This design comes from an exercise in tuning for small area and few clock cycles per item on the open sky130 flow, not from production work.
At most, simulation tests tie the RTL to the original design; equivalence was not proved.
The series may have gaps, and a smaller design here may also do less where the tests do not look.
The RTL of runs 2 and 6 to 8 was laid out without a check of its function.

`design/flow/design.v`:
```
module top (clock, start, BestDist, motionX, motionY, AddressR, AddressS1, AddressS2, R, S1, S2, completed);
	input clock;
	input start;
	output [7:0] BestDist;
	output [3:0] motionX, motionY;
	output completed;
	wire clock;
	wire start;
	wire [7:0] BestDist;
	wire [3:0] motionX, motionY;
	input [7:0] R, S1, S2;
	output [7:0] AddressR;
	output [9:0] AddressS1, AddressS2;
	wire [15:0] S1S2mux, newDist, PEready;
	wire CompStart;
	wire [3:0] VectorX, VectorY;
	wire [127:0] Accumulate;
	wire [7:0] Rpipe;
	control ctl_u(clock, start, S1S2mux, newDist, CompStart, PEready, VectorX, VectorY, AddressR, AddressS1, AddressS2, completed);
	PEtotal pe_u(clock, R, S1, S2, S1S2mux, newDist, Accumulate);
	Comparator comp_u(clock, CompStart, Accumulate, PEready, VectorX, VectorY, BestDist, motionX, motionY);
endmodule
module PE (clock, R, S1, S2, S1S2mux, newDist, Accumulate, Rpipe);
	input clock;
	input [7:0] R, S1, S2;  
	input S1S2mux, newDist;  
	output [7:0] Accumulate, Rpipe;
	reg [7:0] Accumulate, AccumulateIn, difference, difference_temp, Rpipe;
	reg Carry;
	always @(posedge clock) Rpipe <= R;
	always @(posedge clock) Accumulate <= AccumulateIn;
	always @(R or S1 or S2 or S1S2mux or newDist or Accumulate)
	    begin 
		difference = R -(S1S2mux? S1:S2);
		difference_temp = - difference;
		if (R < (S1S2mux? S1:S2)) 
		 begin
			 difference = difference_temp;  
		 end
		{Carry,AccumulateIn} = Accumulate + difference;
		if (Carry == 1) AccumulateIn = 8'hFF;  
		if (newDist == 1) AccumulateIn = difference;
	    end
endmodule
module PEend (clock, R, S1, S2, S1S2mux, newDist, Accumulate);
	input clock;
	input [7:0] R, S1, S2;  
	input S1S2mux, newDist;  
	output [7:0] Accumulate;
	reg [7:0] Accumulate, AccumulateIn, difference, difference_temp;
	reg Carry;
	always @(posedge clock) Accumulate <= AccumulateIn;
	always @(R or S1 or S2 or S1S2mux or newDist or Accumulate)
	    begin 
		difference = R -(S1S2mux? S1:S2);
		difference_temp = - difference;
		if (R < (S1S2mux? S1:S2)) 
		 begin
			 difference = difference_temp;  
		 end
		{Carry,AccumulateIn} = Accumulate + difference;
		if (Carry == 1) AccumulateIn = 8'hFF;  
		if (newDist == 1) AccumulateIn = difference;
	    end
endmodule
module control (clock, start, S1S2mux, newDist, CompStart, PEready, VectorX, VectorY, AddressR, AddressS1, AddressS2, completed);
	input clock;
	input start;  
	output [15:0] S1S2mux, newDist, PEready;
	output CompStart;
	output [3:0] VectorX, VectorY;
	output [7:0] AddressR;
	output [9:0] AddressS1, AddressS2;
	output reg completed;
	parameter count_complete = 16*(16*16) + 16;  
	reg [15:0] S1S2mux, newDist, PEready;
	reg CompStart;
	reg [3:0] VectorX, VectorY;
	reg [7:0] AddressR;
	reg [9:0] AddressS1, AddressS2;
	reg  [12:0] count, count_temp;
	integer i;
	reg [11:0]  temp;
	always @ (posedge clock)
	  begin
		  if (start == 0) count <= 12'b0;
		  else if (completed == 0) count <= count_temp;
	  end
	always @ (count)
	    begin
	      count_temp = count + 1'b1;
	      for (i=0; i<16; i= i+1)
		begin
		   newDist[i] = (count[7:0] == i);	
		   PEready[i] = (newDist[i] && !(count < 256));	
		   S1S2mux[i] = (count[3:0] >= i);
		   CompStart  = (!(count < 256));
		end
		AddressR = count[7:0];
		AddressS1 = (count[11:8] + count[7:4])*32 + count[3:0];
		temp = count[11:0]-16;
		AddressS2 = (temp[11:8] + temp[7:4])*32 + temp[3:0] + 16;
		VectorX = count[3:0] - 8; 
		VectorY = count[11:8] - 9;
		completed = (count[12:0] == count_complete);  
	    end
endmodule
module Comparator (clock, CompStart, PEout, PEready, vectorX, vectorY, BestDist, motionX, motionY);
	input clock;
	input CompStart;  
	input [8*16-1:0] PEout;  
	input [15:0] PEready;  
	input [3:0] vectorX, vectorY;  
	output [7:0] BestDist;  
	output [3:0] motionX, motionY;  
	reg [7:0] BestDist, newDist;
	reg [3:0] motionX, motionY;
	reg newBest;
	integer n;
	always @ (posedge clock)
	  if (CompStart == 0) BestDist <= 8'hFF;  
	  else if (newBest == 1)
	    begin
	      BestDist <= newDist;
	      motionX <= vectorX;
	      motionY <= vectorY;
	    end
	always @ (BestDist or PEout or PEready or CompStart)
	  begin
	    newDist = 8'hFF;
	    for (n = 0; n <= 15; n = n+1)
		begin
		      if (PEready[n] == 1) 
			case (n) 
			  4'b0000: newDist = PEout[7:0];
			  4'b0001: newDist = PEout[15:8]; 
			  4'b0010: newDist = PEout[23:16]; 
			  4'b0011: newDist = PEout[31:24];
			  4'b0100: newDist = PEout[39:32]; 
			  4'b0101: newDist = PEout[47:40]; 
			  4'b0110: newDist = PEout[55:48]; 
			  4'b0111: newDist = PEout[63:56]; 
			  4'b1000: newDist = PEout[71:64]; 
			  4'b1001: newDist = PEout[79:72]; 
			  4'b1010: newDist = PEout[87:80]; 
			  4'b1011: newDist = PEout[95:88]; 
			  4'b1100: newDist = PEout[103:96]; 
			  4'b1101: newDist = PEout[111:104]; 
			  4'b1110: newDist = PEout[119:112]; 
			  4'b1111: newDist = PEout[127:120];
			  default: newDist = 8'hFF;  
			endcase
	     end
	    if ((|PEready == 0) || (CompStart == 0)) newBest = 0;  
	    else if (newDist < BestDist) newBest = 1;
	    else newBest = 0;
	  end
endmodule
module PEtotal (clock, R, S1, S2, S1S2mux, newDist, Accumulate);
	input clock;
	input [7:0] R, S1, S2;  
	input [15:0] S1S2mux, newDist;  
	output [127:0] Accumulate;
	wire [7:0] Rpipe0, Rpipe1, Rpipe2, Rpipe3, Rpipe4, Rpipe5, Rpipe6, Rpipe7, Rpipe8, Rpipe9, Rpipe10, Rpipe11, Rpipe12, Rpipe13, Rpipe14;
	PE pe0 (clock, R, S1, S2, S1S2mux[0], newDist[0], Accumulate[7:0], Rpipe0);
	PE pe1 (clock, Rpipe0, S1, S2, S1S2mux[1], newDist[1], Accumulate[15:8], Rpipe1);
	PE pe2 (clock, Rpipe1, S1, S2, S1S2mux[2], newDist[2], Accumulate[23:16], Rpipe2);
	PE pe3 (clock, Rpipe2, S1, S2, S1S2mux[3], newDist[3], Accumulate[31:24], Rpipe3);
	PE pe4 (clock, Rpipe3, S1, S2, S1S2mux[4], newDist[4], Accumulate[39:32], Rpipe4);
	PE pe5 (clock, Rpipe4, S1, S2, S1S2mux[5], newDist[5], Accumulate[47:40], Rpipe5);
	PE pe6 (clock, Rpipe5, S1, S2, S1S2mux[6], newDist[6], Accumulate[55:48], Rpipe6);
	PE pe7 (clock, Rpipe6, S1, S2, S1S2mux[7], newDist[7], Accumulate[63:56], Rpipe7);
	PE pe8 (clock, Rpipe7, S1, S2, S1S2mux[8], newDist[8], Accumulate[71:64], Rpipe8);
	PE pe9 (clock, Rpipe8, S1, S2, S1S2mux[9], newDist[9], Accumulate[79:72], Rpipe9);
	PE pe10 (clock, Rpipe9, S1, S2, S1S2mux[10], newDist[10], Accumulate[87:80], Rpipe10);
	PE pe11 (clock, Rpipe10, S1, S2, S1S2mux[11], newDist[11], Accumulate[95:88], Rpipe11);
	PE pe12 (clock, Rpipe11, S1, S2, S1S2mux[12], newDist[12], Accumulate[103:96], Rpipe12);
	PE pe13 (clock, Rpipe12, S1, S2, S1S2mux[13], newDist[13], Accumulate[111:104], Rpipe13);
	PE pe14 (clock, Rpipe13, S1, S2, S1S2mux[14], newDist[14], Accumulate[119:112], Rpipe14);
	PEend pe15 (clock, Rpipe14, S1, S2, S1S2mux[15], newDist[15], Accumulate[127:120]);
endmodule
```
`design/flow/run.sh`:
```
#!/bin/bash
# synth_recipe.tcl (not shown) runs the flow's synth.tcl, then flattens the netlist and writes it again
# the make line also repeats each setting of config.mk as NAME=value (left out here)
make -C /OpenROAD-flow-scripts/flow DESIGN_CONFIG=/design/flow/config.mk WORK_HOME=/design/flow/orfs CLKGATE_MAP_FILE= SYNTH_SCRIPT=/design/flow/synth_recipe.tcl finish
```
`design/flow/config.mk`:
```
export PLATFORM = sky130hd
export DESIGN_NAME = top
export DESIGN_NICKNAME = top
export VERILOG_FILES = /design/flow/design.v
export SDC_FILE = /design/flow/constraint.sdc
export NUM_CORES = 4
export LEC_CHECK = 0
export CAP_MARGIN = 20
export CORE_MARGIN = 2
export CORE_UTILIZATION = 40
export SLEW_MARGIN = 20
```
`design/flow/constraint.sdc`:
```
create_clock -name core_clock -period 5.5 [get_ports {clock}]
set_input_delay 1.1000 -clock core_clock [delete_from_list [all_inputs] [get_ports {clock}]]
set_output_delay 1.1000 -clock core_clock [all_outputs]
set_load 0.01 [all_outputs]
```
Run 1, ports around the boundary:
The bar under the picture is 50 um long. Pins as bars across the die edge, other pins in gray.
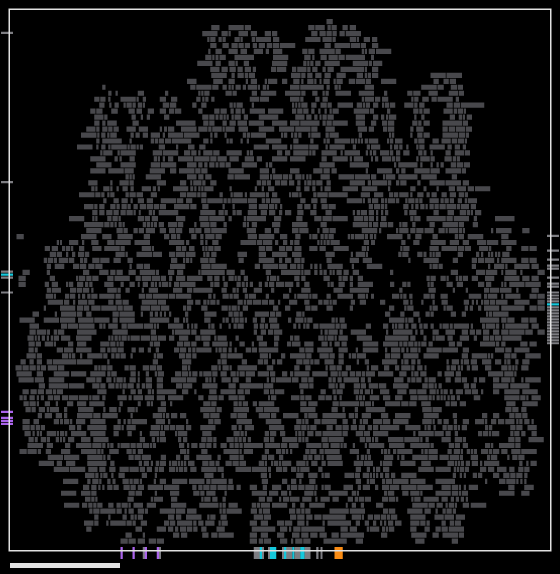
Purple is R, pins 8, direction input, edge 4 south, 4 west. Cyan is AddressS1, pins 10, direction output, edge 8 south, 1 west, 1 east. Orange is motionY, pins 4, direction output, edge south.
All pins by edge: 35 south, 26 east, 10 west.
Die Height: 246 um
DIE WIDTH: 246 um
port bufs: 68

Run 1, clock nets:
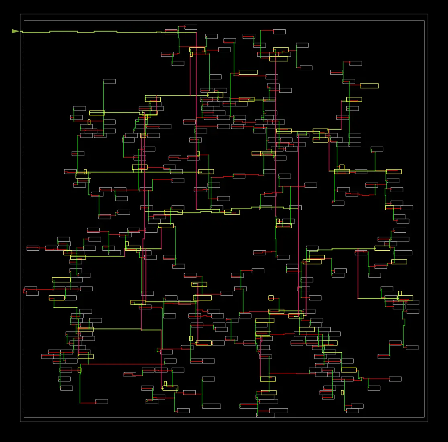
clock sink count: 277
CTS buffer count: 37

Run 1, the metal 2 layer:
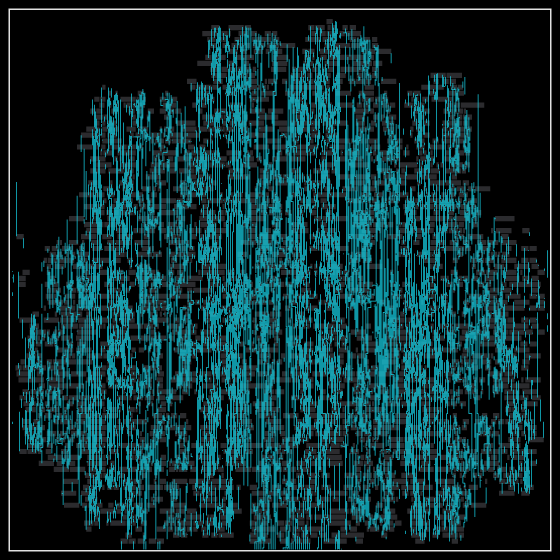
The layer carries 36.6 mm of wire. The wires run mostly vertical. The longest straight run is 117 um.
DRT Wirelength: 79100 um
Vias: 21683

==> out/results.tsv, run 1 <==
stage	metric	value	unit
global_routing	GRT Overall Usage	25.7	%
synth	number of synthesized flops with an enable pin	8	
synth	sequential share of the synthesized area	24.0	%
sta	Fin. Hold Viols	0	
final_layout	commonest cells after routing, fill and taps aside	310 x ha_1, 269 x nor2_1, 269 x dfxtp_1	
place	GP Congestion	0.960	
detailed_routing	wire per inst	20.8	um
final_layout	final core utilization	48.7	%
critical_path	Worst Path Arrival	5.73	ns
clock_tree	hold_buf cts	0	
global_routing	antenna violations before repair	0	
global_routing	largest net degree at the start of global routing	26	
flow_run	MaxCap Viol Count	0	
clock_tree	clk buf depth	3	
synth	Synth top area share	23.0	%
sta	RSZ-0062 raised after global routing	false	
critical_path	Critical Path Source Type	primary input	
floorplanning	die area	60500	um2
global_routing	GRT overflow	0	
critical_path	CP Buf/Inv Count	4	
global_routing	met3 Track Usage GR	3.77	%
critical_path	Worst EP required	5.95	ns
final_layout	number of filler cells placed in the layout	5512	
global_routing	grt met1 use	33.0	%
global_routing	Top Usage Layer GRT	met2	
global_routing	grt met2 use	43.3	%
floorplanning	Initial Util	40.5	%
clock_tree	Root Buffer	clkbuf_16	
detailed_routing	DR iter-0 viols	1666	
status	run status	no timing/DRC/antenna violations	
clock_tree	TritonCTS clock tree	yes	
floorplanning	I/O pins	71	
final_layout	post-route cell area	28200	um2
sta	Pins Over Slew Limit	0	
place	DP HPWL	62800	um
detailed_routing	met3 wire length	4670	um
final_layout	nets	3383	
sta	measured slew at the worst slew-check pin	0.982	ns
floorplanning	Rows	88	
critical_path	Slowest-stage cell, CP	clkdlybuf4s50_1	
critical_path	crit path capture type	flip-flop	
synth	Syn Area/Cell	8.57	um2
detailed_routing	Detail Route Antenna Nets	0	
floorplanning	core area	57800	um2
critical_path	CP Cell Sequence	clkdlybuf4s50_1 > inv_1 > buf_12 > buf_4 > nor2_1 > a21oi_1 > ha_1 > nor2b_1 > o31a_1 > o31a_1 > o21ai_1 > a21oi_1 > a31o_2 > fa_1 > a21o_1 > a21oi_1 > o21bai_1 > a21oi_1 > o21ai_1 > o22a_1	
clock_tree	post-CTS setup buffer count	0	
critical_path	critical path peak fanout	8	
synth	Post-Synthesis Cell Area	23400	um2
synth	syn nets	3104	
detailed_routing	# DRC	0	
synth	post-synthesis register bit count	277	
sta	minimum clock period	5.27	ns
synth	Yosys cell types	90	
detailed_routing	highest routed metal layer	met4	
critical_path	Largest stage delay, worst path	0.55	ns
final_layout	area grow syn2layout	20.2	%
synth	Synth warnings	4	
worst_hold_path	Tightest Hold Check Type	reg2reg	
final_layout	most common cell after layout, fill and taps aside	ha_1	
Testbench counts for the RTL of run 1, summed over its fixed seeds: cycles 197,416, searches 48.
==> run 1: synthesized netlist by cell type, drive strengths merged (16+ instances only) <==
cell type,number
buf,43
nand2,95
xor2,72
o311ai,24
nor2,271
ha,311
o22ai,18
nor3,45
mux2,21
clkbuf,51
o21bai,16
fa,34
dfxtp,269
o22a,113
mux2i,40
nor2b,49
o21ai,124
or2,24
a2bb2oi,17
a21o,48
a21oi,199
nand2b,44
a211oi,35
a31oi,22
o31a,39
o21a,56
xnor2,167
nand3,75
inv,170
nor3b,19
o211ai,29
==> run 1: logic make-up (layout without fill, tap and decap cells) <==
family / Yosys count / count (layout) / share of synthesized area, %
AND/OR/NAND/NOR: 697 / 697 / 14.5
other: 2 / 2 / 0.0321
AO/OA/AOI/OAI: 848 / 848 / 25.4
XOR/XNOR: 239 / 239 / 8.94
adder cells (fa/ha/maj): 345 / 345 / 19.5
buffers and inverters: 264 / 571 / 4.71
flip-flops: 277 / 277 / 24.0
multiplexers: 61 / 61 / 2.80
==> run 1: through the flow <==
stage | setup slack [ns] | TNS [ns] | hold slack, ns
CTS | 0.0569 | 0 | 0.350
finish | 0.227 | 0 | 0.353
global placement | -0.208 | -3.23 | 0.337
floorplan | 0.0154 | 0 | 0.331
global route | 0.00172 | 0 | 0.360
detailed placement | -0.301 | -10.60 | 0.339
==> run 1: layout make-up <==
cell class	count	area (um2)	share of cell area, %
clock buffers	51	1090	3.88
repair buffers	334	2820	10.0
inverters	170	638	2.27
flip-flops and latches	277	5630	20.0
clock inverters	16	289	1.03
well taps	765	957	3.40
multi-input cells	2192	16700	59.5
==> run 1: path summary, 6_finish.rpt <==
kind	start	to	slack, ns	cells after the start
hold / removal	pe_u.pe7.Rpipe[3]	pe_u.pe8.Rpipe[3]	0.35	0
setup reg to reg	ctl_u.count[5]	comp_u.motionY[0]	0.25	17
hold reg to reg	pe_u.pe7.Rpipe[3]	pe_u.pe8.Rpipe[3]	0.35	0
setup / recovery	S1[2]	pe_u.pe9.Accumulate[1]	0.23	20
--- run 2 (diff from run 1) ---
==> design/flow/design.v (replaced) <==
module top (clock, start, BestDist, motionX, motionY, AddressR, AddressS1, AddressS2, R, S1, S2, completed);
	input clock;
	input start;
	output [7:0] BestDist;
	output [3:0] motionX, motionY;
	output completed;
	input [7:0] R, S1, S2;
	output [7:0] AddressR;
	output [9:0] AddressS1, AddressS2;
	localparam IDLE = 3'd0, FILL = 3'd1, RUN = 3'd2, SEL = 3'd3, DONE = 3'd4;
	reg [2:0] st;
	reg [7:0] p;           
	reg [4:0] r1, r2;      
	reg [3:0] K;           
	reg [7:0] n;           
	reg [7:0] best;
	reg [3:0] mvx, mvy;
	reg completed;
	assign AddressR  = p;
	assign AddressS1 = {r1, 1'b0, p[3:0]};
	assign AddressS2 = {r2, 1'b1, p[3:0]};
	assign BestDist  = best;
	assign motionX   = mvx;
	assign motionY   = mvy;
	wire [8*16-1:0] rin;    
	wire [8*16-1:0] accs;
	wire [15:0] alive;
	wire load = (st == RUN) && (n == 8'd0);
	wire hold = (st != RUN);
	assign rin[7:0] = R;
	genvar j;
	generate
		for (j = 0; j < 16; j = j + 1) begin : pe
			PE u (.clock(clock), .r(rin[8*j+7:8*j]), .s1(S1), .s2(S2), .use_s1(p[3:0] >= j),
			      .load(load), .hold(hold), .best(best),
			      .acc(accs[8*j+7:8*j]), .alive(alive[j]));
			if (j < 15) begin : rp
				reg [7:0] rpipe;
				always @(posedge clock) rpipe <= rin[8*j+7:8*j];
				assign rin[8*j+15:8*j+8] = rpipe;
			end
		end
	endgenerate
	reg [7:0] selv;
	reg [3:0] seli;
	integer q;
	always @* begin
		selv = 8'd0;
		seli = 4'd0;
		for (q = 15; q >= 0; q = q - 1)
			if (alive[q]) begin
				selv = accs[8*q +: 8];
				seli = q;
			end
	end
	wire any_alive = |alive;
	wire last_row = (K == 4'd15);
	reg [2:0] st_n;
	reg [3:0] K_n;
	reg [7:0] n_n;
	always @* begin
		st_n = st;
		K_n = K;
		n_n = n + 8'd1;
		case (st)
			IDLE: begin st_n = FILL; K_n = 4'd0; n_n = 8'd0; end
			FILL: if (n == 8'd13) begin st_n = RUN; n_n = 8'd0; end
			RUN: begin
				if (n != 8'd0 && !any_alive) begin
					if (last_row) st_n = DONE;
					else begin K_n = K + 4'd1; n_n = 8'd0; end
				end else if (n == 8'd255)
					st_n = SEL;
			end
			SEL: if (!any_alive) begin
				n_n = 8'd0;
				if (last_row) st_n = DONE;
				else begin st_n = RUN; K_n = K + 4'd1; end
			end
			default: st_n = DONE;
		endcase
		if (!start) st_n = IDLE;
	end
	wire [7:0] p_n = start ? p + 8'd1 : 8'd0;
	wire [3:0] am1 = p_n[7:4] - 4'd1;
	always @(posedge clock) begin
		st <= st_n;
		K <= K_n;
		n <= n_n;
		p <= p_n;
		r1 <= {1'b0, K_n} + {1'b0, p_n[7:4]};
		r2 <= {1'b0, K_n} + {1'b0, am1};
		completed <= start && (st_n == DONE);
		if (st == IDLE)
			best <= 8'hFF;
		else if (st == SEL && any_alive) begin
			best <= selv;
			mvx <= {~seli[3], seli[2:0]};
			mvy <= {~K[3], K[2:0]};
		end
	end
endmodule
module PE (clock, r, s1, s2, use_s1, load, hold, best, acc, alive);
	input clock;
	input [7:0] r, s1, s2;
	input use_s1, load, hold;
	input [7:0] best;
	output reg [7:0] acc;
	output alive;
	wire [7:0] ns = use_s1 ? ~s1 : ~s2;
	wire [8:0] cy, cz, lt;
	wire [7:0] t, x, y, z;
	wire c = cy[8];
	assign cy[0] = 1'b0;
	assign x = acc & {8{~load}};
	assign y = (t ^ {8{~c}}) & {8{~hold}};
	assign cz[0] = c & ~hold;
	assign lt[0] = 1'b0;
	genvar i;
	generate
		for (i = 0; i < 8; i = i + 1) begin : bt
			assign t[i] = r[i] ^ ns[i] ^ cy[i];
			assign cy[i+1] = (r[i] & ns[i]) | (r[i] & cy[i]) | (ns[i] & cy[i]);
			assign z[i] = x[i] ^ y[i] ^ cz[i];
			assign cz[i+1] = (x[i] & y[i]) | (x[i] & cz[i]) | (y[i] & cz[i]);
			assign lt[i+1] = (~acc[i] & best[i]) | (~acc[i] & lt[i]) | (best[i] & lt[i]);
		end
	endgenerate
	assign alive = lt[8];
	always @(posedge clock) acc <= z | {8{cz[8]}};
endmodule
Run 2, sequential cells grouped by signal name:
The bar under the picture is 50 um long. Other sequential cells in the stronger gray, the rest of the logic in the fainter gray.
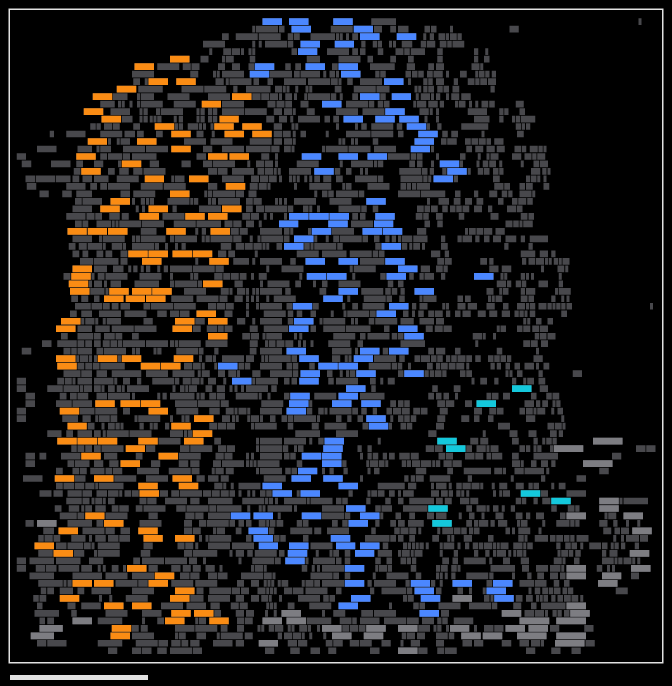
Blue is pe.u.acc, flops 128, where a column down the middle. Cyan is best, flops 8. Orange is pe.rp.rpipe, flops 120, where a column on the left.
final core utilization: 49.8%
Reg area: 6050 um2

Run 2, ports around the boundary:
The bar under the picture is 50 um long. Pins as bars across the die edge, other pins in gray.
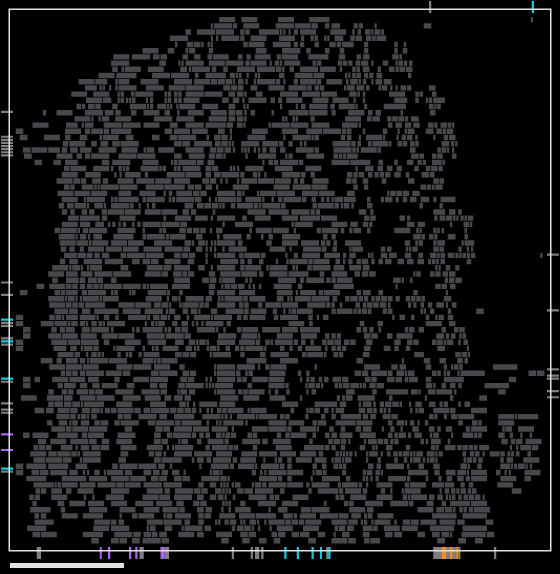
Cyan is AddressS1, pins 10, direction output, edge 5 south, 4 west, 1 north. Purple is R, pins 8, direction input, edge 6 south, 2 west. Orange is motionY, pins 4, direction output, edge south.
DIE WIDTH: 237 um
Die Height: 237 um

Run 2, clock nets:
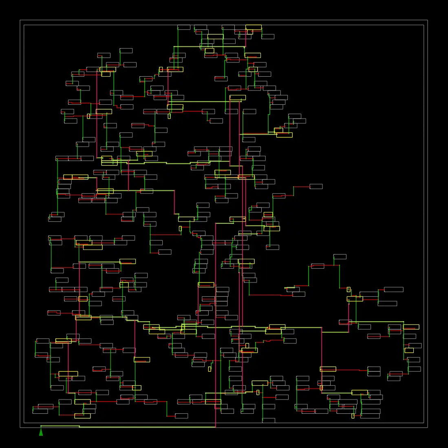
CTS buffer count: 36

==> run 2 against run 1 <==
Net effect:
- now fails the layout checks on setup timing
- register-to-register slack got worse by 2.1 ns
- via count shrank 20%
- sequential cell count up 21
- first-iteration DRC count shrank 15%
- core utilization is 1.0 points higher
- clock skew shrank 0.0076 ns
- die area decreased by 7.3%
- count of clock-buffer cells in the layout increased by 5
- critical path type is now reg2reg
- largest cell class unchanged
==> out/results.tsv, run 2 <==
stage	metric	value	unit	change
critical_path	Largest stage delay, worst path	0.42	ns	was 0.55 ns
detailed_routing	wire per inst	21.6	um	was 20.8 um
sta	Fin. Hold Viols	0		unchanged
detailed_routing	Vias	17245		was 21683
critical_path	reg2reg setup slack	-1.87	ns	was 0.25 ns
floorplanning	Initial Util	40.4	%	was 40.5%
sta	measured slew at the worst slew-check pin	1.07	ns	was 0.982 ns
detailed_routing	DR iter-0 viols	1408		was 1666
detailed_routing	# DRC	0		unchanged
synth	Synth Area in Compound Gates	13.7	%	was 25.4%
synth	Post-Synthesis Cell Area	21700	um2	was 23400 um2
synth	Post-Synth XOR/XNOR Area	5.90	%	was 8.94%
clock_tree	clock sink count	298		was 277
clock_tree	TritonCTS clock tree	yes		unchanged
synth	Post-Synth Adder-Cell Area	25.2	%	was 19.5%
sta	Pins Over Slew Limit	0		unchanged
floorplanning	die area	56100	um2	was 60500 um2
final_layout	commonest cells after routing, fill and taps aside	288 x dfxtp_1, 234 x fa_2, 221 x nor2_1		was 310 x ha_1, 269 x nor2_1, 269 x dfxtp_1
synth	Synth warnings	2		was 4
flow_run	MaxCap Viol Count	0		unchanged
clock_tree	clk buf depth	3		unchanged
global_routing	GRT Overall Usage	24.5	%	was 25.7%
sta	final setup vio count	128		was 0
floorplanning	I/O pins	71		unchanged
floorplanning	core area	53700	um2	was 57800 um2
sta	RSZ-0062 raised after global routing	true		was false
sta	final setup margin	-1.87	ns	was 0.227 ns
status	Blocking Checks	setup timing		
synth	post-synthesis register bit count	298		was 277
critical_path	Critical Path Source Type	flip-flop		was primary input
place	port bufs	68		unchanged
clock_tree	Root Buffer	clkbuf_16		unchanged
worst_hold_path	Tightest Hold Check Type	reg2reg		unchanged
status	run status	finished with violations		was no timing/DRC/antenna violations
critical_path	critical path peak fanout	3		was 8
synth	post-synthesis mux area share	3.75	%	was 2.80%
synth	sequential share of the synthesized area	27.9	%	was 24.0%
final_layout	area of the multi-input gates	15400	um2	was 16700 um2
synth	count leader, synth	dfxtp_1		was ha_1
==> run 2: cell count changes in the layout (fill, tap and decap cells not counted), moves of 51 or more <==
cell	before	now
o22a_1	113	3
inv_1	170	89
buf_4	255	154
a21oi_1	198	130
fa_2	0	234
and2_1	13	75
ha_1	310	13
nand2b_1	44	157
inv_2	0	51
o21ai_0	92	35
xnor2_1	167	34
==> run 2: layout make-up <==
type / count / share of cell area (%)
clock buffers: 56 / 4.26
clock inverters: 8 / 0.393
inverters: 152 / 2.21
multi-input cells: 1706 / 57.7
flip-flops and latches: 298 / 22.6
well taps: 696 / 3.26
repair buffers: 267 / 9.49
==> run 2: worst register-to-register path, delay by kind of cell (launching register included) <==
family                     cells  cell delay [ns]
adders and majority gates     17             5.64
DFF                            1             0.36
and+or+nand+nor                4             0.43
muxes                          1             0.13
xor gates and xnor gates       1             0.18
buffers and inverters          8             0.57
==> run 2: per-stage QoR <==
stage | hold slack, ns | setup slack (ns) | instance area [um2] | instances
global placement | 0.343 | -2.77 | 24800 | 3076
global route | 0.363 | -2.08 | 26700 | 3183
finish | 0.354 | -1.87 | 26700 | 3183
detailed placement | 0.345 | -2.87 | 24800 | 3076
floorplan | 0.331 | -2.12 | 22600 | 2287
CTS | 0.356 | -2.12 | 26500 | 3170
==> run 2: final timing paths <==
| kind | startpoint | endpoint | cells past startpoint |
|---|---|---|---|
| max | p[1] | pe[13].u.acc[7] | 31 |
| min | pe[10].rp.rpipe[1] | pe[11].rp.rpipe[1] | 0 |
| max reg2reg | p[1] | pe[13].u.acc[7] | 31 |
| min reg2reg | pe[10].rp.rpipe[1] | pe[11].rp.rpipe[1] | 0 |
==> run 2: routing by layer <==
layer | GRT usage [%] | vias to the layer above | wire length [um]
li1 | - | 7999 | -
met1 | 35.6 | 8532 | 32500
met2 | 37.3 | 590 | 29600
met3 | 3.46 | 124 | 3910
met4 | 8.73 | 0 | 2520
met5 | 0 | - | 0
==> run 2: what timing repair did <==
item	4_1_cts	5_1_grt
setup endpoints to repair	128	128
buffers inserted	30	18
pin swaps	139	72
gates cloned	0	0
hold endpoints to repair	0	0
resized for setup	83	51
--- run 3 (diff from run 2) ---
--- a/design/flow/design.v
+++ b/design/flow/design.v
@@ -24,4 +24,4 @@
 	assign motionY   = mvy;
-	wire [8*16-1:0] rin;    
-	wire [8*16-1:0] accs;
+	reg  [7:0] rpipe [0:14];
+	reg  [7:0] acc [0:15];
 	wire [15:0] alive;
@@ -29,3 +29,2 @@
 	wire hold = (st != RUN);
-	assign rin[7:0] = R;
 	genvar j;
@@ -33,10 +32,15 @@
 		for (j = 0; j < 16; j = j + 1) begin : pe
-			PE u (.clock(clock), .r(rin[8*j+7:8*j]), .s1(S1), .s2(S2), .use_s1(p[3:0] >= j),
-			      .load(load), .hold(hold), .best(best),
-			      .acc(accs[8*j+7:8*j]), .alive(alive[j]));
-			if (j < 15) begin : rp
-				reg [7:0] rpipe;
-				always @(posedge clock) rpipe <= rin[8*j+7:8*j];
-				assign rin[8*j+15:8*j+8] = rpipe;
+			wire [7:0] r = (j == 0) ? R : rpipe[j-1];
+			wire [7:0] s = (p[3:0] >= j) ? S1 : S2;
+			wire [8:0] t = {1'b0, r} + {1'b0, ~s};
+			wire c = t[8];
+			wire [7:0] x = load ? 8'd0 : acc[j];
+			wire [7:0] y = hold ? 8'd0 : (t[7:0] ^ {8{~c}});
+			wire ci = c & ~hold;
+			wire [8:0] sum = {1'b0, x} + {1'b0, y} + {8'd0, ci};
+			always @(posedge clock) begin
+				acc[j] <= sum[8] ? 8'hFF : sum[7:0];
+				if (j < 15) rpipe[j] <= r;
 			end
+			assign alive[j] = acc[j] < best;
 		end
@@ -51,3 +55,3 @@
 			if (alive[q]) begin
-				selv = accs[8*q +: 8];
+				selv = acc[q];
 				seli = q;
@@ -102,30 +106 @@
 endmodule
-module PE (clock, r, s1, s2, use_s1, load, hold, best, acc, alive);
-	input clock;
-	input [7:0] r, s1, s2;
-	input use_s1, load, hold;
-	input [7:0] best;
-	output reg [7:0] acc;
-	output alive;
-	wire [7:0] ns = use_s1 ? ~s1 : ~s2;
-	wire [8:0] cy, cz, lt;
-	wire [7:0] t, x, y, z;
-	wire c = cy[8];
-	assign cy[0] = 1'b0;
-	assign x = acc & {8{~load}};
-	assign y = (t ^ {8{~c}}) & {8{~hold}};
-	assign cz[0] = c & ~hold;
-	assign lt[0] = 1'b0;
-	genvar i;
-	generate
-		for (i = 0; i < 8; i = i + 1) begin : bt
-			assign t[i] = r[i] ^ ns[i] ^ cy[i];
-			assign cy[i+1] = (r[i] & ns[i]) | (r[i] & cy[i]) | (ns[i] & cy[i]);
-			assign z[i] = x[i] ^ y[i] ^ cz[i];
-			assign cz[i+1] = (x[i] & y[i]) | (x[i] & cz[i]) | (y[i] & cz[i]);
-			assign lt[i+1] = (~acc[i] & best[i]) | (~acc[i] & lt[i]) | (best[i] & lt[i]);
-		end
-	endgenerate
-	assign alive = lt[8];
-	always @(posedge clock) acc <= z | {8{cz[8]}};
-endmodule
==> run 3 against run 2 <==
Net effect:
- now clean on timing, DRC and antenna
- sequential share of layout area down 2.4 points
- worst hold slack improved by 0.0018 ns
- register-to-register slack better by 2.2 ns
- first-iteration DRC count rose by 0.43%
- critical path depth fell by 7
- via count rose by 24%
- clock skew increased by 0.014 ns
- critical endpoint is now acc[5][1]
- largest cell class unchanged
==> out/results.tsv, run 3 <==
stage	metric	value	unit	change
critical_path	critical path peak fanout	8		was 3
critical_path	CP Buf/Inv Count	4		was 8
sta	Clock Skews	0.0401	ns	was 0.0260 ns
floorplanning	Rows	90		was 85
clock_tree	clk buf depth	3		unchanged
clock_tree	Root Buffer	clkbuf_16		unchanged
global_routing	GRT Overall Usage	23.8	%	was 24.5%
critical_path	critical path startpoint	S2[0]		was p[1]
critical_path	R2R Path Start	p[1]		unchanged
final_layout	commonest cells after routing, fill and taps aside	368 x ha_1, 315 x buf_4, 289 x nor2_1		was 288 x dfxtp_1, 234 x fa_2, 221 x nor2_1
place	pre-CTS setup slack	-0.510	ns	was -2.87 ns
critical_path	Setup crit end	acc[5][1]		was pe[13].u.acc[7]
sta	minimum clock period	5.27	ns	was 7.37 ns
sta	final setup margin	0.228	ns	was -1.87 ns
clock_tree	TritonCTS clock tree	yes		unchanged
worst_hold_path	Hold Crit Depth	0		unchanged
critical_path	Worst Path Arrival	5.73	ns	was 7.86 ns
floorplanning	DIE WIDTH	251	um	was 237 um
synth	Synth warnings	3		was 2
detailed_routing	drt first pass iters	7		unchanged
global_routing	antenna violations before repair	1		was 0
sta	Fmax achieved	190	MHz	was 136 MHz
floorplanning	die area	62900	um2	was 56100 um2
critical_path	Critical Path Source Type	primary input		was flip-flop
sta	Pins Over Slew Limit	0		unchanged
critical_path	WP depth	24		was 31
detailed_routing	DR iter-0 viols	1414		was 1408
synth	Synth top area share	23.8	%	was 26.8%
floorplanning	Initial Util	40.4	%	about the same
final_layout	most common cell after layout, fill and taps aside	ha_1		was dfxtp_1
clock_tree	clock sink count	298		unchanged
sta	Fin. Hold Viols	0		unchanged
synth	post-synthesis register bit count	298		unchanged
synth	Post-Synthesis Cell Area	24400	um2	was 21700 um2
status	run status	no timing/DRC/antenna violations		was finished with violations
synth	Syn Area/Cell	8.49	um2	was 9.48 um2
critical_path	R2R Path End	acc[13][0]		was pe[13].u.acc[7]
synth	Async SR Flop Fraction	0	%	unchanged
clock_tree	Clk pin slew, worst setup/hold paths	0.06	ns	about the same
floorplanning	Die Height	251	um	was 237 um
synth	count leader, synth	ha_1		was dfxtp_1
critical_path	CP Cell Sequence	clkdlybuf4s50_1 > buf_6 > buf_4 > a21oi_1 > ha_1 > fa_1 > a21o_1 > a21oi_2 > o21bai_1 > a21oi_1 > o21bai_1 > a21oi_4 > xnor2_1 > nor2_1 > fa_1 > fa_1 > a21o_1 > a21oi_2 > o21bai_1 > a21oi_2 > o21bai_1 > a21oi_2 > buf_4 > nand2b_1		
sta	crit share post-route	95.8	%	was 134%
sta	final setup vio count	0		was 128
synth	Yosys cell types	72		was 99
final_layout	Top reg by flops	acc		was pe.u.acc
synth	syn nets	3315		was 2589
final_layout	Largest register FFs	128		unchanged
critical_path	CP Class	in2reg		was reg2reg
critical_path	Worst EP required	5.95	ns	was 5.99 ns
place	DP HPWL	61700	um	was 55000 um
worst_hold_path	Hold Crit Endpoint	rpipe[5][4]		was pe[11].rp.rpipe[1]
floorplanning	core area	60200	um2	was 53700 um2
sta	measured slew at the worst slew-check pin	0.992	ns	was 1.07 ns
sta	Slew headroom	33.8	%	was 28.8%
worst_hold_path	Tightest Hold Check Type	reg2reg		unchanged
synth	Synth area leader	dfxtp_1		unchanged
global_routing	vias in the first global route	20759		was 17358
final_layout	nets	3650		was 2763
critical_path	reg2reg setup slack	0.33	ns	was -1.87 ns
clock_tree	hold_buf cts	0		unchanged
critical_path	crit path capture type	flip-flop		unchanged
detailed_routing	# DRC	0		unchanged
global_routing	GRT overflow	0		unchanged
place	port bufs	68		unchanged
sta	hold slack	0.356	ns	was 0.354 ns
critical_path	Largest stage delay, worst path	0.47	ns	was 0.42 ns
worst_hold_path	hold wc startpoint	rpipe[4][4]		was pe[10].rp.rpipe[1]
final_layout	area grow syn2layout	22.4	%	was 23.3%
detailed_routing	Detail Route Antenna Nets	0		unchanged
critical_path	Slowest-stage cell, CP	clkdlybuf4s50_1		was fa_2
synth	sequential share of the synthesized area	24.8	%	was 27.9%
synth	most frequent cells after synthesis	369 x ha_1, 290 x dfxtp_1, 290 x nor2_1, 238 x xnor2_1, 236 x a21oi_1		was 290 x dfxtp_1, 242 x fa_1, 229 x nor2_1, 159 x nand2b_1, 141 x inv_1
detailed_routing	wire per inst	19.0	um	was 21.6 um
synth	number of synthesized flops with an enable pin	8		unchanged
global_routing	largest net degree at the start of global routing	51		was 86
critical_path	FF-to-FF path depth	29		was 31
detailed_routing	vias per cell	5.31		was 5.42
flow_run	MaxCap Viol Count	0		unchanged
place	GP Congestion	0.996		was 1.00
Testbench counts for the RTL of run 3, summed over its fixed seeds: cycles 45,315, searches 48.
## run 3: changes by cell type after synthesis, moves of 54 or more
cell / previous run / this run
o21ai_0: 35 / 108
o21bai_1: 1 / 55
nand2_1: 126 / 217
a21o_1: 9 / 117
a21oi_1: 140 / 236
ha_1: 34 / 369
nand2b_1: 159 / 54
xnor2_1: 35 / 238
fa_1: 242 / 50
nor2_1: 229 / 290
## run 3: stage by stage
| step | utilization (%) | instance area, um2 | std cells | TNS, ns |
|---|---|---|---|---|
| 6_report | 49.5 | 29800 | 4015 | 0 |
| 5_1_grt | 49.5 | 29800 | 4014 | -0.0121 |
| 4_1_cts | 48.9 | 29500 | 4009 | 0 |
| 3_5_place_dp | 46.9 | 28300 | 3942 | -55.74 |
| 3_3_place_gp | 46.9 | 28300 | 3942 | -40.43 |
| 2_1_floorplan | - | 24500 | 2870 | -0.0000204 |
## run 3: cell type report
type,count,area (um2)
flip-flops and latches,298,6050
well taps,782,978
inverters,163,619
diodes,1,2.50
clock buffers,55,1090
repair buffers,398,3310
multi-input cells,2306,17600
fillers,5582,30400
clock inverters,12,115
## run 3: repair_timing
item	in CTS	in global routing
gates resized for setup	0	73
setup buffers	0	5
setup endpoints to repair	0	128
## run 3: metal layers
metal	GRT usage, %	routed length [um]	share of wire, %
met5	0	0	0
met4	7.22	2400	3.2
met3	3.03	4510	5.9
met2	37.2	32600	43
met1	34.2	36700	48
## run 3: cell families (layout without fill, tap and decap cells)
family / count (synthesis) / count (layout) / share of synthesized area [%]
multiplexers: 71 / 71 / 2.96
XOR/XNOR: 310 / 310 / 11.1
flip-flops: 298 / 298 / 24.8
other: 2 / 3 / 0.0308
buffers and inverters: 266 / 628 / 4.29
adder cells (fa/ha/maj): 419 / 419 / 23.1
AO/OA/AOI/OAI: 680 / 680 / 17.7
AND/OR/NAND/NOR: 824 / 824 / 16.0
Run 3, the metal 2 layer:
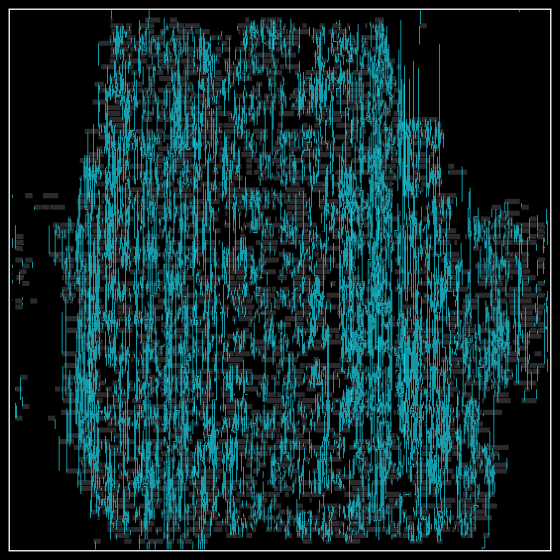
The longest straight run is 122 um. 3043 nets have wire on it. The layer holds 43% of the routed length. The layer carries 32.6 mm of wire. The wires run mostly vertical.
grt met2 use: 37.2%
DRT Wirelength: 76300 um
Vias: 21304

Run 3, port wiring:
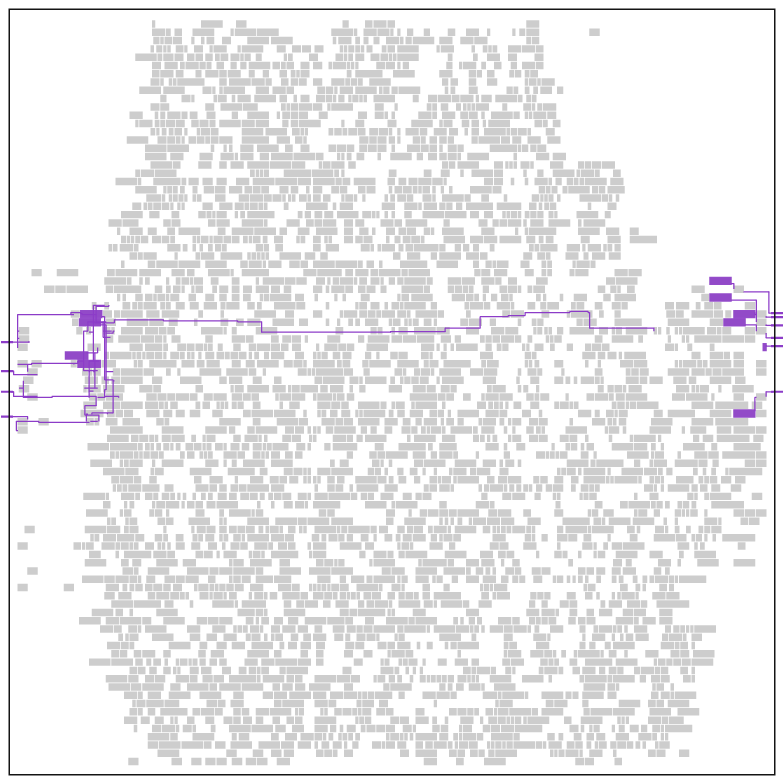
Purple is AddressS1, bits 10, direction output, edge 6 east, 4 west, end cells 10, buffers 13, wire 632 um.
I/O pins: 71

Run 3, clock nets:
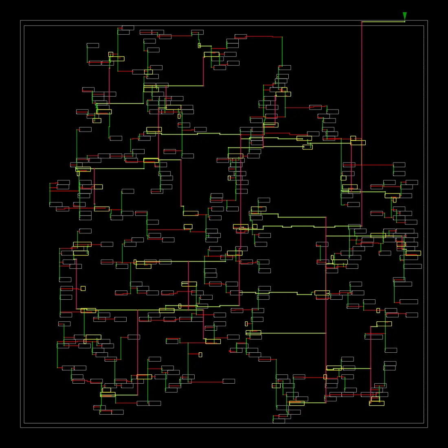
clkbuf count: 55
CTS buffer count: 38
Worst-Skew Late Latency: 0.57 ns
FFs & Latches: 298

--- run 4 (diff from run 3) ---
--- a/design/flow/design.v
+++ b/design/flow/design.v
@@ -12,2 +12,4 @@
 	reg [7:0] p;           
+	reg [3:0] phi;         
+	reg pass2;
 	reg [4:0] r1, r2;      
@@ -24,4 +26,4 @@
 	assign motionY   = mvy;
-	reg  [7:0] rpipe [0:14];
-	reg  [7:0] acc [0:15];
+	wire [8*16-1:0] rin;    
+	wire [8*16-1:0] accs;
 	wire [15:0] alive;
@@ -29,2 +31,3 @@
 	wire hold = (st != RUN);
+	assign rin[7:0] = R;
 	genvar j;
@@ -32,15 +35,10 @@
 		for (j = 0; j < 16; j = j + 1) begin : pe
-			wire [7:0] r = (j == 0) ? R : rpipe[j-1];
-			wire [7:0] s = (p[3:0] >= j) ? S1 : S2;
-			wire [8:0] t = {1'b0, r} + {1'b0, ~s};
-			wire c = t[8];
-			wire [7:0] x = load ? 8'd0 : acc[j];
-			wire [7:0] y = hold ? 8'd0 : (t[7:0] ^ {8{~c}});
-			wire ci = c & ~hold;
-			wire [8:0] sum = {1'b0, x} + {1'b0, y} + {8'd0, ci};
-			always @(posedge clock) begin
-				acc[j] <= sum[8] ? 8'hFF : sum[7:0];
-				if (j < 15) rpipe[j] <= r;
+			PE u (.clock(clock), .r(rin[8*j+7:8*j]), .s1(S1), .s2(S2), .use_s1(p[3:0] >= j),
+			      .load(load), .hold(hold), .best(best),
+			      .acc(accs[8*j+7:8*j]), .alive(alive[j]));
+			if (j < 15) begin : rp
+				reg [7:0] rpipe;
+				always @(posedge clock) rpipe <= rin[8*j+7:8*j];
+				assign rin[8*j+15:8*j+8] = rpipe;
 			end
-			assign alive[j] = acc[j] < best;
 		end
@@ -55,3 +53,3 @@
 			if (alive[q]) begin
-				selv = acc[q];
+				selv = accs[8*q +: 8];
 				seli = q;
@@ -61,2 +59,6 @@
 	wire last_row = (K == 4'd15);
+	localparam [7:0] T1 = 8'd32;
+	wire found = ~best[5];                  
+	wire give_up = !pass2 && !found && (phi == 4'd14);
+	reg new_pass;
 	reg [2:0] st_n;
@@ -64,2 +66,3 @@
 	reg [7:0] n_n;
+	reg next_row;
 	always @* begin
@@ -68,2 +71,4 @@
 		n_n = n + 8'd1;
+		next_row = 1'b0;
+		new_pass = 1'b0;
 		case (st)
@@ -72,15 +77,23 @@
 			RUN: begin
-				if (n != 8'd0 && !any_alive) begin
-					if (last_row) st_n = DONE;
-					else begin K_n = K + 4'd1; n_n = 8'd0; end
-				end else if (n == 8'd255)
-					st_n = SEL;
+				if (n != 8'd0 && !any_alive) next_row = 1'b1;
+				else if (n == 8'd255) st_n = SEL;
 			end
-			SEL: if (!any_alive) begin
-				n_n = 8'd0;
-				if (last_row) st_n = DONE;
-				else begin st_n = RUN; K_n = K + 4'd1; end
-			end
+			SEL: if (!any_alive) next_row = 1'b1;
 			default: st_n = DONE;
 		endcase
+		if (next_row) begin
+			n_n = 8'd0;
+			st_n = RUN;
+			K_n = K + 4'd1;
+			if (last_row) begin
+				if (pass2 || found) st_n = DONE;
+				else new_pass = 1'b1;
+			end
+		end
+		if (give_up && (st == RUN || st == SEL)) begin
+			new_pass = 1'b1;
+			n_n = 8'd0;
+			st_n = RUN;
+		end
+		if (new_pass) K_n = 4'd0;
 		if (!start) st_n = IDLE;
@@ -94,2 +107,6 @@
 		p <= p_n;
+		if (st == IDLE) phi <= 4'd0;
+		else if (p == 8'hFF) phi <= phi + 4'd1;
+		if (st == IDLE) pass2 <= 1'b0;
+		else if (new_pass) pass2 <= 1'b1;
 		r1 <= {1'b0, K_n} + {1'b0, p_n[7:4]};
@@ -98,2 +115,4 @@
 		if (st == IDLE)
+			best <= T1;
+		else if (new_pass)
 			best <= 8'hFF;
@@ -106 +125,18 @@
 endmodule
+module PE (clock, r, s1, s2, use_s1, load, hold, best, acc, alive);
+	input clock;
+	input [7:0] r, s1, s2;
+	input use_s1, load, hold;
+	input [7:0] best;
+	output reg [7:0] acc;
+	output alive;
+	wire [7:0] s = use_s1 ? s1 : s2;
+	wire [8:0] t = {1'b0, r} + {1'b0, ~s};
+	wire c = t[8];
+	wire [7:0] x = load ? 8'd0 : acc;
+	wire [7:0] y = hold ? 8'd0 : (t[7:0] ^ {8{~c}});
+	wire ci = c & ~hold;
+	wire [8:0] sum = {1'b0, x} + {1'b0, y} + {8'd0, ci};
+	assign alive = acc < best;
+	always @(posedge clock) acc <= sum[8] ? 8'hFF : sum[7:0];
+endmodule
--- a/design/flow/config.mk
+++ b/design/flow/config.mk
@@ -10,2 +10,3 @@
 export CORE_UTILIZATION = 40
+export GPL_TIMING_DRIVEN = 0
 export SLEW_MARGIN = 20
Run 4, the metal 2 layer:
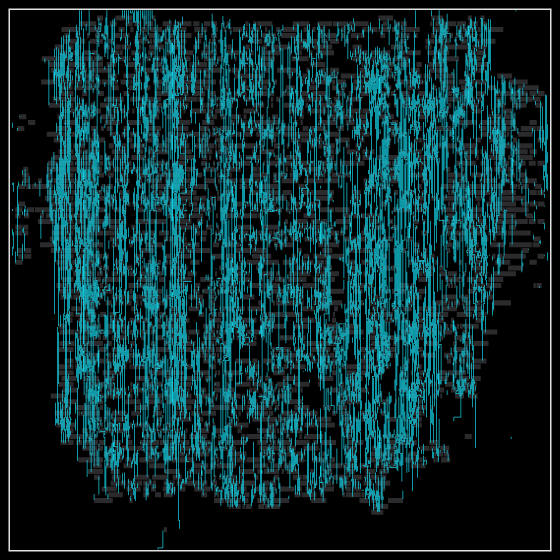
The longest straight run is 96.8 um. The layer carries 35.5 mm of wire. 2984 nets have wire on it.
grt met2 use: 38.9%
Vias: 21448
DRT Wirelength: 81700 um

Run 4, port wiring:
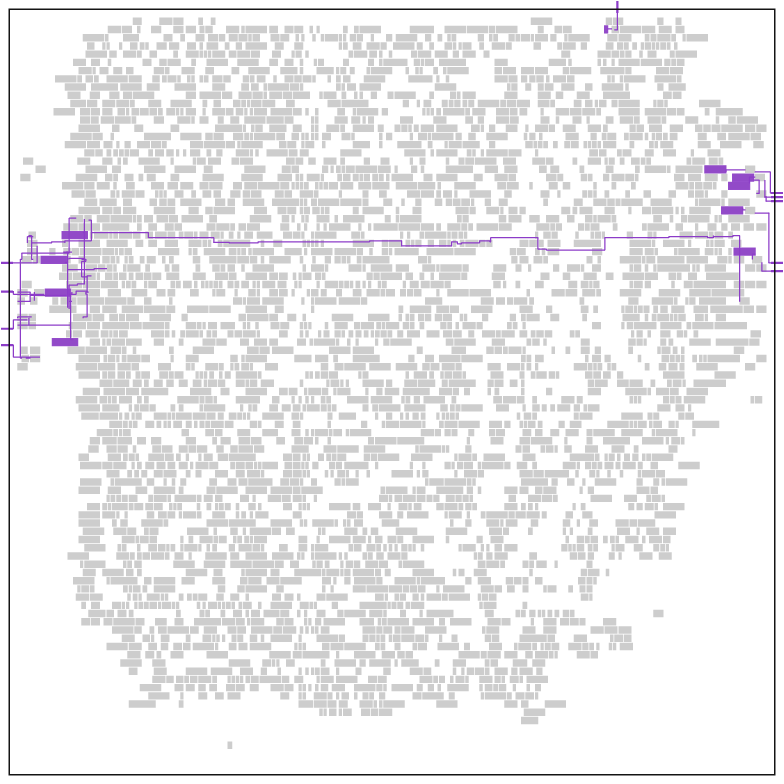
Purple is AddressS1, bits 10, direction output, edge 5 east, 4 west, 1 north, end cells 10, buffers 16, wire 678 um.
port bufs: 61

==> run 4 against run 3 <==
Net effect:
- synthesized cell count is 2.5% higher
- register-to-register slack got worse by 0.11 ns
- setup slack worse by 0.0079 ns
- sequential share of layout area is 0.92 points higher
- cell count shrank 2.0%
- die area grew 1.5%
- core utilization down 2.1 points
- area after synthesis increased by 1.5%
- critical path depth rose by 4
- still clean on timing, DRC and antenna
- non-clock buffer count decreased by 153
- final area fell by 2.6%
==> out/results.tsv, run 4 <==
stage	metric	value	unit	change
status	run status	no timing/DRC/antenna violations		unchanged
sta	final setup margin	0.220	ns	was 0.228 ns
clock_tree	CTS buffer count	39		was 38
sta	Clock Skews	0.0219	ns	was 0.0401 ns
synth	main combinational cell family by area after synthesis	adder cells		unchanged
clock_tree	Root Buffer	clkbuf_16		unchanged
critical_path	Critical Path Source Type	flip-flop		was primary input
detailed_routing	DR iter-0 viols	1476		was 1414
critical_path	Worst Path Arrival	5.77	ns	was 5.73 ns
clock_tree	clk buf depth	3		unchanged
clock_tree	clock sink count	303		was 298
detailed_routing	met3 wire length	4530	um	was 4510 um
detailed_routing	vias per cell	5.45		was 5.31
critical_path	CP Class	reg2reg		was in2reg
flow_run	MaxCap Viol Count	0		unchanged
global_routing	GRT Overall Usage	25.2	%	was 23.8%
synth	Synth top area share	23.9	%	was 23.8%
final_layout	Post-Layout Cell Count	3936		was 4015
global_routing	Top Usage Layer GRT	met2		unchanged
synth	post-synthesis mux area share	2.28	%	was 2.96%
final_layout	final core utilization	47.3	%	was 49.5%
detailed_routing	drt first pass iters	6		was 7
synth	Async SR Flop Fraction	0	%	unchanged
synth	Syn Area/Cell	8.40	um2	was 8.49 um2
detailed_routing	highest routed metal layer	met4		unchanged
place	pre-CTS setup slack	-1.93	ns	was -0.510 ns
final_layout	commonest cells after routing, fill and taps aside	365 x ha_1, 291 x dfxtp_1, 265 x nor2_1		was 368 x ha_1, 315 x buf_4, 289 x nor2_1
sta	RSZ-0062 raised after global routing	true		
final_layout	Largest register FFs	128		unchanged
final_layout	layout cells sized above 1	10.4	%	was 15.0%
final_layout	nets	3566		was 3650
detailed_routing	Detail Route Antenna Nets	0		unchanged
global_routing	largest net degree at the start of global routing	20		was 51
critical_path	critical path peak fanout	9		was 8
floorplanning	die area	63800	um2	was 62900 um2
critical_path	Largest stage delay, worst path	0.43	ns	was 0.47 ns
place	GP Congestion	0.983		was 0.996
synth	count leader, synth	ha_1		unchanged
synth	Post-Synthesis Cell Area	24700	um2	was 24400 um2
synth	Post-Synth Adder-Cell Area	22.9	%	was 23.1%
synth	Post-Synth XOR/XNOR Area	10.8	%	was 11.1%
sta	minimum clock period	5.28	ns	was 5.27 ns
global_routing	vias in the first global route	21069		was 20759
sta	final setup vio count	0		unchanged
floorplanning	Initial Util	40.3	%	was 40.4%
synth	Simple-Gate Fraction of Synth Area	17.2	%	was 16.0%
floorplanning	I/O pins	71		unchanged
synth	sequential share of the synthesized area	24.9	%	was 24.8%
final_layout	most common cell after layout, fill and taps aside	ha_1		unchanged
sta	crit share post-route	96.0	%	was 95.8%
critical_path	Slowest-stage cell, CP	fa_2		was clkdlybuf4s50_1
clock_tree	Clk pin slew, worst setup/hold paths	0.06	ns	about the same
detailed_routing	DRT met1 WL	38600	um	was 36700 um
detailed_routing	# DRC	0		unchanged
synth	Yosys cell types	77		was 72
critical_path	crit path capture type	flip-flop		unchanged
place	DP HPWL	64600	um	was 61700 um
final_layout	Top reg by flops	pe.u.acc		was acc
synth	Synth area leader	dfxtp_1		unchanged
detailed_routing	WL met2	35500	um	was 32600 um
synth	most frequent cells after synthesis	372 x ha_1, 295 x dfxtp_1, 270 x nor2_1, 240 x nand2_1, 226 x xnor2_1		was 369 x ha_1, 290 x dfxtp_1, 290 x nor2_1, 238 x xnor2_1, 236 x a21oi_1
sta	Slew headroom	33.0	%	was 33.8%
floorplanning	Rows	91		was 90
floorplanning	core area	61400	um2	was 60200 um2
worst_hold_path	Tightest Hold Check Type	reg2reg		unchanged
synth	Synth Area in Compound Gates	17.4	%	was 17.7%
global_routing	met3 Track Usage GR	3.08	%	was 3.03%
place	Inst Count DP	3793		was 3942
global_routing	antenna violations before repair	0		was 1
final_layout	area grow syn2layout	17.5	%	was 22.4%
clock_tree	Worst-Skew Late Latency	0.58	ns	was 0.57 ns
sta	Fin. Hold Viols	0		unchanged
sta	setup_tns	0	ns	unchanged
critical_path	Worst EP required	5.99	ns	was 5.95 ns
detailed_routing	wire per inst	20.8	um	was 19.0 um
synth	number of synthesized flops with an enable pin	8		unchanged
synth	Synth warnings	2		was 3
sta	Pins Over Slew Limit	0		unchanged
sta	measured slew at the worst slew-check pin	1.00	ns	was 0.992 ns
sta	Fmax achieved	189	MHz	was 190 MHz
synth	syn nets	3390		was 3315
clock_tree	TritonCTS clock tree	yes		unchanged
final_layout	ant diodes	0		was 1
Testbench counts for the RTL of run 4, summed over its fixed seeds: cycles 27,633, searches 48.
Run 4, ports around the boundary:
The bar under the picture is 100 um long. Pins as bars across the die edge, other pins in gray.
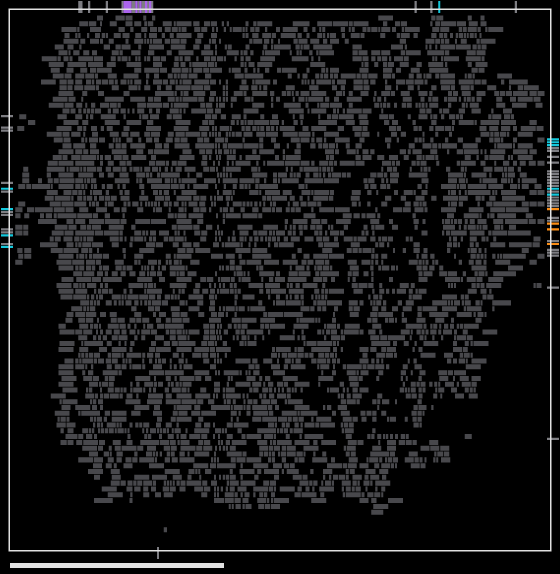
Cyan is AddressS1, pins 10, direction output, edge 5 east, 4 west, 1 north. Purple is R, pins 8, direction input, edge north. Orange is motionY, pins 4, direction output, edge east.
All pins by edge: 32 east, 24 north, 14 west, 1 south.
DIE WIDTH: 253 um
Die Height: 253 um

-- run 4: changes by cell type after synthesis, sizes merged, moves of 16 or more --
cell,change
o21bai,-28
nand2,+23
a211oi,+16
nor2,-20
o21ai,+44
a21oi,-31
-- run 4: cell type report --
type	count	area (um2)
fillers	5870	32300
inverters	176	684
flip-flops and latches	303	6160
clock buffers	56	1150
well taps	790	988
clock inverters	13	110
multi-input cells	2353	18100
repair buffers	146	1270
plain buffers	99	606
-- run 4: path summary, 6_finish.rpt --
| check | startpoint | endpoint | slack (ns) | cells past startpoint |
|---|---|---|---|---|
| min | pe[11].rp.rpipe[3] | pe[12].rp.rpipe[3] | 0.35 | 0 |
| max reg2reg | p[0] | pe[1].u.acc[2] | 0.22 | 28 |
| max | p[0] | pe[1].u.acc[2] | 0.22 | 28 |
| min reg2reg | pe[11].rp.rpipe[3] | pe[12].rp.rpipe[3] | 0.35 | 0 |
-- run 4: cell families (layout without fill, tap and decap cells) --
kind of cell	count (synthesis)	after routing
other cells	2	2
compound gates	683	683
xor+xnor	305	305
simple gates	885	885
buf+inv	286	490
fa+ha+maj	422	422
flops	303	303
mux	56	56
-- run 4: through the flow --
stage / area [um2] / hold slack, ns
floorplan: 24800 / 0.337
finish: 29000 / 0.355
CTS: 28300 / 0.356
global route: 29000 / 0.360
global placement: 26400 / 0.343
detailed placement: 26400 / 0.347
-- run 4: worst max-delay path, delay by kind of cell, from the launching register on --
kind | cells | cell delay (ns)
and+or+nand+nor | 9 | 1.19
DFF | 1 | 0.37
AOI/OAI and AO/OA | 10 | 1.49
xor gates and xnor gates | 1 | 0.18
muxes | 1 | 0.19
buffers and inverters | 3 | 0.43
adders and majority gates | 4 | 1.34
-- run 4: repair_timing --
item                       CTS  global route
buffers inserted            35            49
setup endpoints to repair  128           129
cloned                       0             1
resized for setup          120           158
pin swaps                   13            39
hold buffers                 0             0
--- run 5 (diff from run 4) ---
--- a/design/flow/config.mk
+++ b/design/flow/config.mk
@@ -10,3 +10,2 @@
 export CORE_UTILIZATION = 40
-export GPL_TIMING_DRIVEN = 0
 export SLEW_MARGIN = 20
==> run 5 against run 4 <==
Net effect:
- still clean on timing, DRC and antenna
- synthesized cell count unchanged
- first-iteration DRC count rose by 11%
- core utilization rose by 2.0 points
- die area unchanged
- wire length shrank 0.56%
- critical path depth grew 1
- worst hold slack better by 0.0012 ns
==> out/results.tsv, run 5 <==
stage	metric	value	unit	change
synth	Post-Synthesis Cell Area	24700	um2	unchanged
critical_path	Critical Path Source Type	flip-flop		unchanged
sta	Slew headroom	36.7	%	was 33.0%
place	pre-CTS setup slack	-0.614	ns	was -1.93 ns
synth	most frequent cells after synthesis	372 x ha_1, 295 x dfxtp_1, 270 x nor2_1, 240 x nand2_1, 226 x xnor2_1		unchanged
critical_path	Worst Path Arrival	5.75	ns	was 5.77 ns
clock_tree	clock sink count	303		unchanged
status	run status	no timing/DRC/antenna violations		unchanged
sta	final setup vio count	0		unchanged
critical_path	crit path capture type	flip-flop		unchanged
sta	Fin. Hold Viols	0		unchanged
place	placed cell areas	28600	um2	was 26400 um2
clock_tree	CTS buffer count	40		was 39
detailed_routing	wire per inst	19.8	um	was 20.8 um
final_layout	Largest register FFs	128		unchanged
synth	Synth top area share	23.9	%	unchanged
sta	hold slack	0.356	ns	was 0.355 ns
detailed_routing	vias per cell	5.36		was 5.45
final_layout	area grow syn2layout	22.4	%	was 17.5%
global_routing	GRT Overall Usage	25.2	%	about the same
final_layout	layout cells sized above 1	15.2	%	was 10.4%
floorplanning	I/O pins	71		unchanged
sta	setup_tns	0	ns	unchanged
synth	sequential share of the synthesized area	24.9	%	unchanged
flow_run	MaxCap Viol Count	0		unchanged
final_layout	Top reg by flops	pe.u.acc		unchanged
floorplanning	die area	63800	um2	unchanged
synth	Async SR Flop Fraction	0	%	unchanged
detailed_routing	Vias	21964		was 21448
synth	Yosys cell types	77		unchanged
final_layout	Post-Layout Cell Count	4097		was 3936
floorplanning	DIE WIDTH	253	um	unchanged
final_layout	post-route cell area	30300	um2	was 29000 um2
sta	crit share post-route	95.3	%	was 96.0%
floorplanning	Initial Util	40.3	%	unchanged
place	GP Congestion	0.940		was 0.983
sta	final setup margin	0.260	ns	was 0.220 ns
global_routing	antenna violations before repair	0		unchanged
critical_path	critical path's top delay family	compound AO/OA/AOI/OAI gates		unchanged
synth	Synth area leader	dfxtp_1		unchanged
global_routing	GRT overflow	0		unchanged
sta	measured slew at the worst slew-check pin	0.949	ns	was 1.00 ns
worst_hold_path	Tightest Hold Check Type	reg2reg		unchanged
sta	Fmax achieved	191	MHz	was 189 MHz
final_layout	most common cell after layout, fill and taps aside	ha_1		unchanged
global_routing	vias in the first global route	21479		was 21069
critical_path	critical path peak fanout	5		was 9
floorplanning	core area	61400	um2	unchanged
place	DP HPWL	64400	um	was 64600 um
synth	Synth warnings	2		unchanged
clock_tree	Root Buffer	clkbuf_16		unchanged
synth	number of synthesized flops with an enable pin	8		unchanged
clock_tree	TritonCTS clock tree	yes		unchanged
floorplanning	Rows	91		unchanged
clock_tree	clk buf depth	3		unchanged
clock_tree	Worst-Skew Late Latency	0.58	ns	about the same
clock_tree	Clk pin slew, worst setup/hold paths	0.06	ns	about the same
final_layout	nets	3727		was 3566
synth	syn nets	3390		unchanged
final_layout	number of filler cells placed in the layout	5788		was 5870
detailed_routing	DRT Wirelength	81300	um	was 81700 um
place	Inst Count DP	4019		was 3793
[run 5: cell count changes in the layout (fill, tap and decap cells not counted), moves of 8 or more]
| cell | change |
|---|---|
| buf_4 | +226 |
| clkbuf_1 | -51 |
| a21oi_4 | -13 |
| clkdlybuf4s50_1 | +12 |
| a21oi_2 | +11 |
| buf_12 | +8 |
| o21ai_1 | +8 |
[run 5: worst register-to-register path, delay by kind of cell (launching register included)]
family	cells	cell delay [ns]
buffers and inverters	5	0.74
flip-flops	1	0.44
AO/OA/AOI/OAI	10	1.40
XOR/XNOR	1	0.15
AND/OR/NAND/NOR	8	1.06
adder cells (fa/ha/maj)	4	1.20
multiplexers	1	0.17
[run 5: layer usage]
metal | global-route usage (%) | vias to the layer above | wire (um) | share of wire, %
met2 | 39.5 | 677 | 35500 | 44
met3 | 3.71 | 136 | 5120 | 6.3
met5 | 0 | - | 0 | 0
met1 | 35.5 | 10399 | 38100 | 47
li1 | - | 10752 | - | -
met4 | 7.95 | 0 | 2530 | 3.1
[run 5: logic make-up after synthesis]
group	count (synthesis)	share of synthesized area, %
AO/OA/AOI/OAI	683	17.4
XOR/XNOR	305	10.8
adder cells (fa/ha/maj)	422	22.9
buffers and inverters	286	4.54
flip-flops	303	24.9
multiplexers	56	2.28
other	2	0.0304
AND/OR/NAND/NOR	885	17.2
[run 5: path summary, 6_finish.rpt]
check,cells past startpoint,slack (ns),end,startpoint
min,0,0.36,pe[4].rp.rpipe[4],pe[3].rp.rpipe[4]
max reg2reg,29,0.26,pe[2].u.acc[4],p[0]
max,29,0.26,pe[2].u.acc[4],p[0]
min reg2reg,0,0.36,pe[4].rp.rpipe[4],pe[3].rp.rpipe[4]
[run 5: layout make-up]
cell class / count / area [um2] / area share [%]
flip-flops and latches: 303 / 6150 / 20.3
multi-input cells: 2353 / 17800 / 58.8
inverters: 176 / 663 / 2.19
well taps: 790 / 988 / 3.27
clock inverters: 14 / 136 / 0.451
repair buffers: 405 / 3390 / 11.2
clock buffers: 56 / 1150 / 3.81
[run 5: repair_timing]
action | 4_1_cts | 5_1_grt
pin swaps | 0 | 36
resized for setup | 4 | 114
setup endpoints to repair | 45 | 128
hold buffers | 0 | 0
setup buffers | 0 | 8
Run 5, sequential cells grouped by signal name:
The bar under the picture is 100 um long. Other sequential cells in the stronger gray, the rest of the logic in the fainter gray.
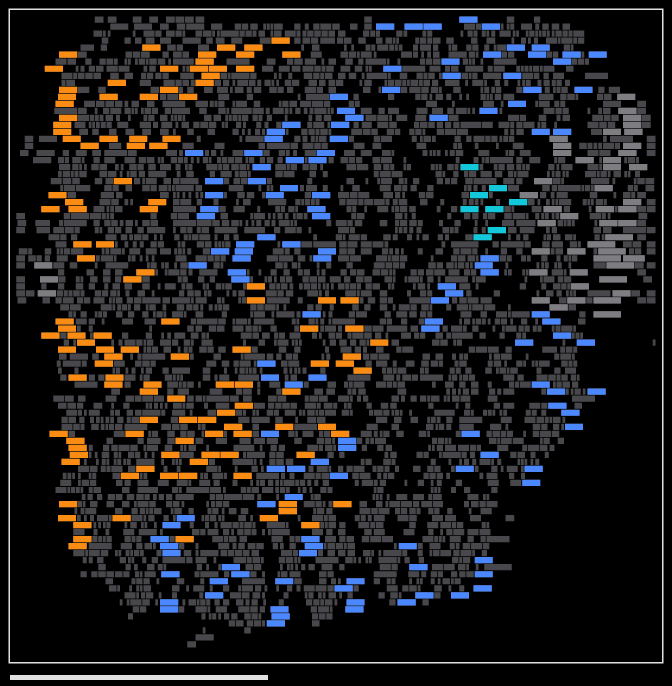
Cyan is best, flops 8. Blue is pe.u.acc, flops 128. Orange is pe.rp.rpipe, flops 120.
Another 47 sequential cells are not colored.
final core utilization: 49.3%
fraction of area in registers: 20.3%
Reg area: 6150 um2

Run 5, port wiring:
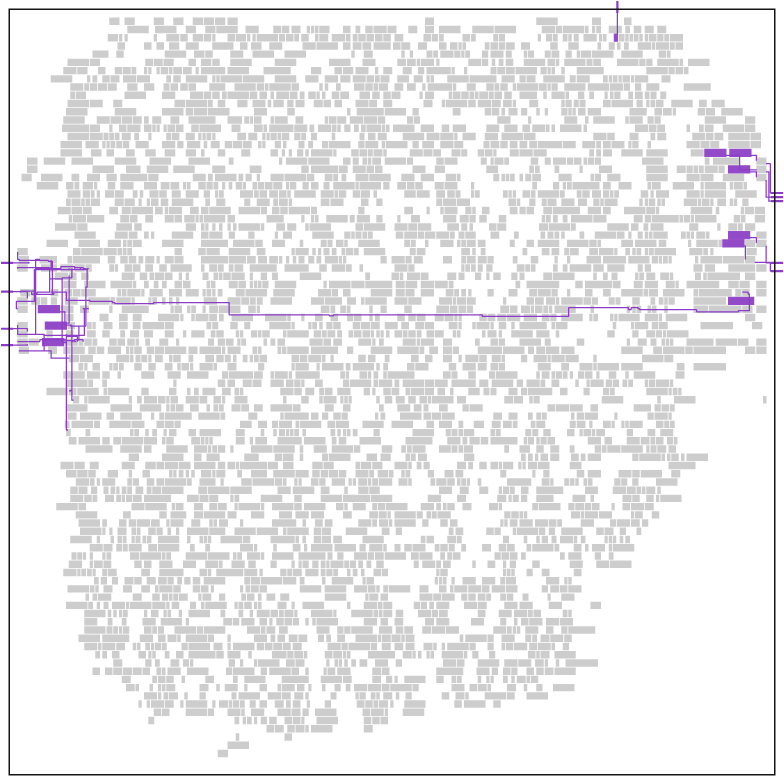
Purple is AddressS1, bits 10, direction output, edge 5 east, 4 west, 1 north, end cells 10, buffers 13, wire 754 um.
port bufs: 68

Run 5, ports around the boundary:
The bar under the picture is 100 um long. Pins as bars across the die edge, other pins in gray.
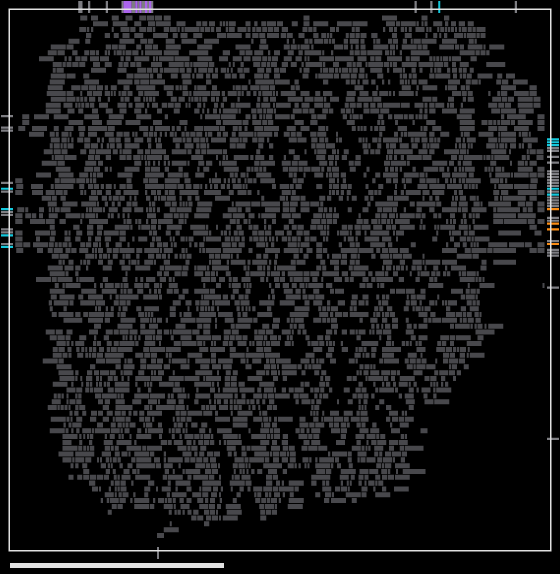
Cyan is AddressS1, pins 10, direction output, edge 5 east, 4 west, 1 north. Orange is motionY, pins 4, direction output, edge east. Purple is R, pins 8, direction input, edge north.

Run 5, clock nets:
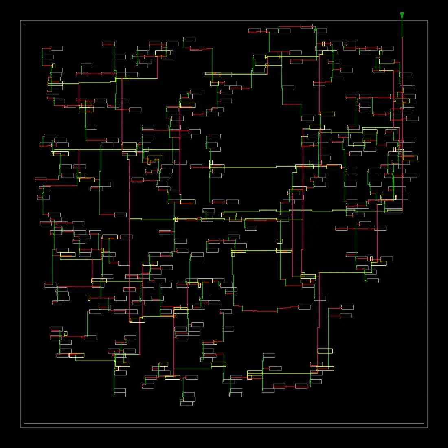

--- run 6 (diff from run 5) ---
--- a/design/flow/design.v
+++ b/design/flow/design.v
@@ -12,2 +12,3 @@
 	reg [7:0] p;           
+	reg [15:1] th;         
 	reg [3:0] phi;         
@@ -27,2 +28,3 @@
 	wire [8*16-1:0] rin;    
+	wire [15:0] th_all = {th, 1'b1};
 	wire [8*16-1:0] accs;
@@ -35,3 +37,3 @@
 		for (j = 0; j < 16; j = j + 1) begin : pe
-			PE u (.clock(clock), .r(rin[8*j+7:8*j]), .s1(S1), .s2(S2), .use_s1(p[3:0] >= j),
+			PE u (.clock(clock), .r(rin[8*j+7:8*j]), .s1(S1), .s2(S2), .use_s1(th_all[j]),
 			      .load(load), .hold(hold), .best(best),
@@ -107,2 +109,4 @@
 		p <= p_n;
+		if (p_n[3:0] == 4'd0) th <= 15'd0;
+		else th <= {th[14:1], 1'b1};
 		if (st == IDLE) phi <= 4'd0;
@@ -139,3 +143,11 @@
 	wire [8:0] sum = {1'b0, x} + {1'b0, y} + {8'd0, ci};
-	assign alive = acc < best;
+	wire [8:0] lt;
+	assign lt[0] = 1'b0;
+	genvar i;
+	generate
+		for (i = 0; i < 8; i = i + 1) begin : cmp
+			assign lt[i+1] = (~acc[i] & best[i]) | (~acc[i] & lt[i]) | (best[i] & lt[i]);
+		end
+	endgenerate
+	assign alive = lt[8];
 	always @(posedge clock) acc <= sum[8] ? 8'hFF : sum[7:0];
--- a/design/flow/config.mk
+++ b/design/flow/config.mk
@@ -7,2 +7,3 @@
 export LEC_CHECK = 0
+export ABC_AREA = 1
 export CAP_MARGIN = 20
@@ -10,2 +11,3 @@
 export CORE_UTILIZATION = 40
+export GPL_TIMING_DRIVEN = 0
 export SLEW_MARGIN = 20
Run 6, clock nets:
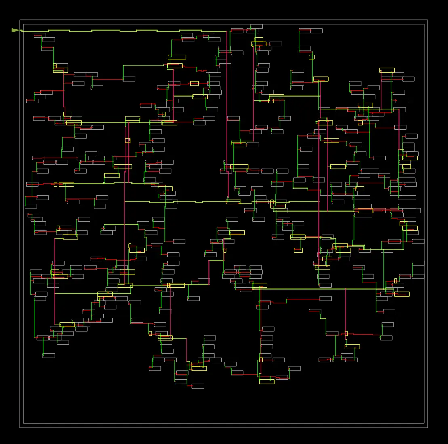
clock sink count: 318
clkbuf count: 56

Run 6, sequential cells grouped by signal name:
The bar under the picture is 100 um long. Other sequential cells in the stronger gray, the rest of the logic in the fainter gray.
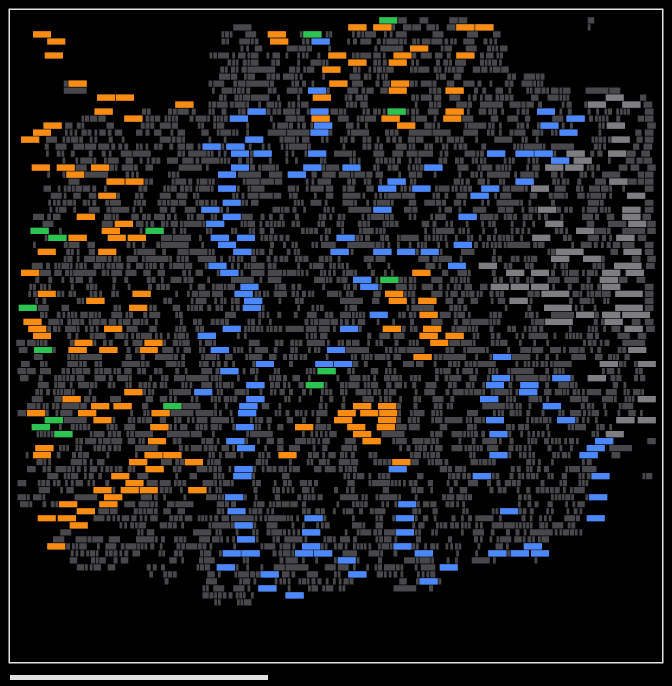
Orange is pe.rp.rpipe, flops 120. Blue is pe.u.acc, flops 128. Green is th, flops 15.
Another 55 sequential cells are not colored.
Reg area: 6450 um2
fraction of area in registers: 23.0%
final core utilization: 45.7%

Run 6, port wiring:
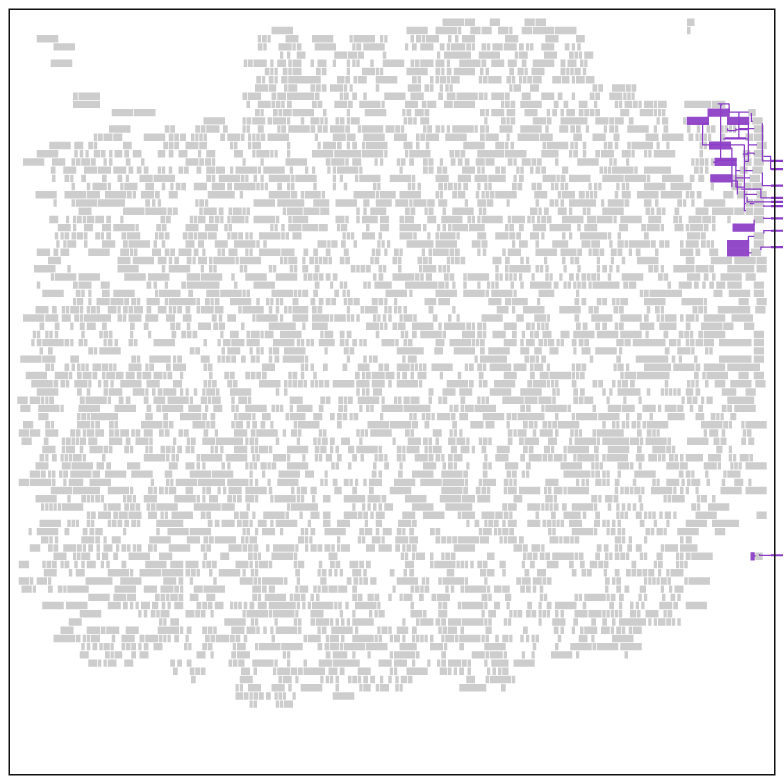
Purple is AddressS1, bits 10, direction output, edge east, end cells 10, buffers 14, wire 272 um.

==> run 6 against run 5 <==
Net effect:
- still clean
- worst hold slack about the same
- area after synthesis up 0.27%
- setup slack worse by 0.020 ns
- register-to-register slack better by 0.21 ns
- cell count up 8.3%
- global-route usage up 0.42 points
- non-clock buffer count down 204
- die area up 0.27%
- highest routed layer unchanged
==> out/results.tsv, run 6 <==
stage	metric	value	unit	change
critical_path	CP Cell Sequence	clkdlybuf4s50_1 > o21ai_0 > ha_1 > inv_1 > fa_1 > o21ai_0 > nand2_1 > nand2_1 > clkbuf_1 > xor2_1 > nor2_1 > fa_1 > inv_1 > fa_1 > inv_1 > a31oi_1 > o31ai_1 > nand2_1 > nand2_1 > a21oi_2 > o21ai_0		
synth	Synth area leader	dfxtp_1		unchanged
synth	Async SR Flop Fraction	0	%	unchanged
final_layout	Largest register FFs	128		unchanged
sta	minimum clock period	5.26	ns	was 5.24 ns
final_layout	area grow syn2layout	13.2	%	was 22.4%
final_layout	layout cells sized above 1	7.05	%	was 15.2%
detailed_routing	drt first pass iters	6		was 5
final_layout	clk cell area share	4.89	%	was 4.26%
final_layout	number of filler cells placed in the layout	6323		was 5788
critical_path	Slowest-stage cell, CP	clkdlybuf4s50_1		was dfxtp_4
critical_path	CP Buf/Inv Count	5		unchanged
global_routing	GRT overflow	0		unchanged
final_layout	commonest cells after routing, fill and taps aside	564 x nand2_1, 535 x inv_1, 366 x a21oi_1		was 366 x ha_1, 319 x buf_4, 294 x dfxtp_1
global_routing	largest net degree at the start of global routing	20		was 64
clock_tree	Clk pin slew, worst setup/hold paths	0.06	ns	about the same
clock_tree	clk buf depth	3		unchanged
place	DP HPWL	63500	um	was 64400 um
clock_tree	Worst-Skew Late Latency	0.59	ns	was 0.58 ns
global_routing	antenna violations before repair	2		was 0
sta	final setup vio count	0		unchanged
place	placed cell areas	26500	um2	was 28600 um2
global_routing	vias in the first global route	21219		was 21479
critical_path	FF-to-FF path depth	15		was 29
sta	Clock Skews	0.0313	ns	was 0.0199 ns
synth	Synth warnings	2		unchanged
status	run status	no timing/DRC/antenna violations		unchanged
synth	most frequent cells after synthesis	564 x nand2_1, 538 x inv_1, 382 x a21oi_1, 359 x nor2_1, 310 x dfxtp_1		was 372 x ha_1, 295 x dfxtp_1, 270 x nor2_1, 240 x nand2_1, 226 x xnor2_1
critical_path	R2R Path End	pe[5].u.acc[5]		was pe[2].u.acc[4]
synth	Synth top area share	25.0	%	was 23.9%
critical_path	Critical Path Source Type	primary input		was flip-flop
detailed_routing	DRT Wirelength	82600	um	was 81300 um
sta	Slew headroom	27.7	%	was 36.7%
final_layout	nets	3947		was 3727
synth	post-synthesis register bit count	318		was 303
final_layout	area of the multi-input gates	15800	um2	was 17800 um2
final_layout	post-route cell area	28100	um2	was 30300 um2
final_layout	Post-Layout Cell Count	4437		was 4097
final_layout	Top class by area	multi-input gates		unchanged
sta	crit share post-route	95.6	%	was 95.3%
detailed_routing	Vias	23108		was 21964
critical_path	WP depth	21		was 29
final_layout	Multi-input comb cells	2501		was 2353
sta	RSZ-0062 raised after global routing	false		
critical_path	reg2reg setup slack	0.47	ns	was 0.26 ns
final_layout	fraction of area in multi-input gates	56.2	%	was 58.8%
critical_path	crit path capture type	flip-flop		unchanged
final_layout	ant diodes	1		was 0
synth	number of synthesized flops with an enable pin	8		unchanged
critical_path	CP Class	in2reg		was reg2reg
critical_path	critical path startpoint	S2[0]		was p[0]
global_routing	GRT Overall Usage	25.6	%	was 25.2%
clock_tree	Root Buffer	clkbuf_16		unchanged
clock_tree	TritonCTS clock tree	yes		unchanged
place	Inst Count DP	4365		was 4019
sta	Pins Over Slew Limit	0		unchanged
floorplanning	core area	61500	um2	was 61400 um2
synth	Post-Synthesis Cell Area	24800	um2	was 24700 um2
critical_path	critical path peak fanout	10		was 5
clock_tree	CTS buffer count	39		was 40
final_layout	FFs & Latches	318		was 303
place	GP Congestion	0.964		was 0.940
critical_path	Worst Path Arrival	5.68	ns	was 5.75 ns
final_layout	Signal buf overhead	4.97	%	was 11.2%
critical_path	R2R Path Start	st[2]		was p[0]
critical_path	critical path's top delay family	compound AO/OA/AOI/OAI gates		unchanged
critical_path	Largest stage delay, worst path	0.57	ns	was 0.44 ns
synth	count leader, synth	nand2_1		was ha_1
## run 6: cell types whose count changed after synthesis, moves of 116 or more
cell / before / now
a21oi_1: 211 / 382
o21ai_0: 156 / 309
xnor2_1: 226 / 54
inv_1: 168 / 538
a21o_1: 121 / 0
nand2_1: 240 / 564
ha_1: 372 / 256
and2_1: 149 / 2
## run 6: cell families (layout without fill, tap and decap cells)
logic type | count (synthesis) | after routing | synth area share, %
compound gates | 894 | 894 | 21.0
buf+inv | 688 | 827 | 10.9
simple gates | 1098 | 1098 | 18.0
other cells | 2 | 3 | 0.0303
xor+xnor | 201 | 201 | 7.10
fa+ha+maj | 306 | 306 | 17.0
flops | 318 | 318 | 26.0
## run 6: per-layer routing
layer  part of all wire [%]  vias to the layer above  GRT usage (%)
met5                      0                        -              0
met4                    3.4                        0           8.88
met3                    7.5                      144           3.93
met2                     43                      766           39.9
met1                     46                    10493           35.9
li1                       -                    11705              -
## run 6: what timing repair did
item / 4_1_cts / 5_1_grt
setup buffers: 0 / 3
gates resized for setup: 39 / 59
setup endpoints to repair: 99 / 128
## run 6: stage by stage
| stage | setup slack [ns] | TNS (ns) | hold WS [ns] | utilization, % |
|---|---|---|---|---|
| final | 0.240 | 0 | 0.356 | 45.7 |
| after global routing | 0.00504 | 0 | 0.362 | 45.6 |
| after CTS | 0.00751 | 0 | 0.358 | 45.4 |
| after detailed placement | -1.63 | -133.54 | 0.346 | 43.0 |
| after global placement | -1.58 | -132.23 | 0.345 | 43.0 |
| after floorplan | 0.486 | 0 | 0.334 | - |
## run 6: how the worst min path moves through the flow
stage          depth (start not counted)               from                  to
2_1_floorplan                          0  pe[9].rp.rpipe[0]  pe[10].rp.rpipe[0]
3_3_place_gp                           0  pe[9].rp.rpipe[0]  pe[10].rp.rpipe[0]
3_5_place_dp                           0  pe[9].rp.rpipe[0]  pe[10].rp.rpipe[0]
4_1_cts                                0  pe[9].rp.rpipe[0]  pe[10].rp.rpipe[0]
5_1_grt                                0  pe[6].rp.rpipe[0]   pe[7].rp.rpipe[0]
6_report                               0  pe[9].rp.rpipe[6]  pe[10].rp.rpipe[6]
Run 6, ports around the boundary:
The bar under the picture is 100 um long. Pins as bars across the die edge, other pins in gray.
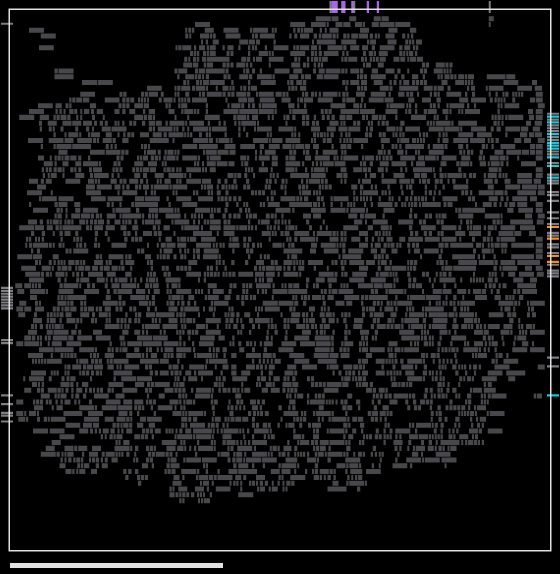

--- run 7 (diff from run 6) ---
--- a/design/flow/config.mk
+++ b/design/flow/config.mk
@@ -11,2 +11,3 @@
 export CORE_UTILIZATION = 40
+export CTS_BUF_LIST = sky130_fd_sc_hd__clkbuf_4
 export GPL_TIMING_DRIVEN = 0
Run 7, ports around the boundary:
The bar under the picture is 100 um long. Pins as bars across the die edge, other pins in gray.
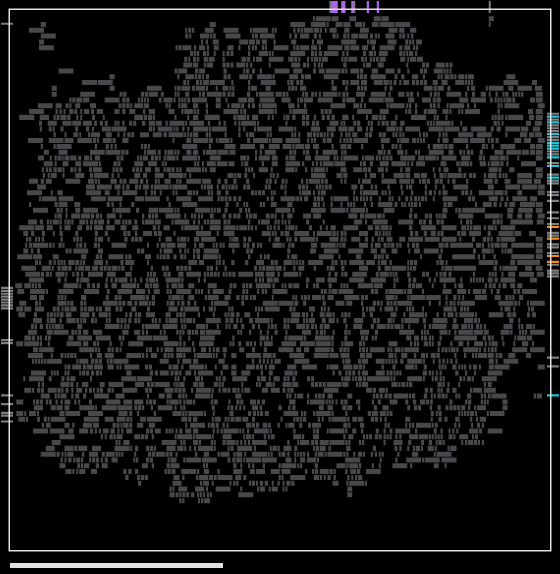
Orange is motionY, pins 4, direction output, edge east. Cyan is AddressS1, pins 10, direction output, edge east. Purple is R, pins 8, direction input, edge north.
Die Height: 253 um
DIE WIDTH: 253 um

Run 7, the metal 2 layer:
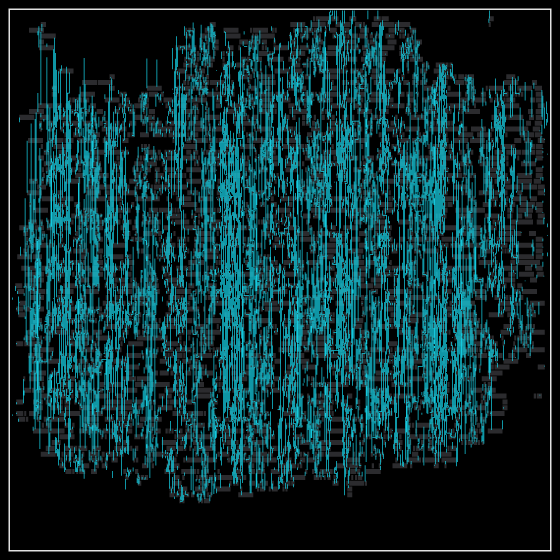
The wires run mostly vertical. The longest straight run is 143 um.
grt met2 use: 39.9%
DRT Wirelength: 82700 um
Vias: 23439

==> run 7 against run 6 <==
Net effect:
- critical endpoint is now pe[2].u.acc[5]
- fmax increased by 1.2%
- worst hold slack got worse by 0.018 ns
- still clean
- sequential share of layout area increased by 0.27 points
==> out/results.tsv, run 7 <==
stage	metric	value	unit	change
sta	Pins Over Slew Limit	0		unchanged
critical_path	R2R Path End	pe[13].u.acc[5]		was pe[5].u.acc[5]
sta	final setup vio count	0		unchanged
global_routing	Top Usage Layer GRT	met2		unchanged
global_routing	largest net degree at the start of global routing	20		unchanged
final_layout	layout cells sized above 1	8.46	%	was 7.05%
critical_path	R2R Path Start	st[2]		unchanged
place	placed cell areas	26500	um2	unchanged
critical_path	CP Class	in2reg		unchanged
sta	Slew headroom	31.7	%	was 27.7%
synth	Synth Area in Compound Gates	21.0	%	unchanged
synth	Synth warnings	2		unchanged
global_routing	GRT Overall Usage	25.8	%	was 25.6%
global_routing	met3 Track Usage GR	5.09	%	was 3.93%
critical_path	critical path startpoint	S2[0]		unchanged
critical_path	reg2reg setup slack	0.48	ns	was 0.47 ns
synth	Synth top area share	25.0	%	unchanged
floorplanning	Initial Util	40.3	%	unchanged
detailed_routing	Detail Route Antenna Nets	0		unchanged
status	run status	no timing/DRC/antenna violations		unchanged
floorplanning	die area	64000	um2	unchanged
sta	RSZ-0062 raised after global routing	false		unchanged
detailed_routing	# DRC	0		unchanged
detailed_routing	drt first pass iters	6		unchanged
global_routing	vias in the first global route	21607		was 21219
final_layout	commonest cells after routing, fill and taps aside	564 x nand2_1, 536 x inv_1, 366 x a21oi_1		was 564 x nand2_1, 535 x inv_1, 366 x a21oi_1
final_layout	final core utilization	45.1	%	was 45.7%
synth	post-synthesis mux area share	0	%	unchanged
clock_tree	Worst-Skew Late Latency	0.88	ns	was 0.59 ns
place	port bufs	68		unchanged
sta	measured slew at the worst slew-check pin	1.02	ns	was 1.08 ns
floorplanning	core area	61500	um2	unchanged
sta	Fmax achieved	192	MHz	was 190 MHz
worst_hold_path	Tightest Hold Check Type	reg2reg		unchanged
detailed_routing	DR iter-0 viols	1958		was 2044
place	GP Congestion	0.964		unchanged
sta	Clock Skews	0.0460	ns	was 0.0313 ns
synth	Synth area leader	dfxtp_1		unchanged
synth	most frequent cells after synthesis	564 x nand2_1, 538 x inv_1, 382 x a21oi_1, 359 x nor2_1, 310 x dfxtp_1		unchanged
critical_path	critical path peak fanout	10		unchanged
final_layout	area grow syn2layout	11.9	%	was 13.2%
floorplanning	Rows	91		unchanged
critical_path	FF-to-FF path depth	15		unchanged
synth	syn nets	3839		unchanged
flow_run	MaxCap Viol Count	0		unchanged
detailed_routing	met3 wire length	6590	um	was 6190 um
synth	Simple-Gate Fraction of Synth Area	18.0	%	unchanged
global_routing	antenna violations before repair	4		was 2
detailed_routing	WL met2	35500	um	was 35300 um
critical_path	Critical Path Source Type	primary input		unchanged
clock_tree	TritonCTS clock tree	yes		unchanged
synth	Async SR Flop Fraction	0	%	unchanged
clock_tree	CTS buffer count	93		was 39
detailed_routing	wire per inst	18.3	um	was 18.6 um
clock_tree	clock sink count	318		unchanged
Run 7, port wiring:
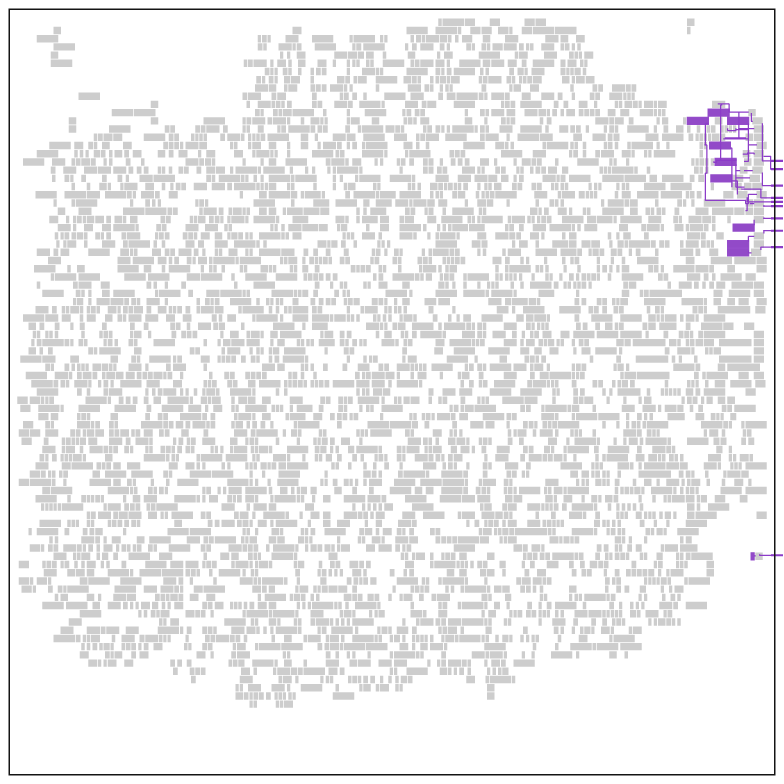
Purple is AddressS1, bits 10, direction output, edge east, end cells 10, buffers 14, wire 274 um.

==> run 7: cell counts after synthesis <==
No cell type changed its count.
==> run 7: timing repair <==
action                     in CTS  in global routing
gates resized for setup        17                 42
setup endpoints to repair      88                125
pin swaps                       0                  0
gates cloned                    0                  0
buffers inserted                0                  3
hold buffers                    0                  0
==> run 7: how the worst min path moves through the flow <==
stage	startpoint	slack [ns]	to	depth (start not counted)
floorplan	pe[9].rp.rpipe[0]	0.33	pe[10].rp.rpipe[0]	0
global placement	pe[9].rp.rpipe[0]	0.35	pe[10].rp.rpipe[0]	0
detailed placement	pe[9].rp.rpipe[0]	0.35	pe[10].rp.rpipe[0]	0
CTS	pe[10].rp.rpipe[0]	0.33	pe[11].rp.rpipe[0]	0
global route	pe[9].rp.rpipe[5]	0.36	pe[10].rp.rpipe[5]	0
finish	pe[4].rp.rpipe[7]	0.34	pe[5].rp.rpipe[7]	0
==> run 7: per-stage QoR <==
stage	cells	worst slack (ns)	TNS, ns	hold WS (ns)
2_1_floorplan	3507	0.486	0	0.334
3_3_place_gp	4365	-1.58	-132.23	0.345
3_5_place_dp	4365	-1.63	-133.54	0.346
4_1_cts	4527	0.0190	0	0.329
5_1_grt	4530	0.0340	0	0.362
6_report	4532	0.301	0	0.338
==> run 7: cell type report <==
class | instances | area, um2 | area share (%)
timing repair buffer | 71 | 703 | 2.54
antenna | 8 | 20.0 | 0.0722
sequential | 318 | 6450 | 23.2
buffer | 126 | 621 | 2.24
clock buffer | 133 | 998 | 3.60
multi-input combinational | 2501 | 15700 | 56.6
inverter | 554 | 2090 | 7.53
tap | 790 | 988 | 3.56
clock inverter | 31 | 171 | 0.618
==> run 7: critical path, cell delays in order <==
cell and delay (ns):
clkdlybuf4s50_1 0.57, clkbuf_2 0.39, o21ai_0 0.25, ha_1 0.19, inv_1 0.06, fa_1 0.43
o21ai_1 0.27, nand2_1 0.08, nand2_1 0.19, xor2_1 0.20, nor2_1 0.08, fa_1 0.46
fa_1 0.48, a21oi_1 0.17, o21bai_1 0.11, a21oi_1 0.16, o21bai_1 0.12, nand2_1 0.08
nand2_1 0.06, a21oi_2 0.33, o21ai_0 0.14
Run 7, sequential cells grouped by signal name:
The bar under the picture is 100 um long. Other sequential cells in the stronger gray, the rest of the logic in the fainter gray.
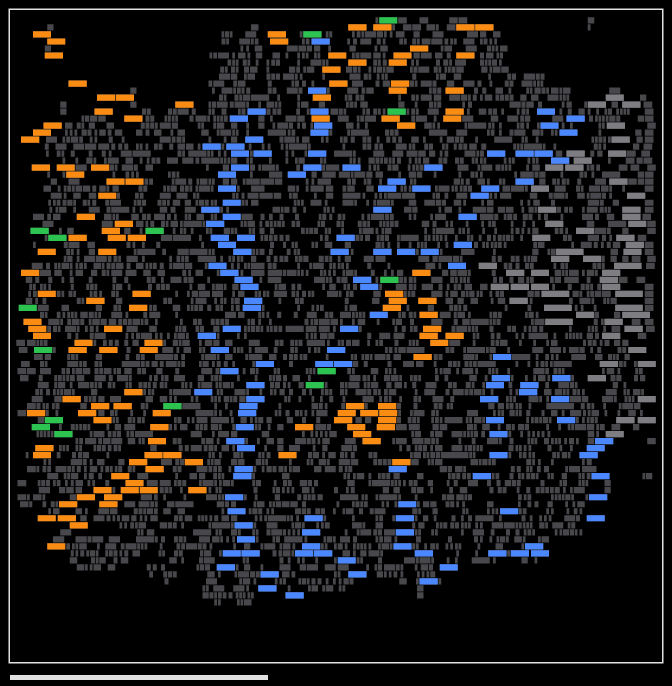

--- run 8 (diff from run 7) ---
--- a/design/flow/config.mk
+++ b/design/flow/config.mk
@@ -10,3 +10,3 @@
 export CORE_MARGIN = 2
-export CORE_UTILIZATION = 40
+export CORE_UTILIZATION = 65
 export CTS_BUF_LIST = sky130_fd_sc_hd__clkbuf_4
Run 8, sequential cells grouped by signal name:
The bar under the picture is 50 um long. Other sequential cells in the stronger gray, the rest of the logic in the fainter gray.
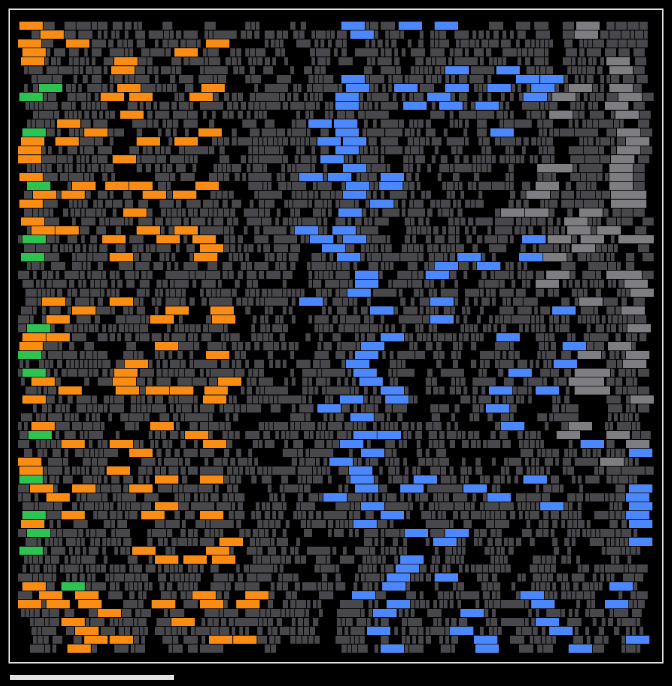
Blue is pe.u.acc, flops 128. Green is th, flops 15. Orange is pe.rp.rpipe, flops 120.
fraction of area in registers: 23.6%

Run 8, clock nets:
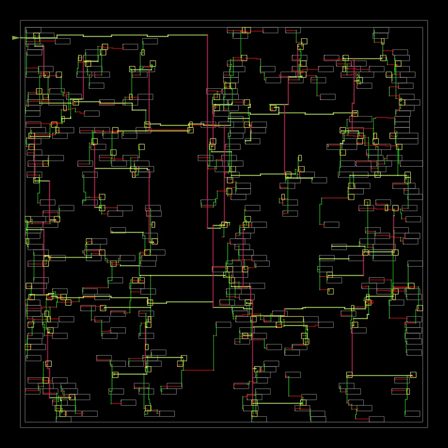
Clock Skews: 0.0444 ns
clkbuf count: 125
Worst-Skew Late Latency: 0.85 ns
CTS buffer count: 90

==> run 8 against run 7 <==
Net effect:
- sequential cell count did not move
- critical path depth fell by 1
- critical path type unchanged
- still clean
- clock skew fell by 0.0016 ns
- register-to-register slack got worse by 0.18 ns
- first-iteration DRC count rose by 42%
- final area fell by 1.7%
==> out/results.tsv, run 8 <==
stage	metric	value	unit	change
global_routing	grt met1 use	53.8	%	was 35.7%
final_layout	Top reg by flops	pe.u.acc		unchanged
detailed_routing	Detail Route Antenna Nets	0		unchanged
final_layout	area grow syn2layout	10.0	%	was 11.9%
detailed_routing	# DRC	0		unchanged
synth	Syn Area/Cell	7.07	um2	unchanged
detailed_routing	WL met2	32400	um	was 35500 um
detailed_routing	highest routed metal layer	met4		unchanged
sta	Fin. Hold Viols	0		unchanged
synth	count leader, synth	nand2_1		unchanged
global_routing	grt met2 use	58.4	%	was 39.9%
sta	Fmax achieved	189	MHz	was 192 MHz
sta	final setup margin	0.219	ns	was 0.301 ns
synth	Synth area leader	dfxtp_1		unchanged
floorplanning	die area	39700	um2	was 64000 um2
global_routing	Top Usage Layer GRT	met2		unchanged
global_routing	largest net degree at the start of global routing	13		was 20
detailed_routing	DRT met1 WL	34000	um	was 38000 um
synth	syn nets	3839		unchanged
place	Inst Count DP	4086		was 4365
detailed_routing	DRT Wirelength	77300	um	was 82700 um
floorplanning	core area	37600	um2	was 61500 um2
global_routing	met3 Track Usage GR	7.00	%	was 5.09%
detailed_routing	wire per inst	18.3	um	about the same
critical_path	CP Class	in2reg		unchanged
place	GP Congestion	1.01		was 0.964
clock_tree	Clk pin slew, worst setup/hold paths	0.07	ns	about the same
sta	measured slew at the worst slew-check pin	0.845	ns	was 1.02 ns
detailed_routing	drt first pass iters	6		unchanged
sta	final setup vio count	0		unchanged
synth	sequential share of the synthesized area	26.0	%	unchanged
sta	minimum clock period	5.28	ns	was 5.20 ns
final_layout	top flop regs	pe.u.acc x128, pe.rp.rpipe x120, th x15		unchanged
critical_path	Worst EP required	6.20	ns	was 6.23 ns
synth	number of synthesized flops with an enable pin	8		unchanged
detailed_routing	vias per cell	5.79		was 5.17
final_layout	layout cells sized above 1	8.00	%	was 8.46%
critical_path	crit path capture type	flip-flop		unchanged
synth	Yosys cell types	52		unchanged
floorplanning	Rows	71		was 91
floorplanning	Initial Util	66.0	%	was 40.3%
synth	Post-Synthesis Cell Area	24800	um2	unchanged
sta	Slew headroom	43.7	%	was 31.7%
final_layout	Largest register FFs	128		unchanged
global_routing	vias in the first global route	22514		was 21607
clock_tree	TritonCTS clock tree	yes		unchanged
sta	hold slack	0.347	ns	was 0.338 ns
floorplanning	Die Height	199	um	was 253 um
critical_path	critical path peak fanout	10		unchanged
clock_tree	clock sink count	318		unchanged
status	run status	no timing/DRC/antenna violations		unchanged
floorplanning	I/O pins	71		unchanged
place	pre-CTS setup slack	-1.18	ns	was -1.63 ns
clock_tree	hold_buf cts	0		unchanged
detailed_routing	met3 wire length	7350	um	was 6590 um
sta	crit share post-route	96.0	%	was 94.5%
global_routing	GRT Overall Usage	38.8	%	was 25.8%
final_layout	final core utilization	72.6	%	was 45.1%
synth	Async SR Flop Fraction	0	%	unchanged
sta	Pins Over Slew Limit	0		unchanged
flow_run	MaxCap Viol Count	0		unchanged
final_layout	Post-Layout Cell Count	4237		was 4532
final_layout	most common cell after layout, fill and taps aside	nand2_1		unchanged
global_routing	antenna violations before repair	2		was 4
clock_tree	clk buf depth	3		unchanged
clock_tree	post-CTS setup buffer count	0		unchanged
synth	Synth warnings	2		unchanged
final_layout	commonest cells after routing, fill and taps aside	564 x nand2_1, 538 x inv_1, 366 x a21oi_1		was 564 x nand2_1, 536 x inv_1, 366 x a21oi_1
global_routing	GRT overflow	0		unchanged
synth	post-synthesis register bit count	318		unchanged
sta	RSZ-0062 raised after global routing	false		unchanged
place	port bufs	68		unchanged
critical_path	Critical Path Source Type	primary input		unchanged
detailed_routing	DR iter-0 viols	2785		was 1958
final_layout	nets	3995		was 3997
Run 8, port wiring:
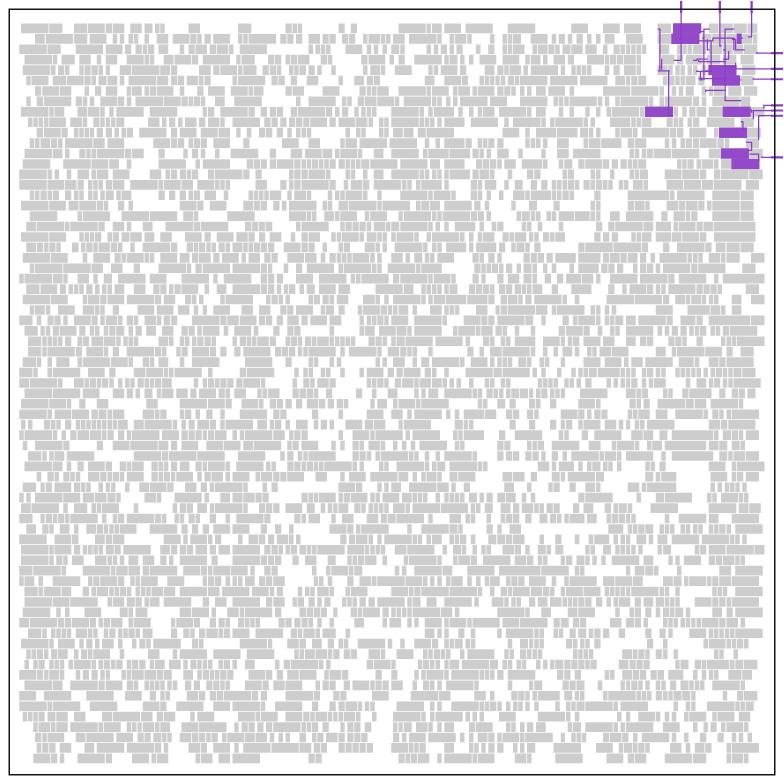
Purple is AddressS1, bits 10, direction output, edge 7 east, 3 north, end cells 10, buffers 14, wire 229 um.

run 8: worst paths after layout:
kind / startpoint / depth (start not counted) / slack (ns) / to
setup / recovery: S1[1] / 20 / 0.22 / pe[5].u.acc[5]
hold / removal: pe[9].rp.rpipe[7] / 0 / 0.35 / pe[10].rp.rpipe[7]
setup reg to reg: st[1] / 17 / 0.30 / pe[5].u.acc[5]
hold reg to reg: pe[9].rp.rpipe[7] / 0 / 0.35 / pe[10].rp.rpipe[7]
run 8: area by class of cell:
cell class              instances  area (um2)
clock inverters                27         133
well taps                     511         639
clock buffers                 125         938
multi-input cells            2501       15700
repair buffers                 68         681
diodes                          3        7.51
fillers                      3155       10300
plain buffers                 130         619
flip-flops and latches        318        6450
inverters                     554        2080
run 8: kinds of logic (layout without fill, tap and decap cells):
logic type / Yosys count / in the layout / share of synthesized area (%)
simple gates: 1098 / 1098 / 18.0
compound gates: 894 / 894 / 21.0
buf+inv: 688 / 904 / 10.9
flops: 318 / 318 / 26.0
fa+ha+maj: 306 / 306 / 17.0
xor+xnor: 201 / 201 / 7.10
other cells: 2 / 5 / 0.0303
run 8: what timing repair did:
action / 4_1_cts / 5_1_grt
endpoints found under the hold margin: 0 / 0
resized for setup: 8 / 35
setup endpoints to repair: 53 / 100
run 8: worst max-delay path: stages:
cell             delay, ns
clkdlybuf4s50_1       0.45
inv_1                 0.28
buf_2                 0.35
nand2_1               0.09
o21ai_0               0.13
inv_1                 0.10
fa_1                  0.42
o21ai_0               0.41
nand2_1               0.11
nand2_1               0.18
xor2_1                0.19
nor2_1                0.09
fa_1                  0.45
fa_1                  0.49
a31oi_1               0.29
o31ai_1               0.15
nand2_1               0.09
nand2_1               0.06
a21oi_2               0.32
o21ai_0               0.21
run 8: through the flow:
step                      TNS [ns]  cell area (um2)
after floorplan                  0            24800
after global placement      -74.56            26100
after detailed placement    -93.40            26100
after CTS                        0            27200
after global routing             0            27300
final                            0            27300
--- run 9 (diff from run 8) ---
--- a/design/flow/design.v
+++ b/design/flow/design.v
@@ -15,3 +15,2 @@
 	reg pass2;
-	reg [4:0] r1, r2;      
 	reg [3:0] K;           
@@ -22,2 +21,5 @@
 	assign AddressR  = p;
+	wire [3:0] am1 = p[7:4] - 4'd1;
+	wire [4:0] r1 = {1'b0, K} + {1'b0, p[7:4]};
+	wire [4:0] r2 = {1'b0, K} + {1'b0, am1};
 	assign AddressS1 = {r1, 1'b0, p[3:0]};
@@ -103,3 +105,2 @@
 	wire [7:0] p_n = start ? p + 8'd1 : 8'd0;
-	wire [3:0] am1 = p_n[7:4] - 4'd1;
 	always @(posedge clock) begin
@@ -115,4 +116,2 @@
 		else if (new_pass) pass2 <= 1'b1;
-		r1 <= {1'b0, K_n} + {1'b0, p_n[7:4]};
-		r2 <= {1'b0, K_n} + {1'b0, am1};
 		completed <= start && (st_n == DONE);
--- a/design/flow/config.mk
+++ b/design/flow/config.mk
@@ -11,3 +11,5 @@
 export CORE_UTILIZATION = 65
-export CTS_BUF_LIST = sky130_fd_sc_hd__clkbuf_4
+export CTS_BUF_LIST = sky130_fd_sc_hd__clkbuf_8
+export CTS_CLUSTER_DIAMETER = 60
+export CTS_CLUSTER_SIZE = 30
 export GPL_TIMING_DRIVEN = 0
Run 9, the metal 2 layer:
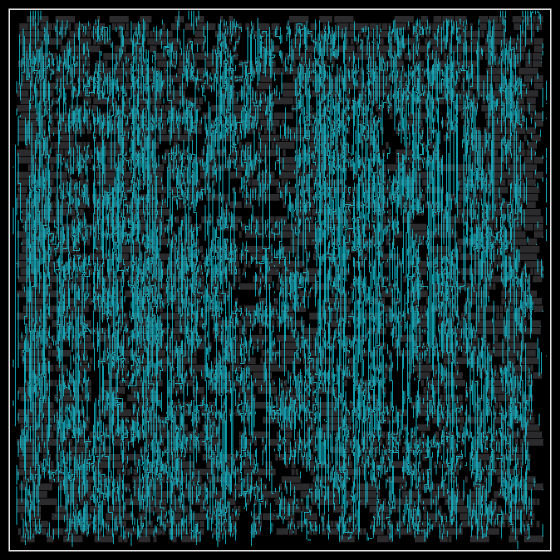
The layer carries 32.9 mm of wire. The longest straight run is 103 um. The wires run mostly vertical. 3300 nets have wire on it.
Vias: 24246
DRT Wirelength: 78400 um
grt met2 use: 60.4%

Run 9, port wiring:
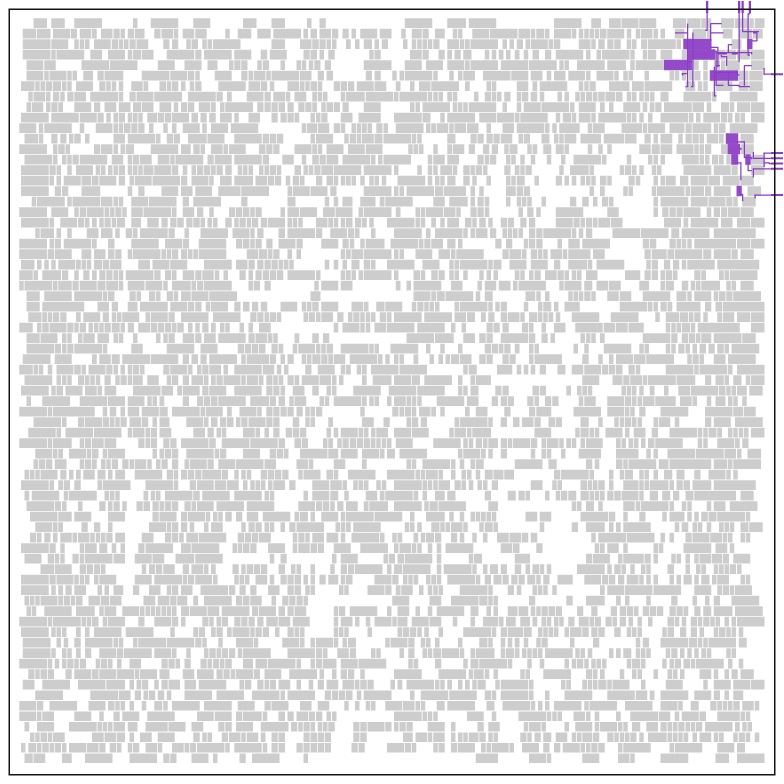
Purple is AddressS1, bits 10, direction output, edge 6 east, 4 north, end cells 10, buffers 14, wire 214 um.

Run 9, sequential cells grouped by signal name:
The bar under the picture is 50 um long. Other sequential cells in the stronger gray, the rest of the logic in the fainter gray.
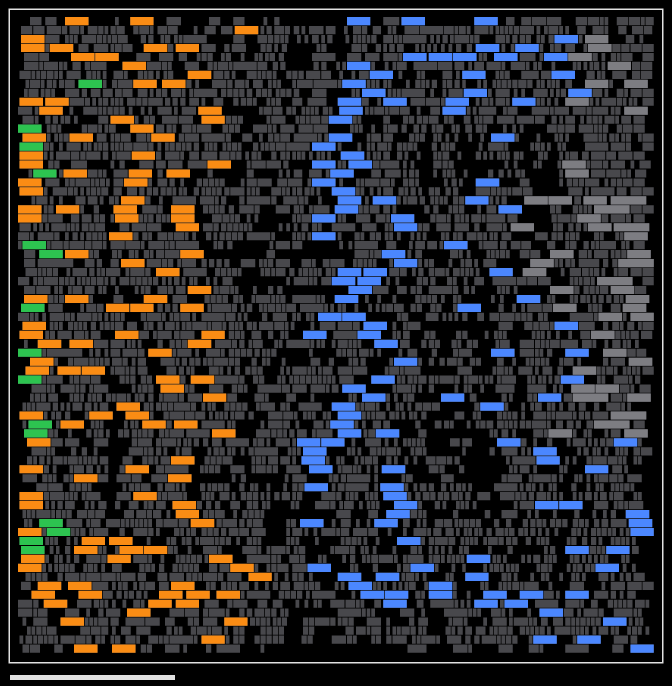
Blue is pe.u.acc, flops 128. Green is th, flops 15. Orange is pe.rp.rpipe, flops 120.
Reg area: 6250 um2

==> run 9 against run 8 <==
Net effect:
- die area shrank 1.4%
- area after synthesis fell by 1.5%
- highest routed layer is now met5
- critical path depth is 3 lower
- critical path type is now reg2reg
- global-route usage up 0.87 points
==> out/results.tsv, run 9 <==
stage	metric	value	unit	change
critical_path	Critical Path Source Type	flip-flop		was primary input
final_layout	invs w/o clock	557		was 554
detailed_routing	drt first pass iters	7		was 6
floorplanning	Die Height	198	um	was 199 um
detailed_routing	Detail Route Antenna Nets	0		unchanged
detailed_routing	DR iter-0 viols	2645		was 2785
place	DP HPWL	62900	um	was 62200 um
sta	measured slew at the worst slew-check pin	0.980	ns	was 0.845 ns
sta	minimum clock period	5.38	ns	was 5.28 ns
synth	Yosys cell types	53		was 52
synth	Synth top area share	24.6	%	was 25.0%
status	run status	no timing/DRC/antenna violations		unchanged
final_layout	layout cells sized above 1	5.57	%	was 8.00%
synth	number of synthesized flops with an enable pin	8		unchanged
floorplanning	die area	39100	um2	was 39700 um2
final_layout	fraction of area in registers	23.5	%	was 23.6%
synth	syn nets	3834		was 3839
final_layout	number of filler cells placed in the layout	3168		was 3155
critical_path	Worst EP required	5.99	ns	was 6.20 ns
final_layout	clkbuf count	35		was 125
clock_tree	Root Buffer	clkbuf_8		was clkbuf_4
synth	Synth warnings	2		unchanged
synth	Post-Synthesis Cell Area	24400	um2	was 24800 um2
global_routing	GRT overflow	0		unchanged
final_layout	FFs & Latches	308		was 318
sta	final setup vio count	0		unchanged
final_layout	Top reg by flops	pe.u.acc		unchanged
clock_tree	post-CTS setup buffer count	0		unchanged
sta	Pins Over Slew Limit	0		unchanged
global_routing	GRT Overall Usage	39.6	%	was 38.8%
clock_tree	clock sink count	308		was 318
final_layout	Non-Clock Buffer Count	200		was 198
floorplanning	I/O pins	71		unchanged
flow_run	MaxCap Viol Count	0		unchanged
sta	Clock Skews	0.0286	ns	was 0.0444 ns
synth	Syn Area/Cell	6.98	um2	was 7.07 um2
final_layout	area grow syn2layout	8.90	%	was 10.0%
sta	Fmax achieved	186	MHz	was 189 MHz
global_routing	antenna violations before repair	1		was 2
clock_tree	Worst-Skew Late Latency	0.65	ns	was 0.85 ns
critical_path	CP Class	reg2reg		was in2reg
final_layout	clk cell area share	2.89	%	was 3.93%
final_layout	most common cell after layout, fill and taps aside	nand2_1		unchanged
sta	Slew headroom	34.7	%	was 43.7%
critical_path	crit path capture type	flip-flop		unchanged
place	GP Congestion	1.02		was 1.01
clock_tree	TritonCTS clock tree	yes		unchanged
synth	post-synthesis register bit count	308		was 318
synth	most frequent cells after synthesis	572 x nand2_1, 545 x inv_1, 373 x a21oi_1, 352 x nor2_1, 315 x o21ai_0		was 564 x nand2_1, 538 x inv_1, 382 x a21oi_1, 359 x nor2_1, 310 x dfxtp_1
synth	Synth area leader	dfxtp_1		unchanged
clock_tree	hold_buf cts	0		unchanged
clock_tree	post-CTS resize count	20		was 8
sta	crit share post-route	97.7	%	was 96.0%
place	port bufs	68		unchanged
final_layout	top flop regs	pe.u.acc x128, pe.rp.rpipe x120, th x15		unchanged
worst_hold_path	Tightest Hold Check Type	reg2reg		unchanged
final_layout	final core utilization	71.3	%	was 72.6%
final_layout	fraction of area in multi-input gates	58.6	%	was 57.7%
floorplanning	Rows	71		unchanged
synth	sequential share of the synthesized area	25.6	%	was 26.0%
final_layout	commonest cells after routing, fill and taps aside	571 x nand2_1, 543 x inv_1, 357 x a21oi_1		was 564 x nand2_1, 538 x inv_1, 366 x a21oi_1
final_layout	Largest register FFs	128		unchanged
critical_path	Worst Path Arrival	5.87	ns	was 5.98 ns
place	placed cell areas	25700	um2	was 26100 um2
floorplanning	core area	37300	um2	was 37600 um2
final_layout	Signal buf overhead	4.94	%	was 4.77%
synth	count leader, synth	nand2_1		unchanged
critical_path	critical path peak fanout	10		unchanged
floorplanning	n_taps	474		was 511
floorplanning	DIE WIDTH	198	um	was 199 um
clock_tree	Clk pin slew, worst setup/hold paths	0.11	ns	was 0.07 ns
final_layout	post-route cell area	26600	um2	was 27300 um2
final_layout	area of the multi-input gates	15600	um2	was 15700 um2
global_routing	vias in the first global route	22149		was 22514
detailed_routing	vias per cell	5.91		was 5.79
Testbench counts for the RTL of run 9, summed over its fixed seeds: cycles 27,633, searches 48.
==> run 9: cell types whose count changed after synthesis, moves of 7 or more <==
| cell | before | now |
|---|---|---|
| o221ai_1 | 20 | 39 |
| o221ai_2 | 26 | 6 |
| nor2_1 | 359 | 352 |
| nand2_1 | 564 | 572 |
| inv_1 | 538 | 545 |
| dfxtp_1 | 310 | 300 |
| a21oi_1 | 382 | 373 |
| a21oi_2 | 0 | 10 |
==> run 9: worst max-delay path, cell delays in order (launching register included) <==
cell and delay (ns):
dfxtp_1 0.38, inv_1 0.10, nor3_2 0.59, nand2_1 0.42, inv_2 0.23, clkbuf_1 0.75
buf_1 0.76, nor2_1 0.16, fa_1 0.45, inv_1 0.09, fa_1 0.21, o21ai_1 0.14
a21oi_1 0.18, o21bai_1 0.11, nand2_1 0.07, nand2_1 0.06, a21oi_2 0.36, o21ai_0 0.16
==> run 9: path summary, 6_finish.rpt <==
| check | slack [ns] | from | endpoint | cells past startpoint |
|---|---|---|---|---|
| worst max-delay path | 0.12 | st[1] | pe[15].u.acc[5] | 17 |
| worst min register to register | 0.36 | pe[8].rp.rpipe[4] | pe[9].rp.rpipe[4] | 0 |
| worst max register to register | 0.12 | st[1] | pe[15].u.acc[5] | 17 |
| worst min-delay path | 0.36 | pe[8].rp.rpipe[4] | pe[9].rp.rpipe[4] | 0 |
==> run 9: cells by family (layout without fill, tap and decap cells) <==
kind of cell / after synthesis / in the layout / synth area share (%)
buffers and inverters: 692 / 818 / 11.1
XOR/XNOR: 201 / 201 / 7.21
AO/OA/AOI/OAI: 899 / 899 / 20.7
AND/OR/NAND/NOR: 1092 / 1092 / 18.1
adder cells (fa/ha/maj): 307 / 307 / 17.3
flip-flops: 308 / 308 / 25.6
other: 2 / 2 / 0.0307
==> run 9: layer usage <==
layer / routed length (um) / up-vias / share of wire, % / global-route usage, %
met5: 9 / - / 0.011 / 0
met4: 3630 / 2 / 4.6 / 17.9
met3: 7590 / 230 / 9.7 / 7.15
met2: 32900 / 1227 / 42 / 60.4
met1: 34200 / 11141 / 44 / 54.8
li1: - / 11646 / - / -
==> run 9: per-stage QoR <==
step                hold WS [ns]  worst slack [ns]
floorplan                  0.334             0.488
global route               0.363          -0.00327
detailed placement         0.343             -1.24
CTS                        0.357           0.00645
global placement           0.344             -1.09
finish                     0.355             0.124

==> screenshots <==
The metal 2 layer.
picture 1
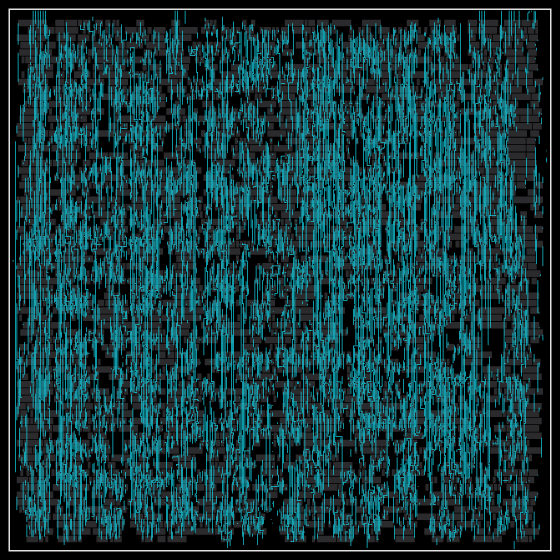
picture 2
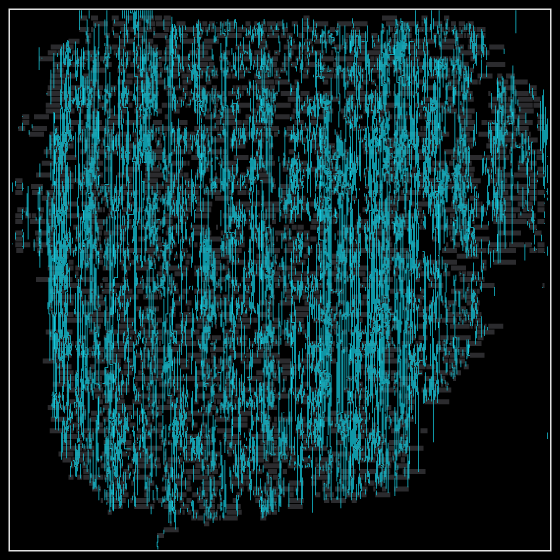
picture 3
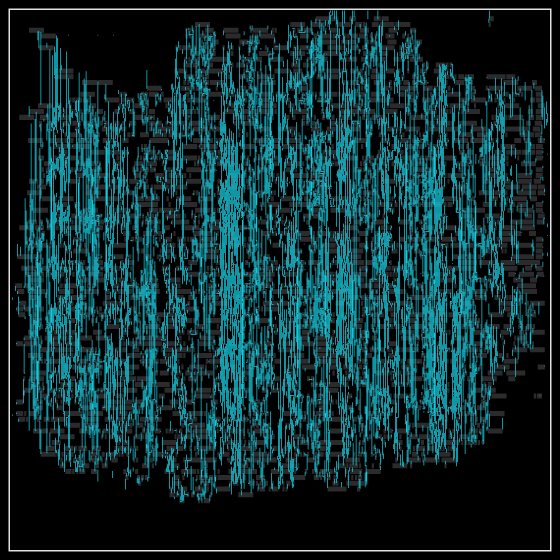
picture 4
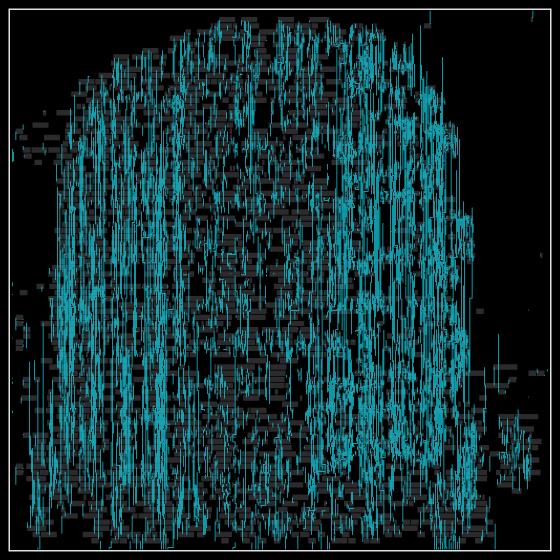
Run 6 is picture 3.
Run 5 is picture 2.
Run 2 is picture 4.
Run 8 is picture 1.


==> layout pictures side by side <==
Ports around the boundary.
Plate I
The bar under the picture is 100 um long. Pins as bars across the die edge, other pins in gray.
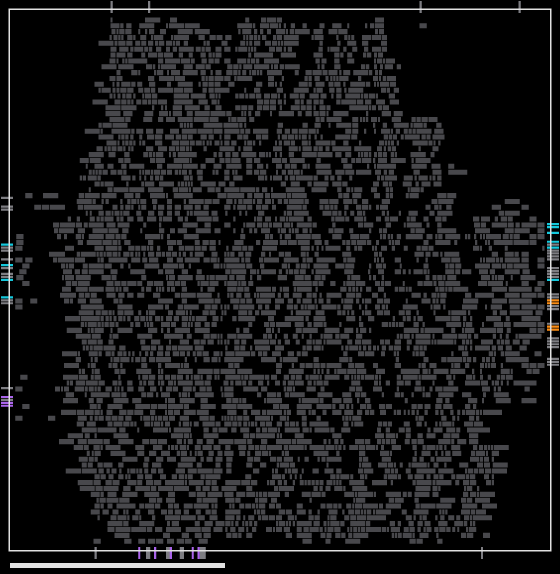
Plate II
The bar under the picture is 50 um long. Pins as bars across the die edge, other pins in gray.
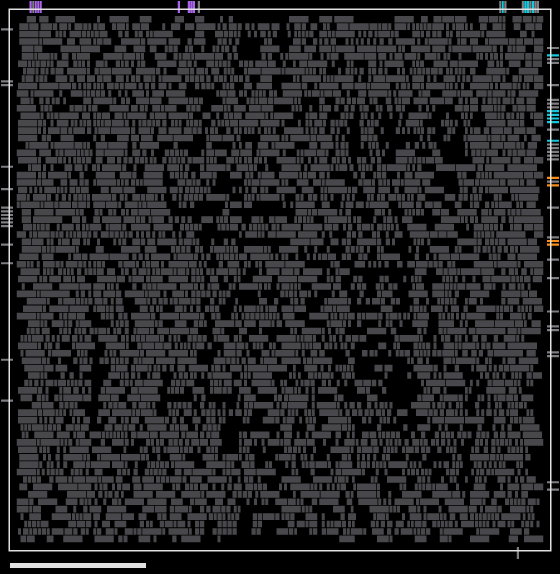
Run 3 is Plate I.
Run 9 is Plate II.

Key to Plate I:
Cyan is AddressS1, pins 10, direction output, edge 6 east, 4 west. Purple is R, pins 8, direction input, edge 5 south, 3 west. Orange is motionY, pins 4, direction output, edge east.
All pins by edge: 31 east, 20 west, 16 south, 4 north.

==> static timing again, ports no longer ideal <==
How much do the figures lean on ideal ports? The routed layouts below were timed once more, with nothing changed but the port constraints. Step 1 assumes that a clkbuf_16 drives the clock port and a buf_2 every other input. Step 2, shift: input delay + t, output delay - t, t = (earliest + latest rising clock arrival at the registers) / 2. This alone moves slack from input paths to output paths. Slacks: ideal ports / drivers / drivers and shift; pairs: ideal ports / drivers.
| run | shift t [ns] | setup WS [ns] | latest minus earliest clock arrival (ns) | worst slew at a driven data input, ns |
|---|---|---|---|---|
| run 1 | 0.627 | 0.227 / 0.250 / -0.364 | 0.039 / 0.039 | 0.04 |
| run 2 | 0.599 | -1.865 / -1.865 / -2.366 | 0.028 / 0.028 | 0.06 |
| run 3 | 0.612 | 0.228 / 0.266 / -0.346 | 0.040 / 0.040 | 0.04 |
| run 4 | 0.635 | 0.220 / 0.220 / -0.359 | 0.023 / 0.023 | 0.05 |
| run 5 | 0.633 | 0.260 / 0.260 / -0.317 | 0.020 / 0.020 | 0.06 |
| run 6 | 0.637 | 0.240 / 0.278 / -0.359 | 0.031 / 0.031 | 0.04 |
| run 7 | 0.911 | 0.301 / 0.334 / -0.577 | 0.049 / 0.049 | 0.04 |
| run 8 | 0.883 | 0.219 / 0.246 / -0.637 | 0.048 / 0.047 | 0.04 |
| run 9 | 0.689 | 0.124 / 0.124 / -0.465 | 0.029 / 0.029 | 0.04 |
Met with ideal ports but missed after step 2: setup timing in 8 of these runs. For run 7, which loses most, drivers alone change the setup slack by +0.033 ns; drivers and shift together by -0.878 ns.
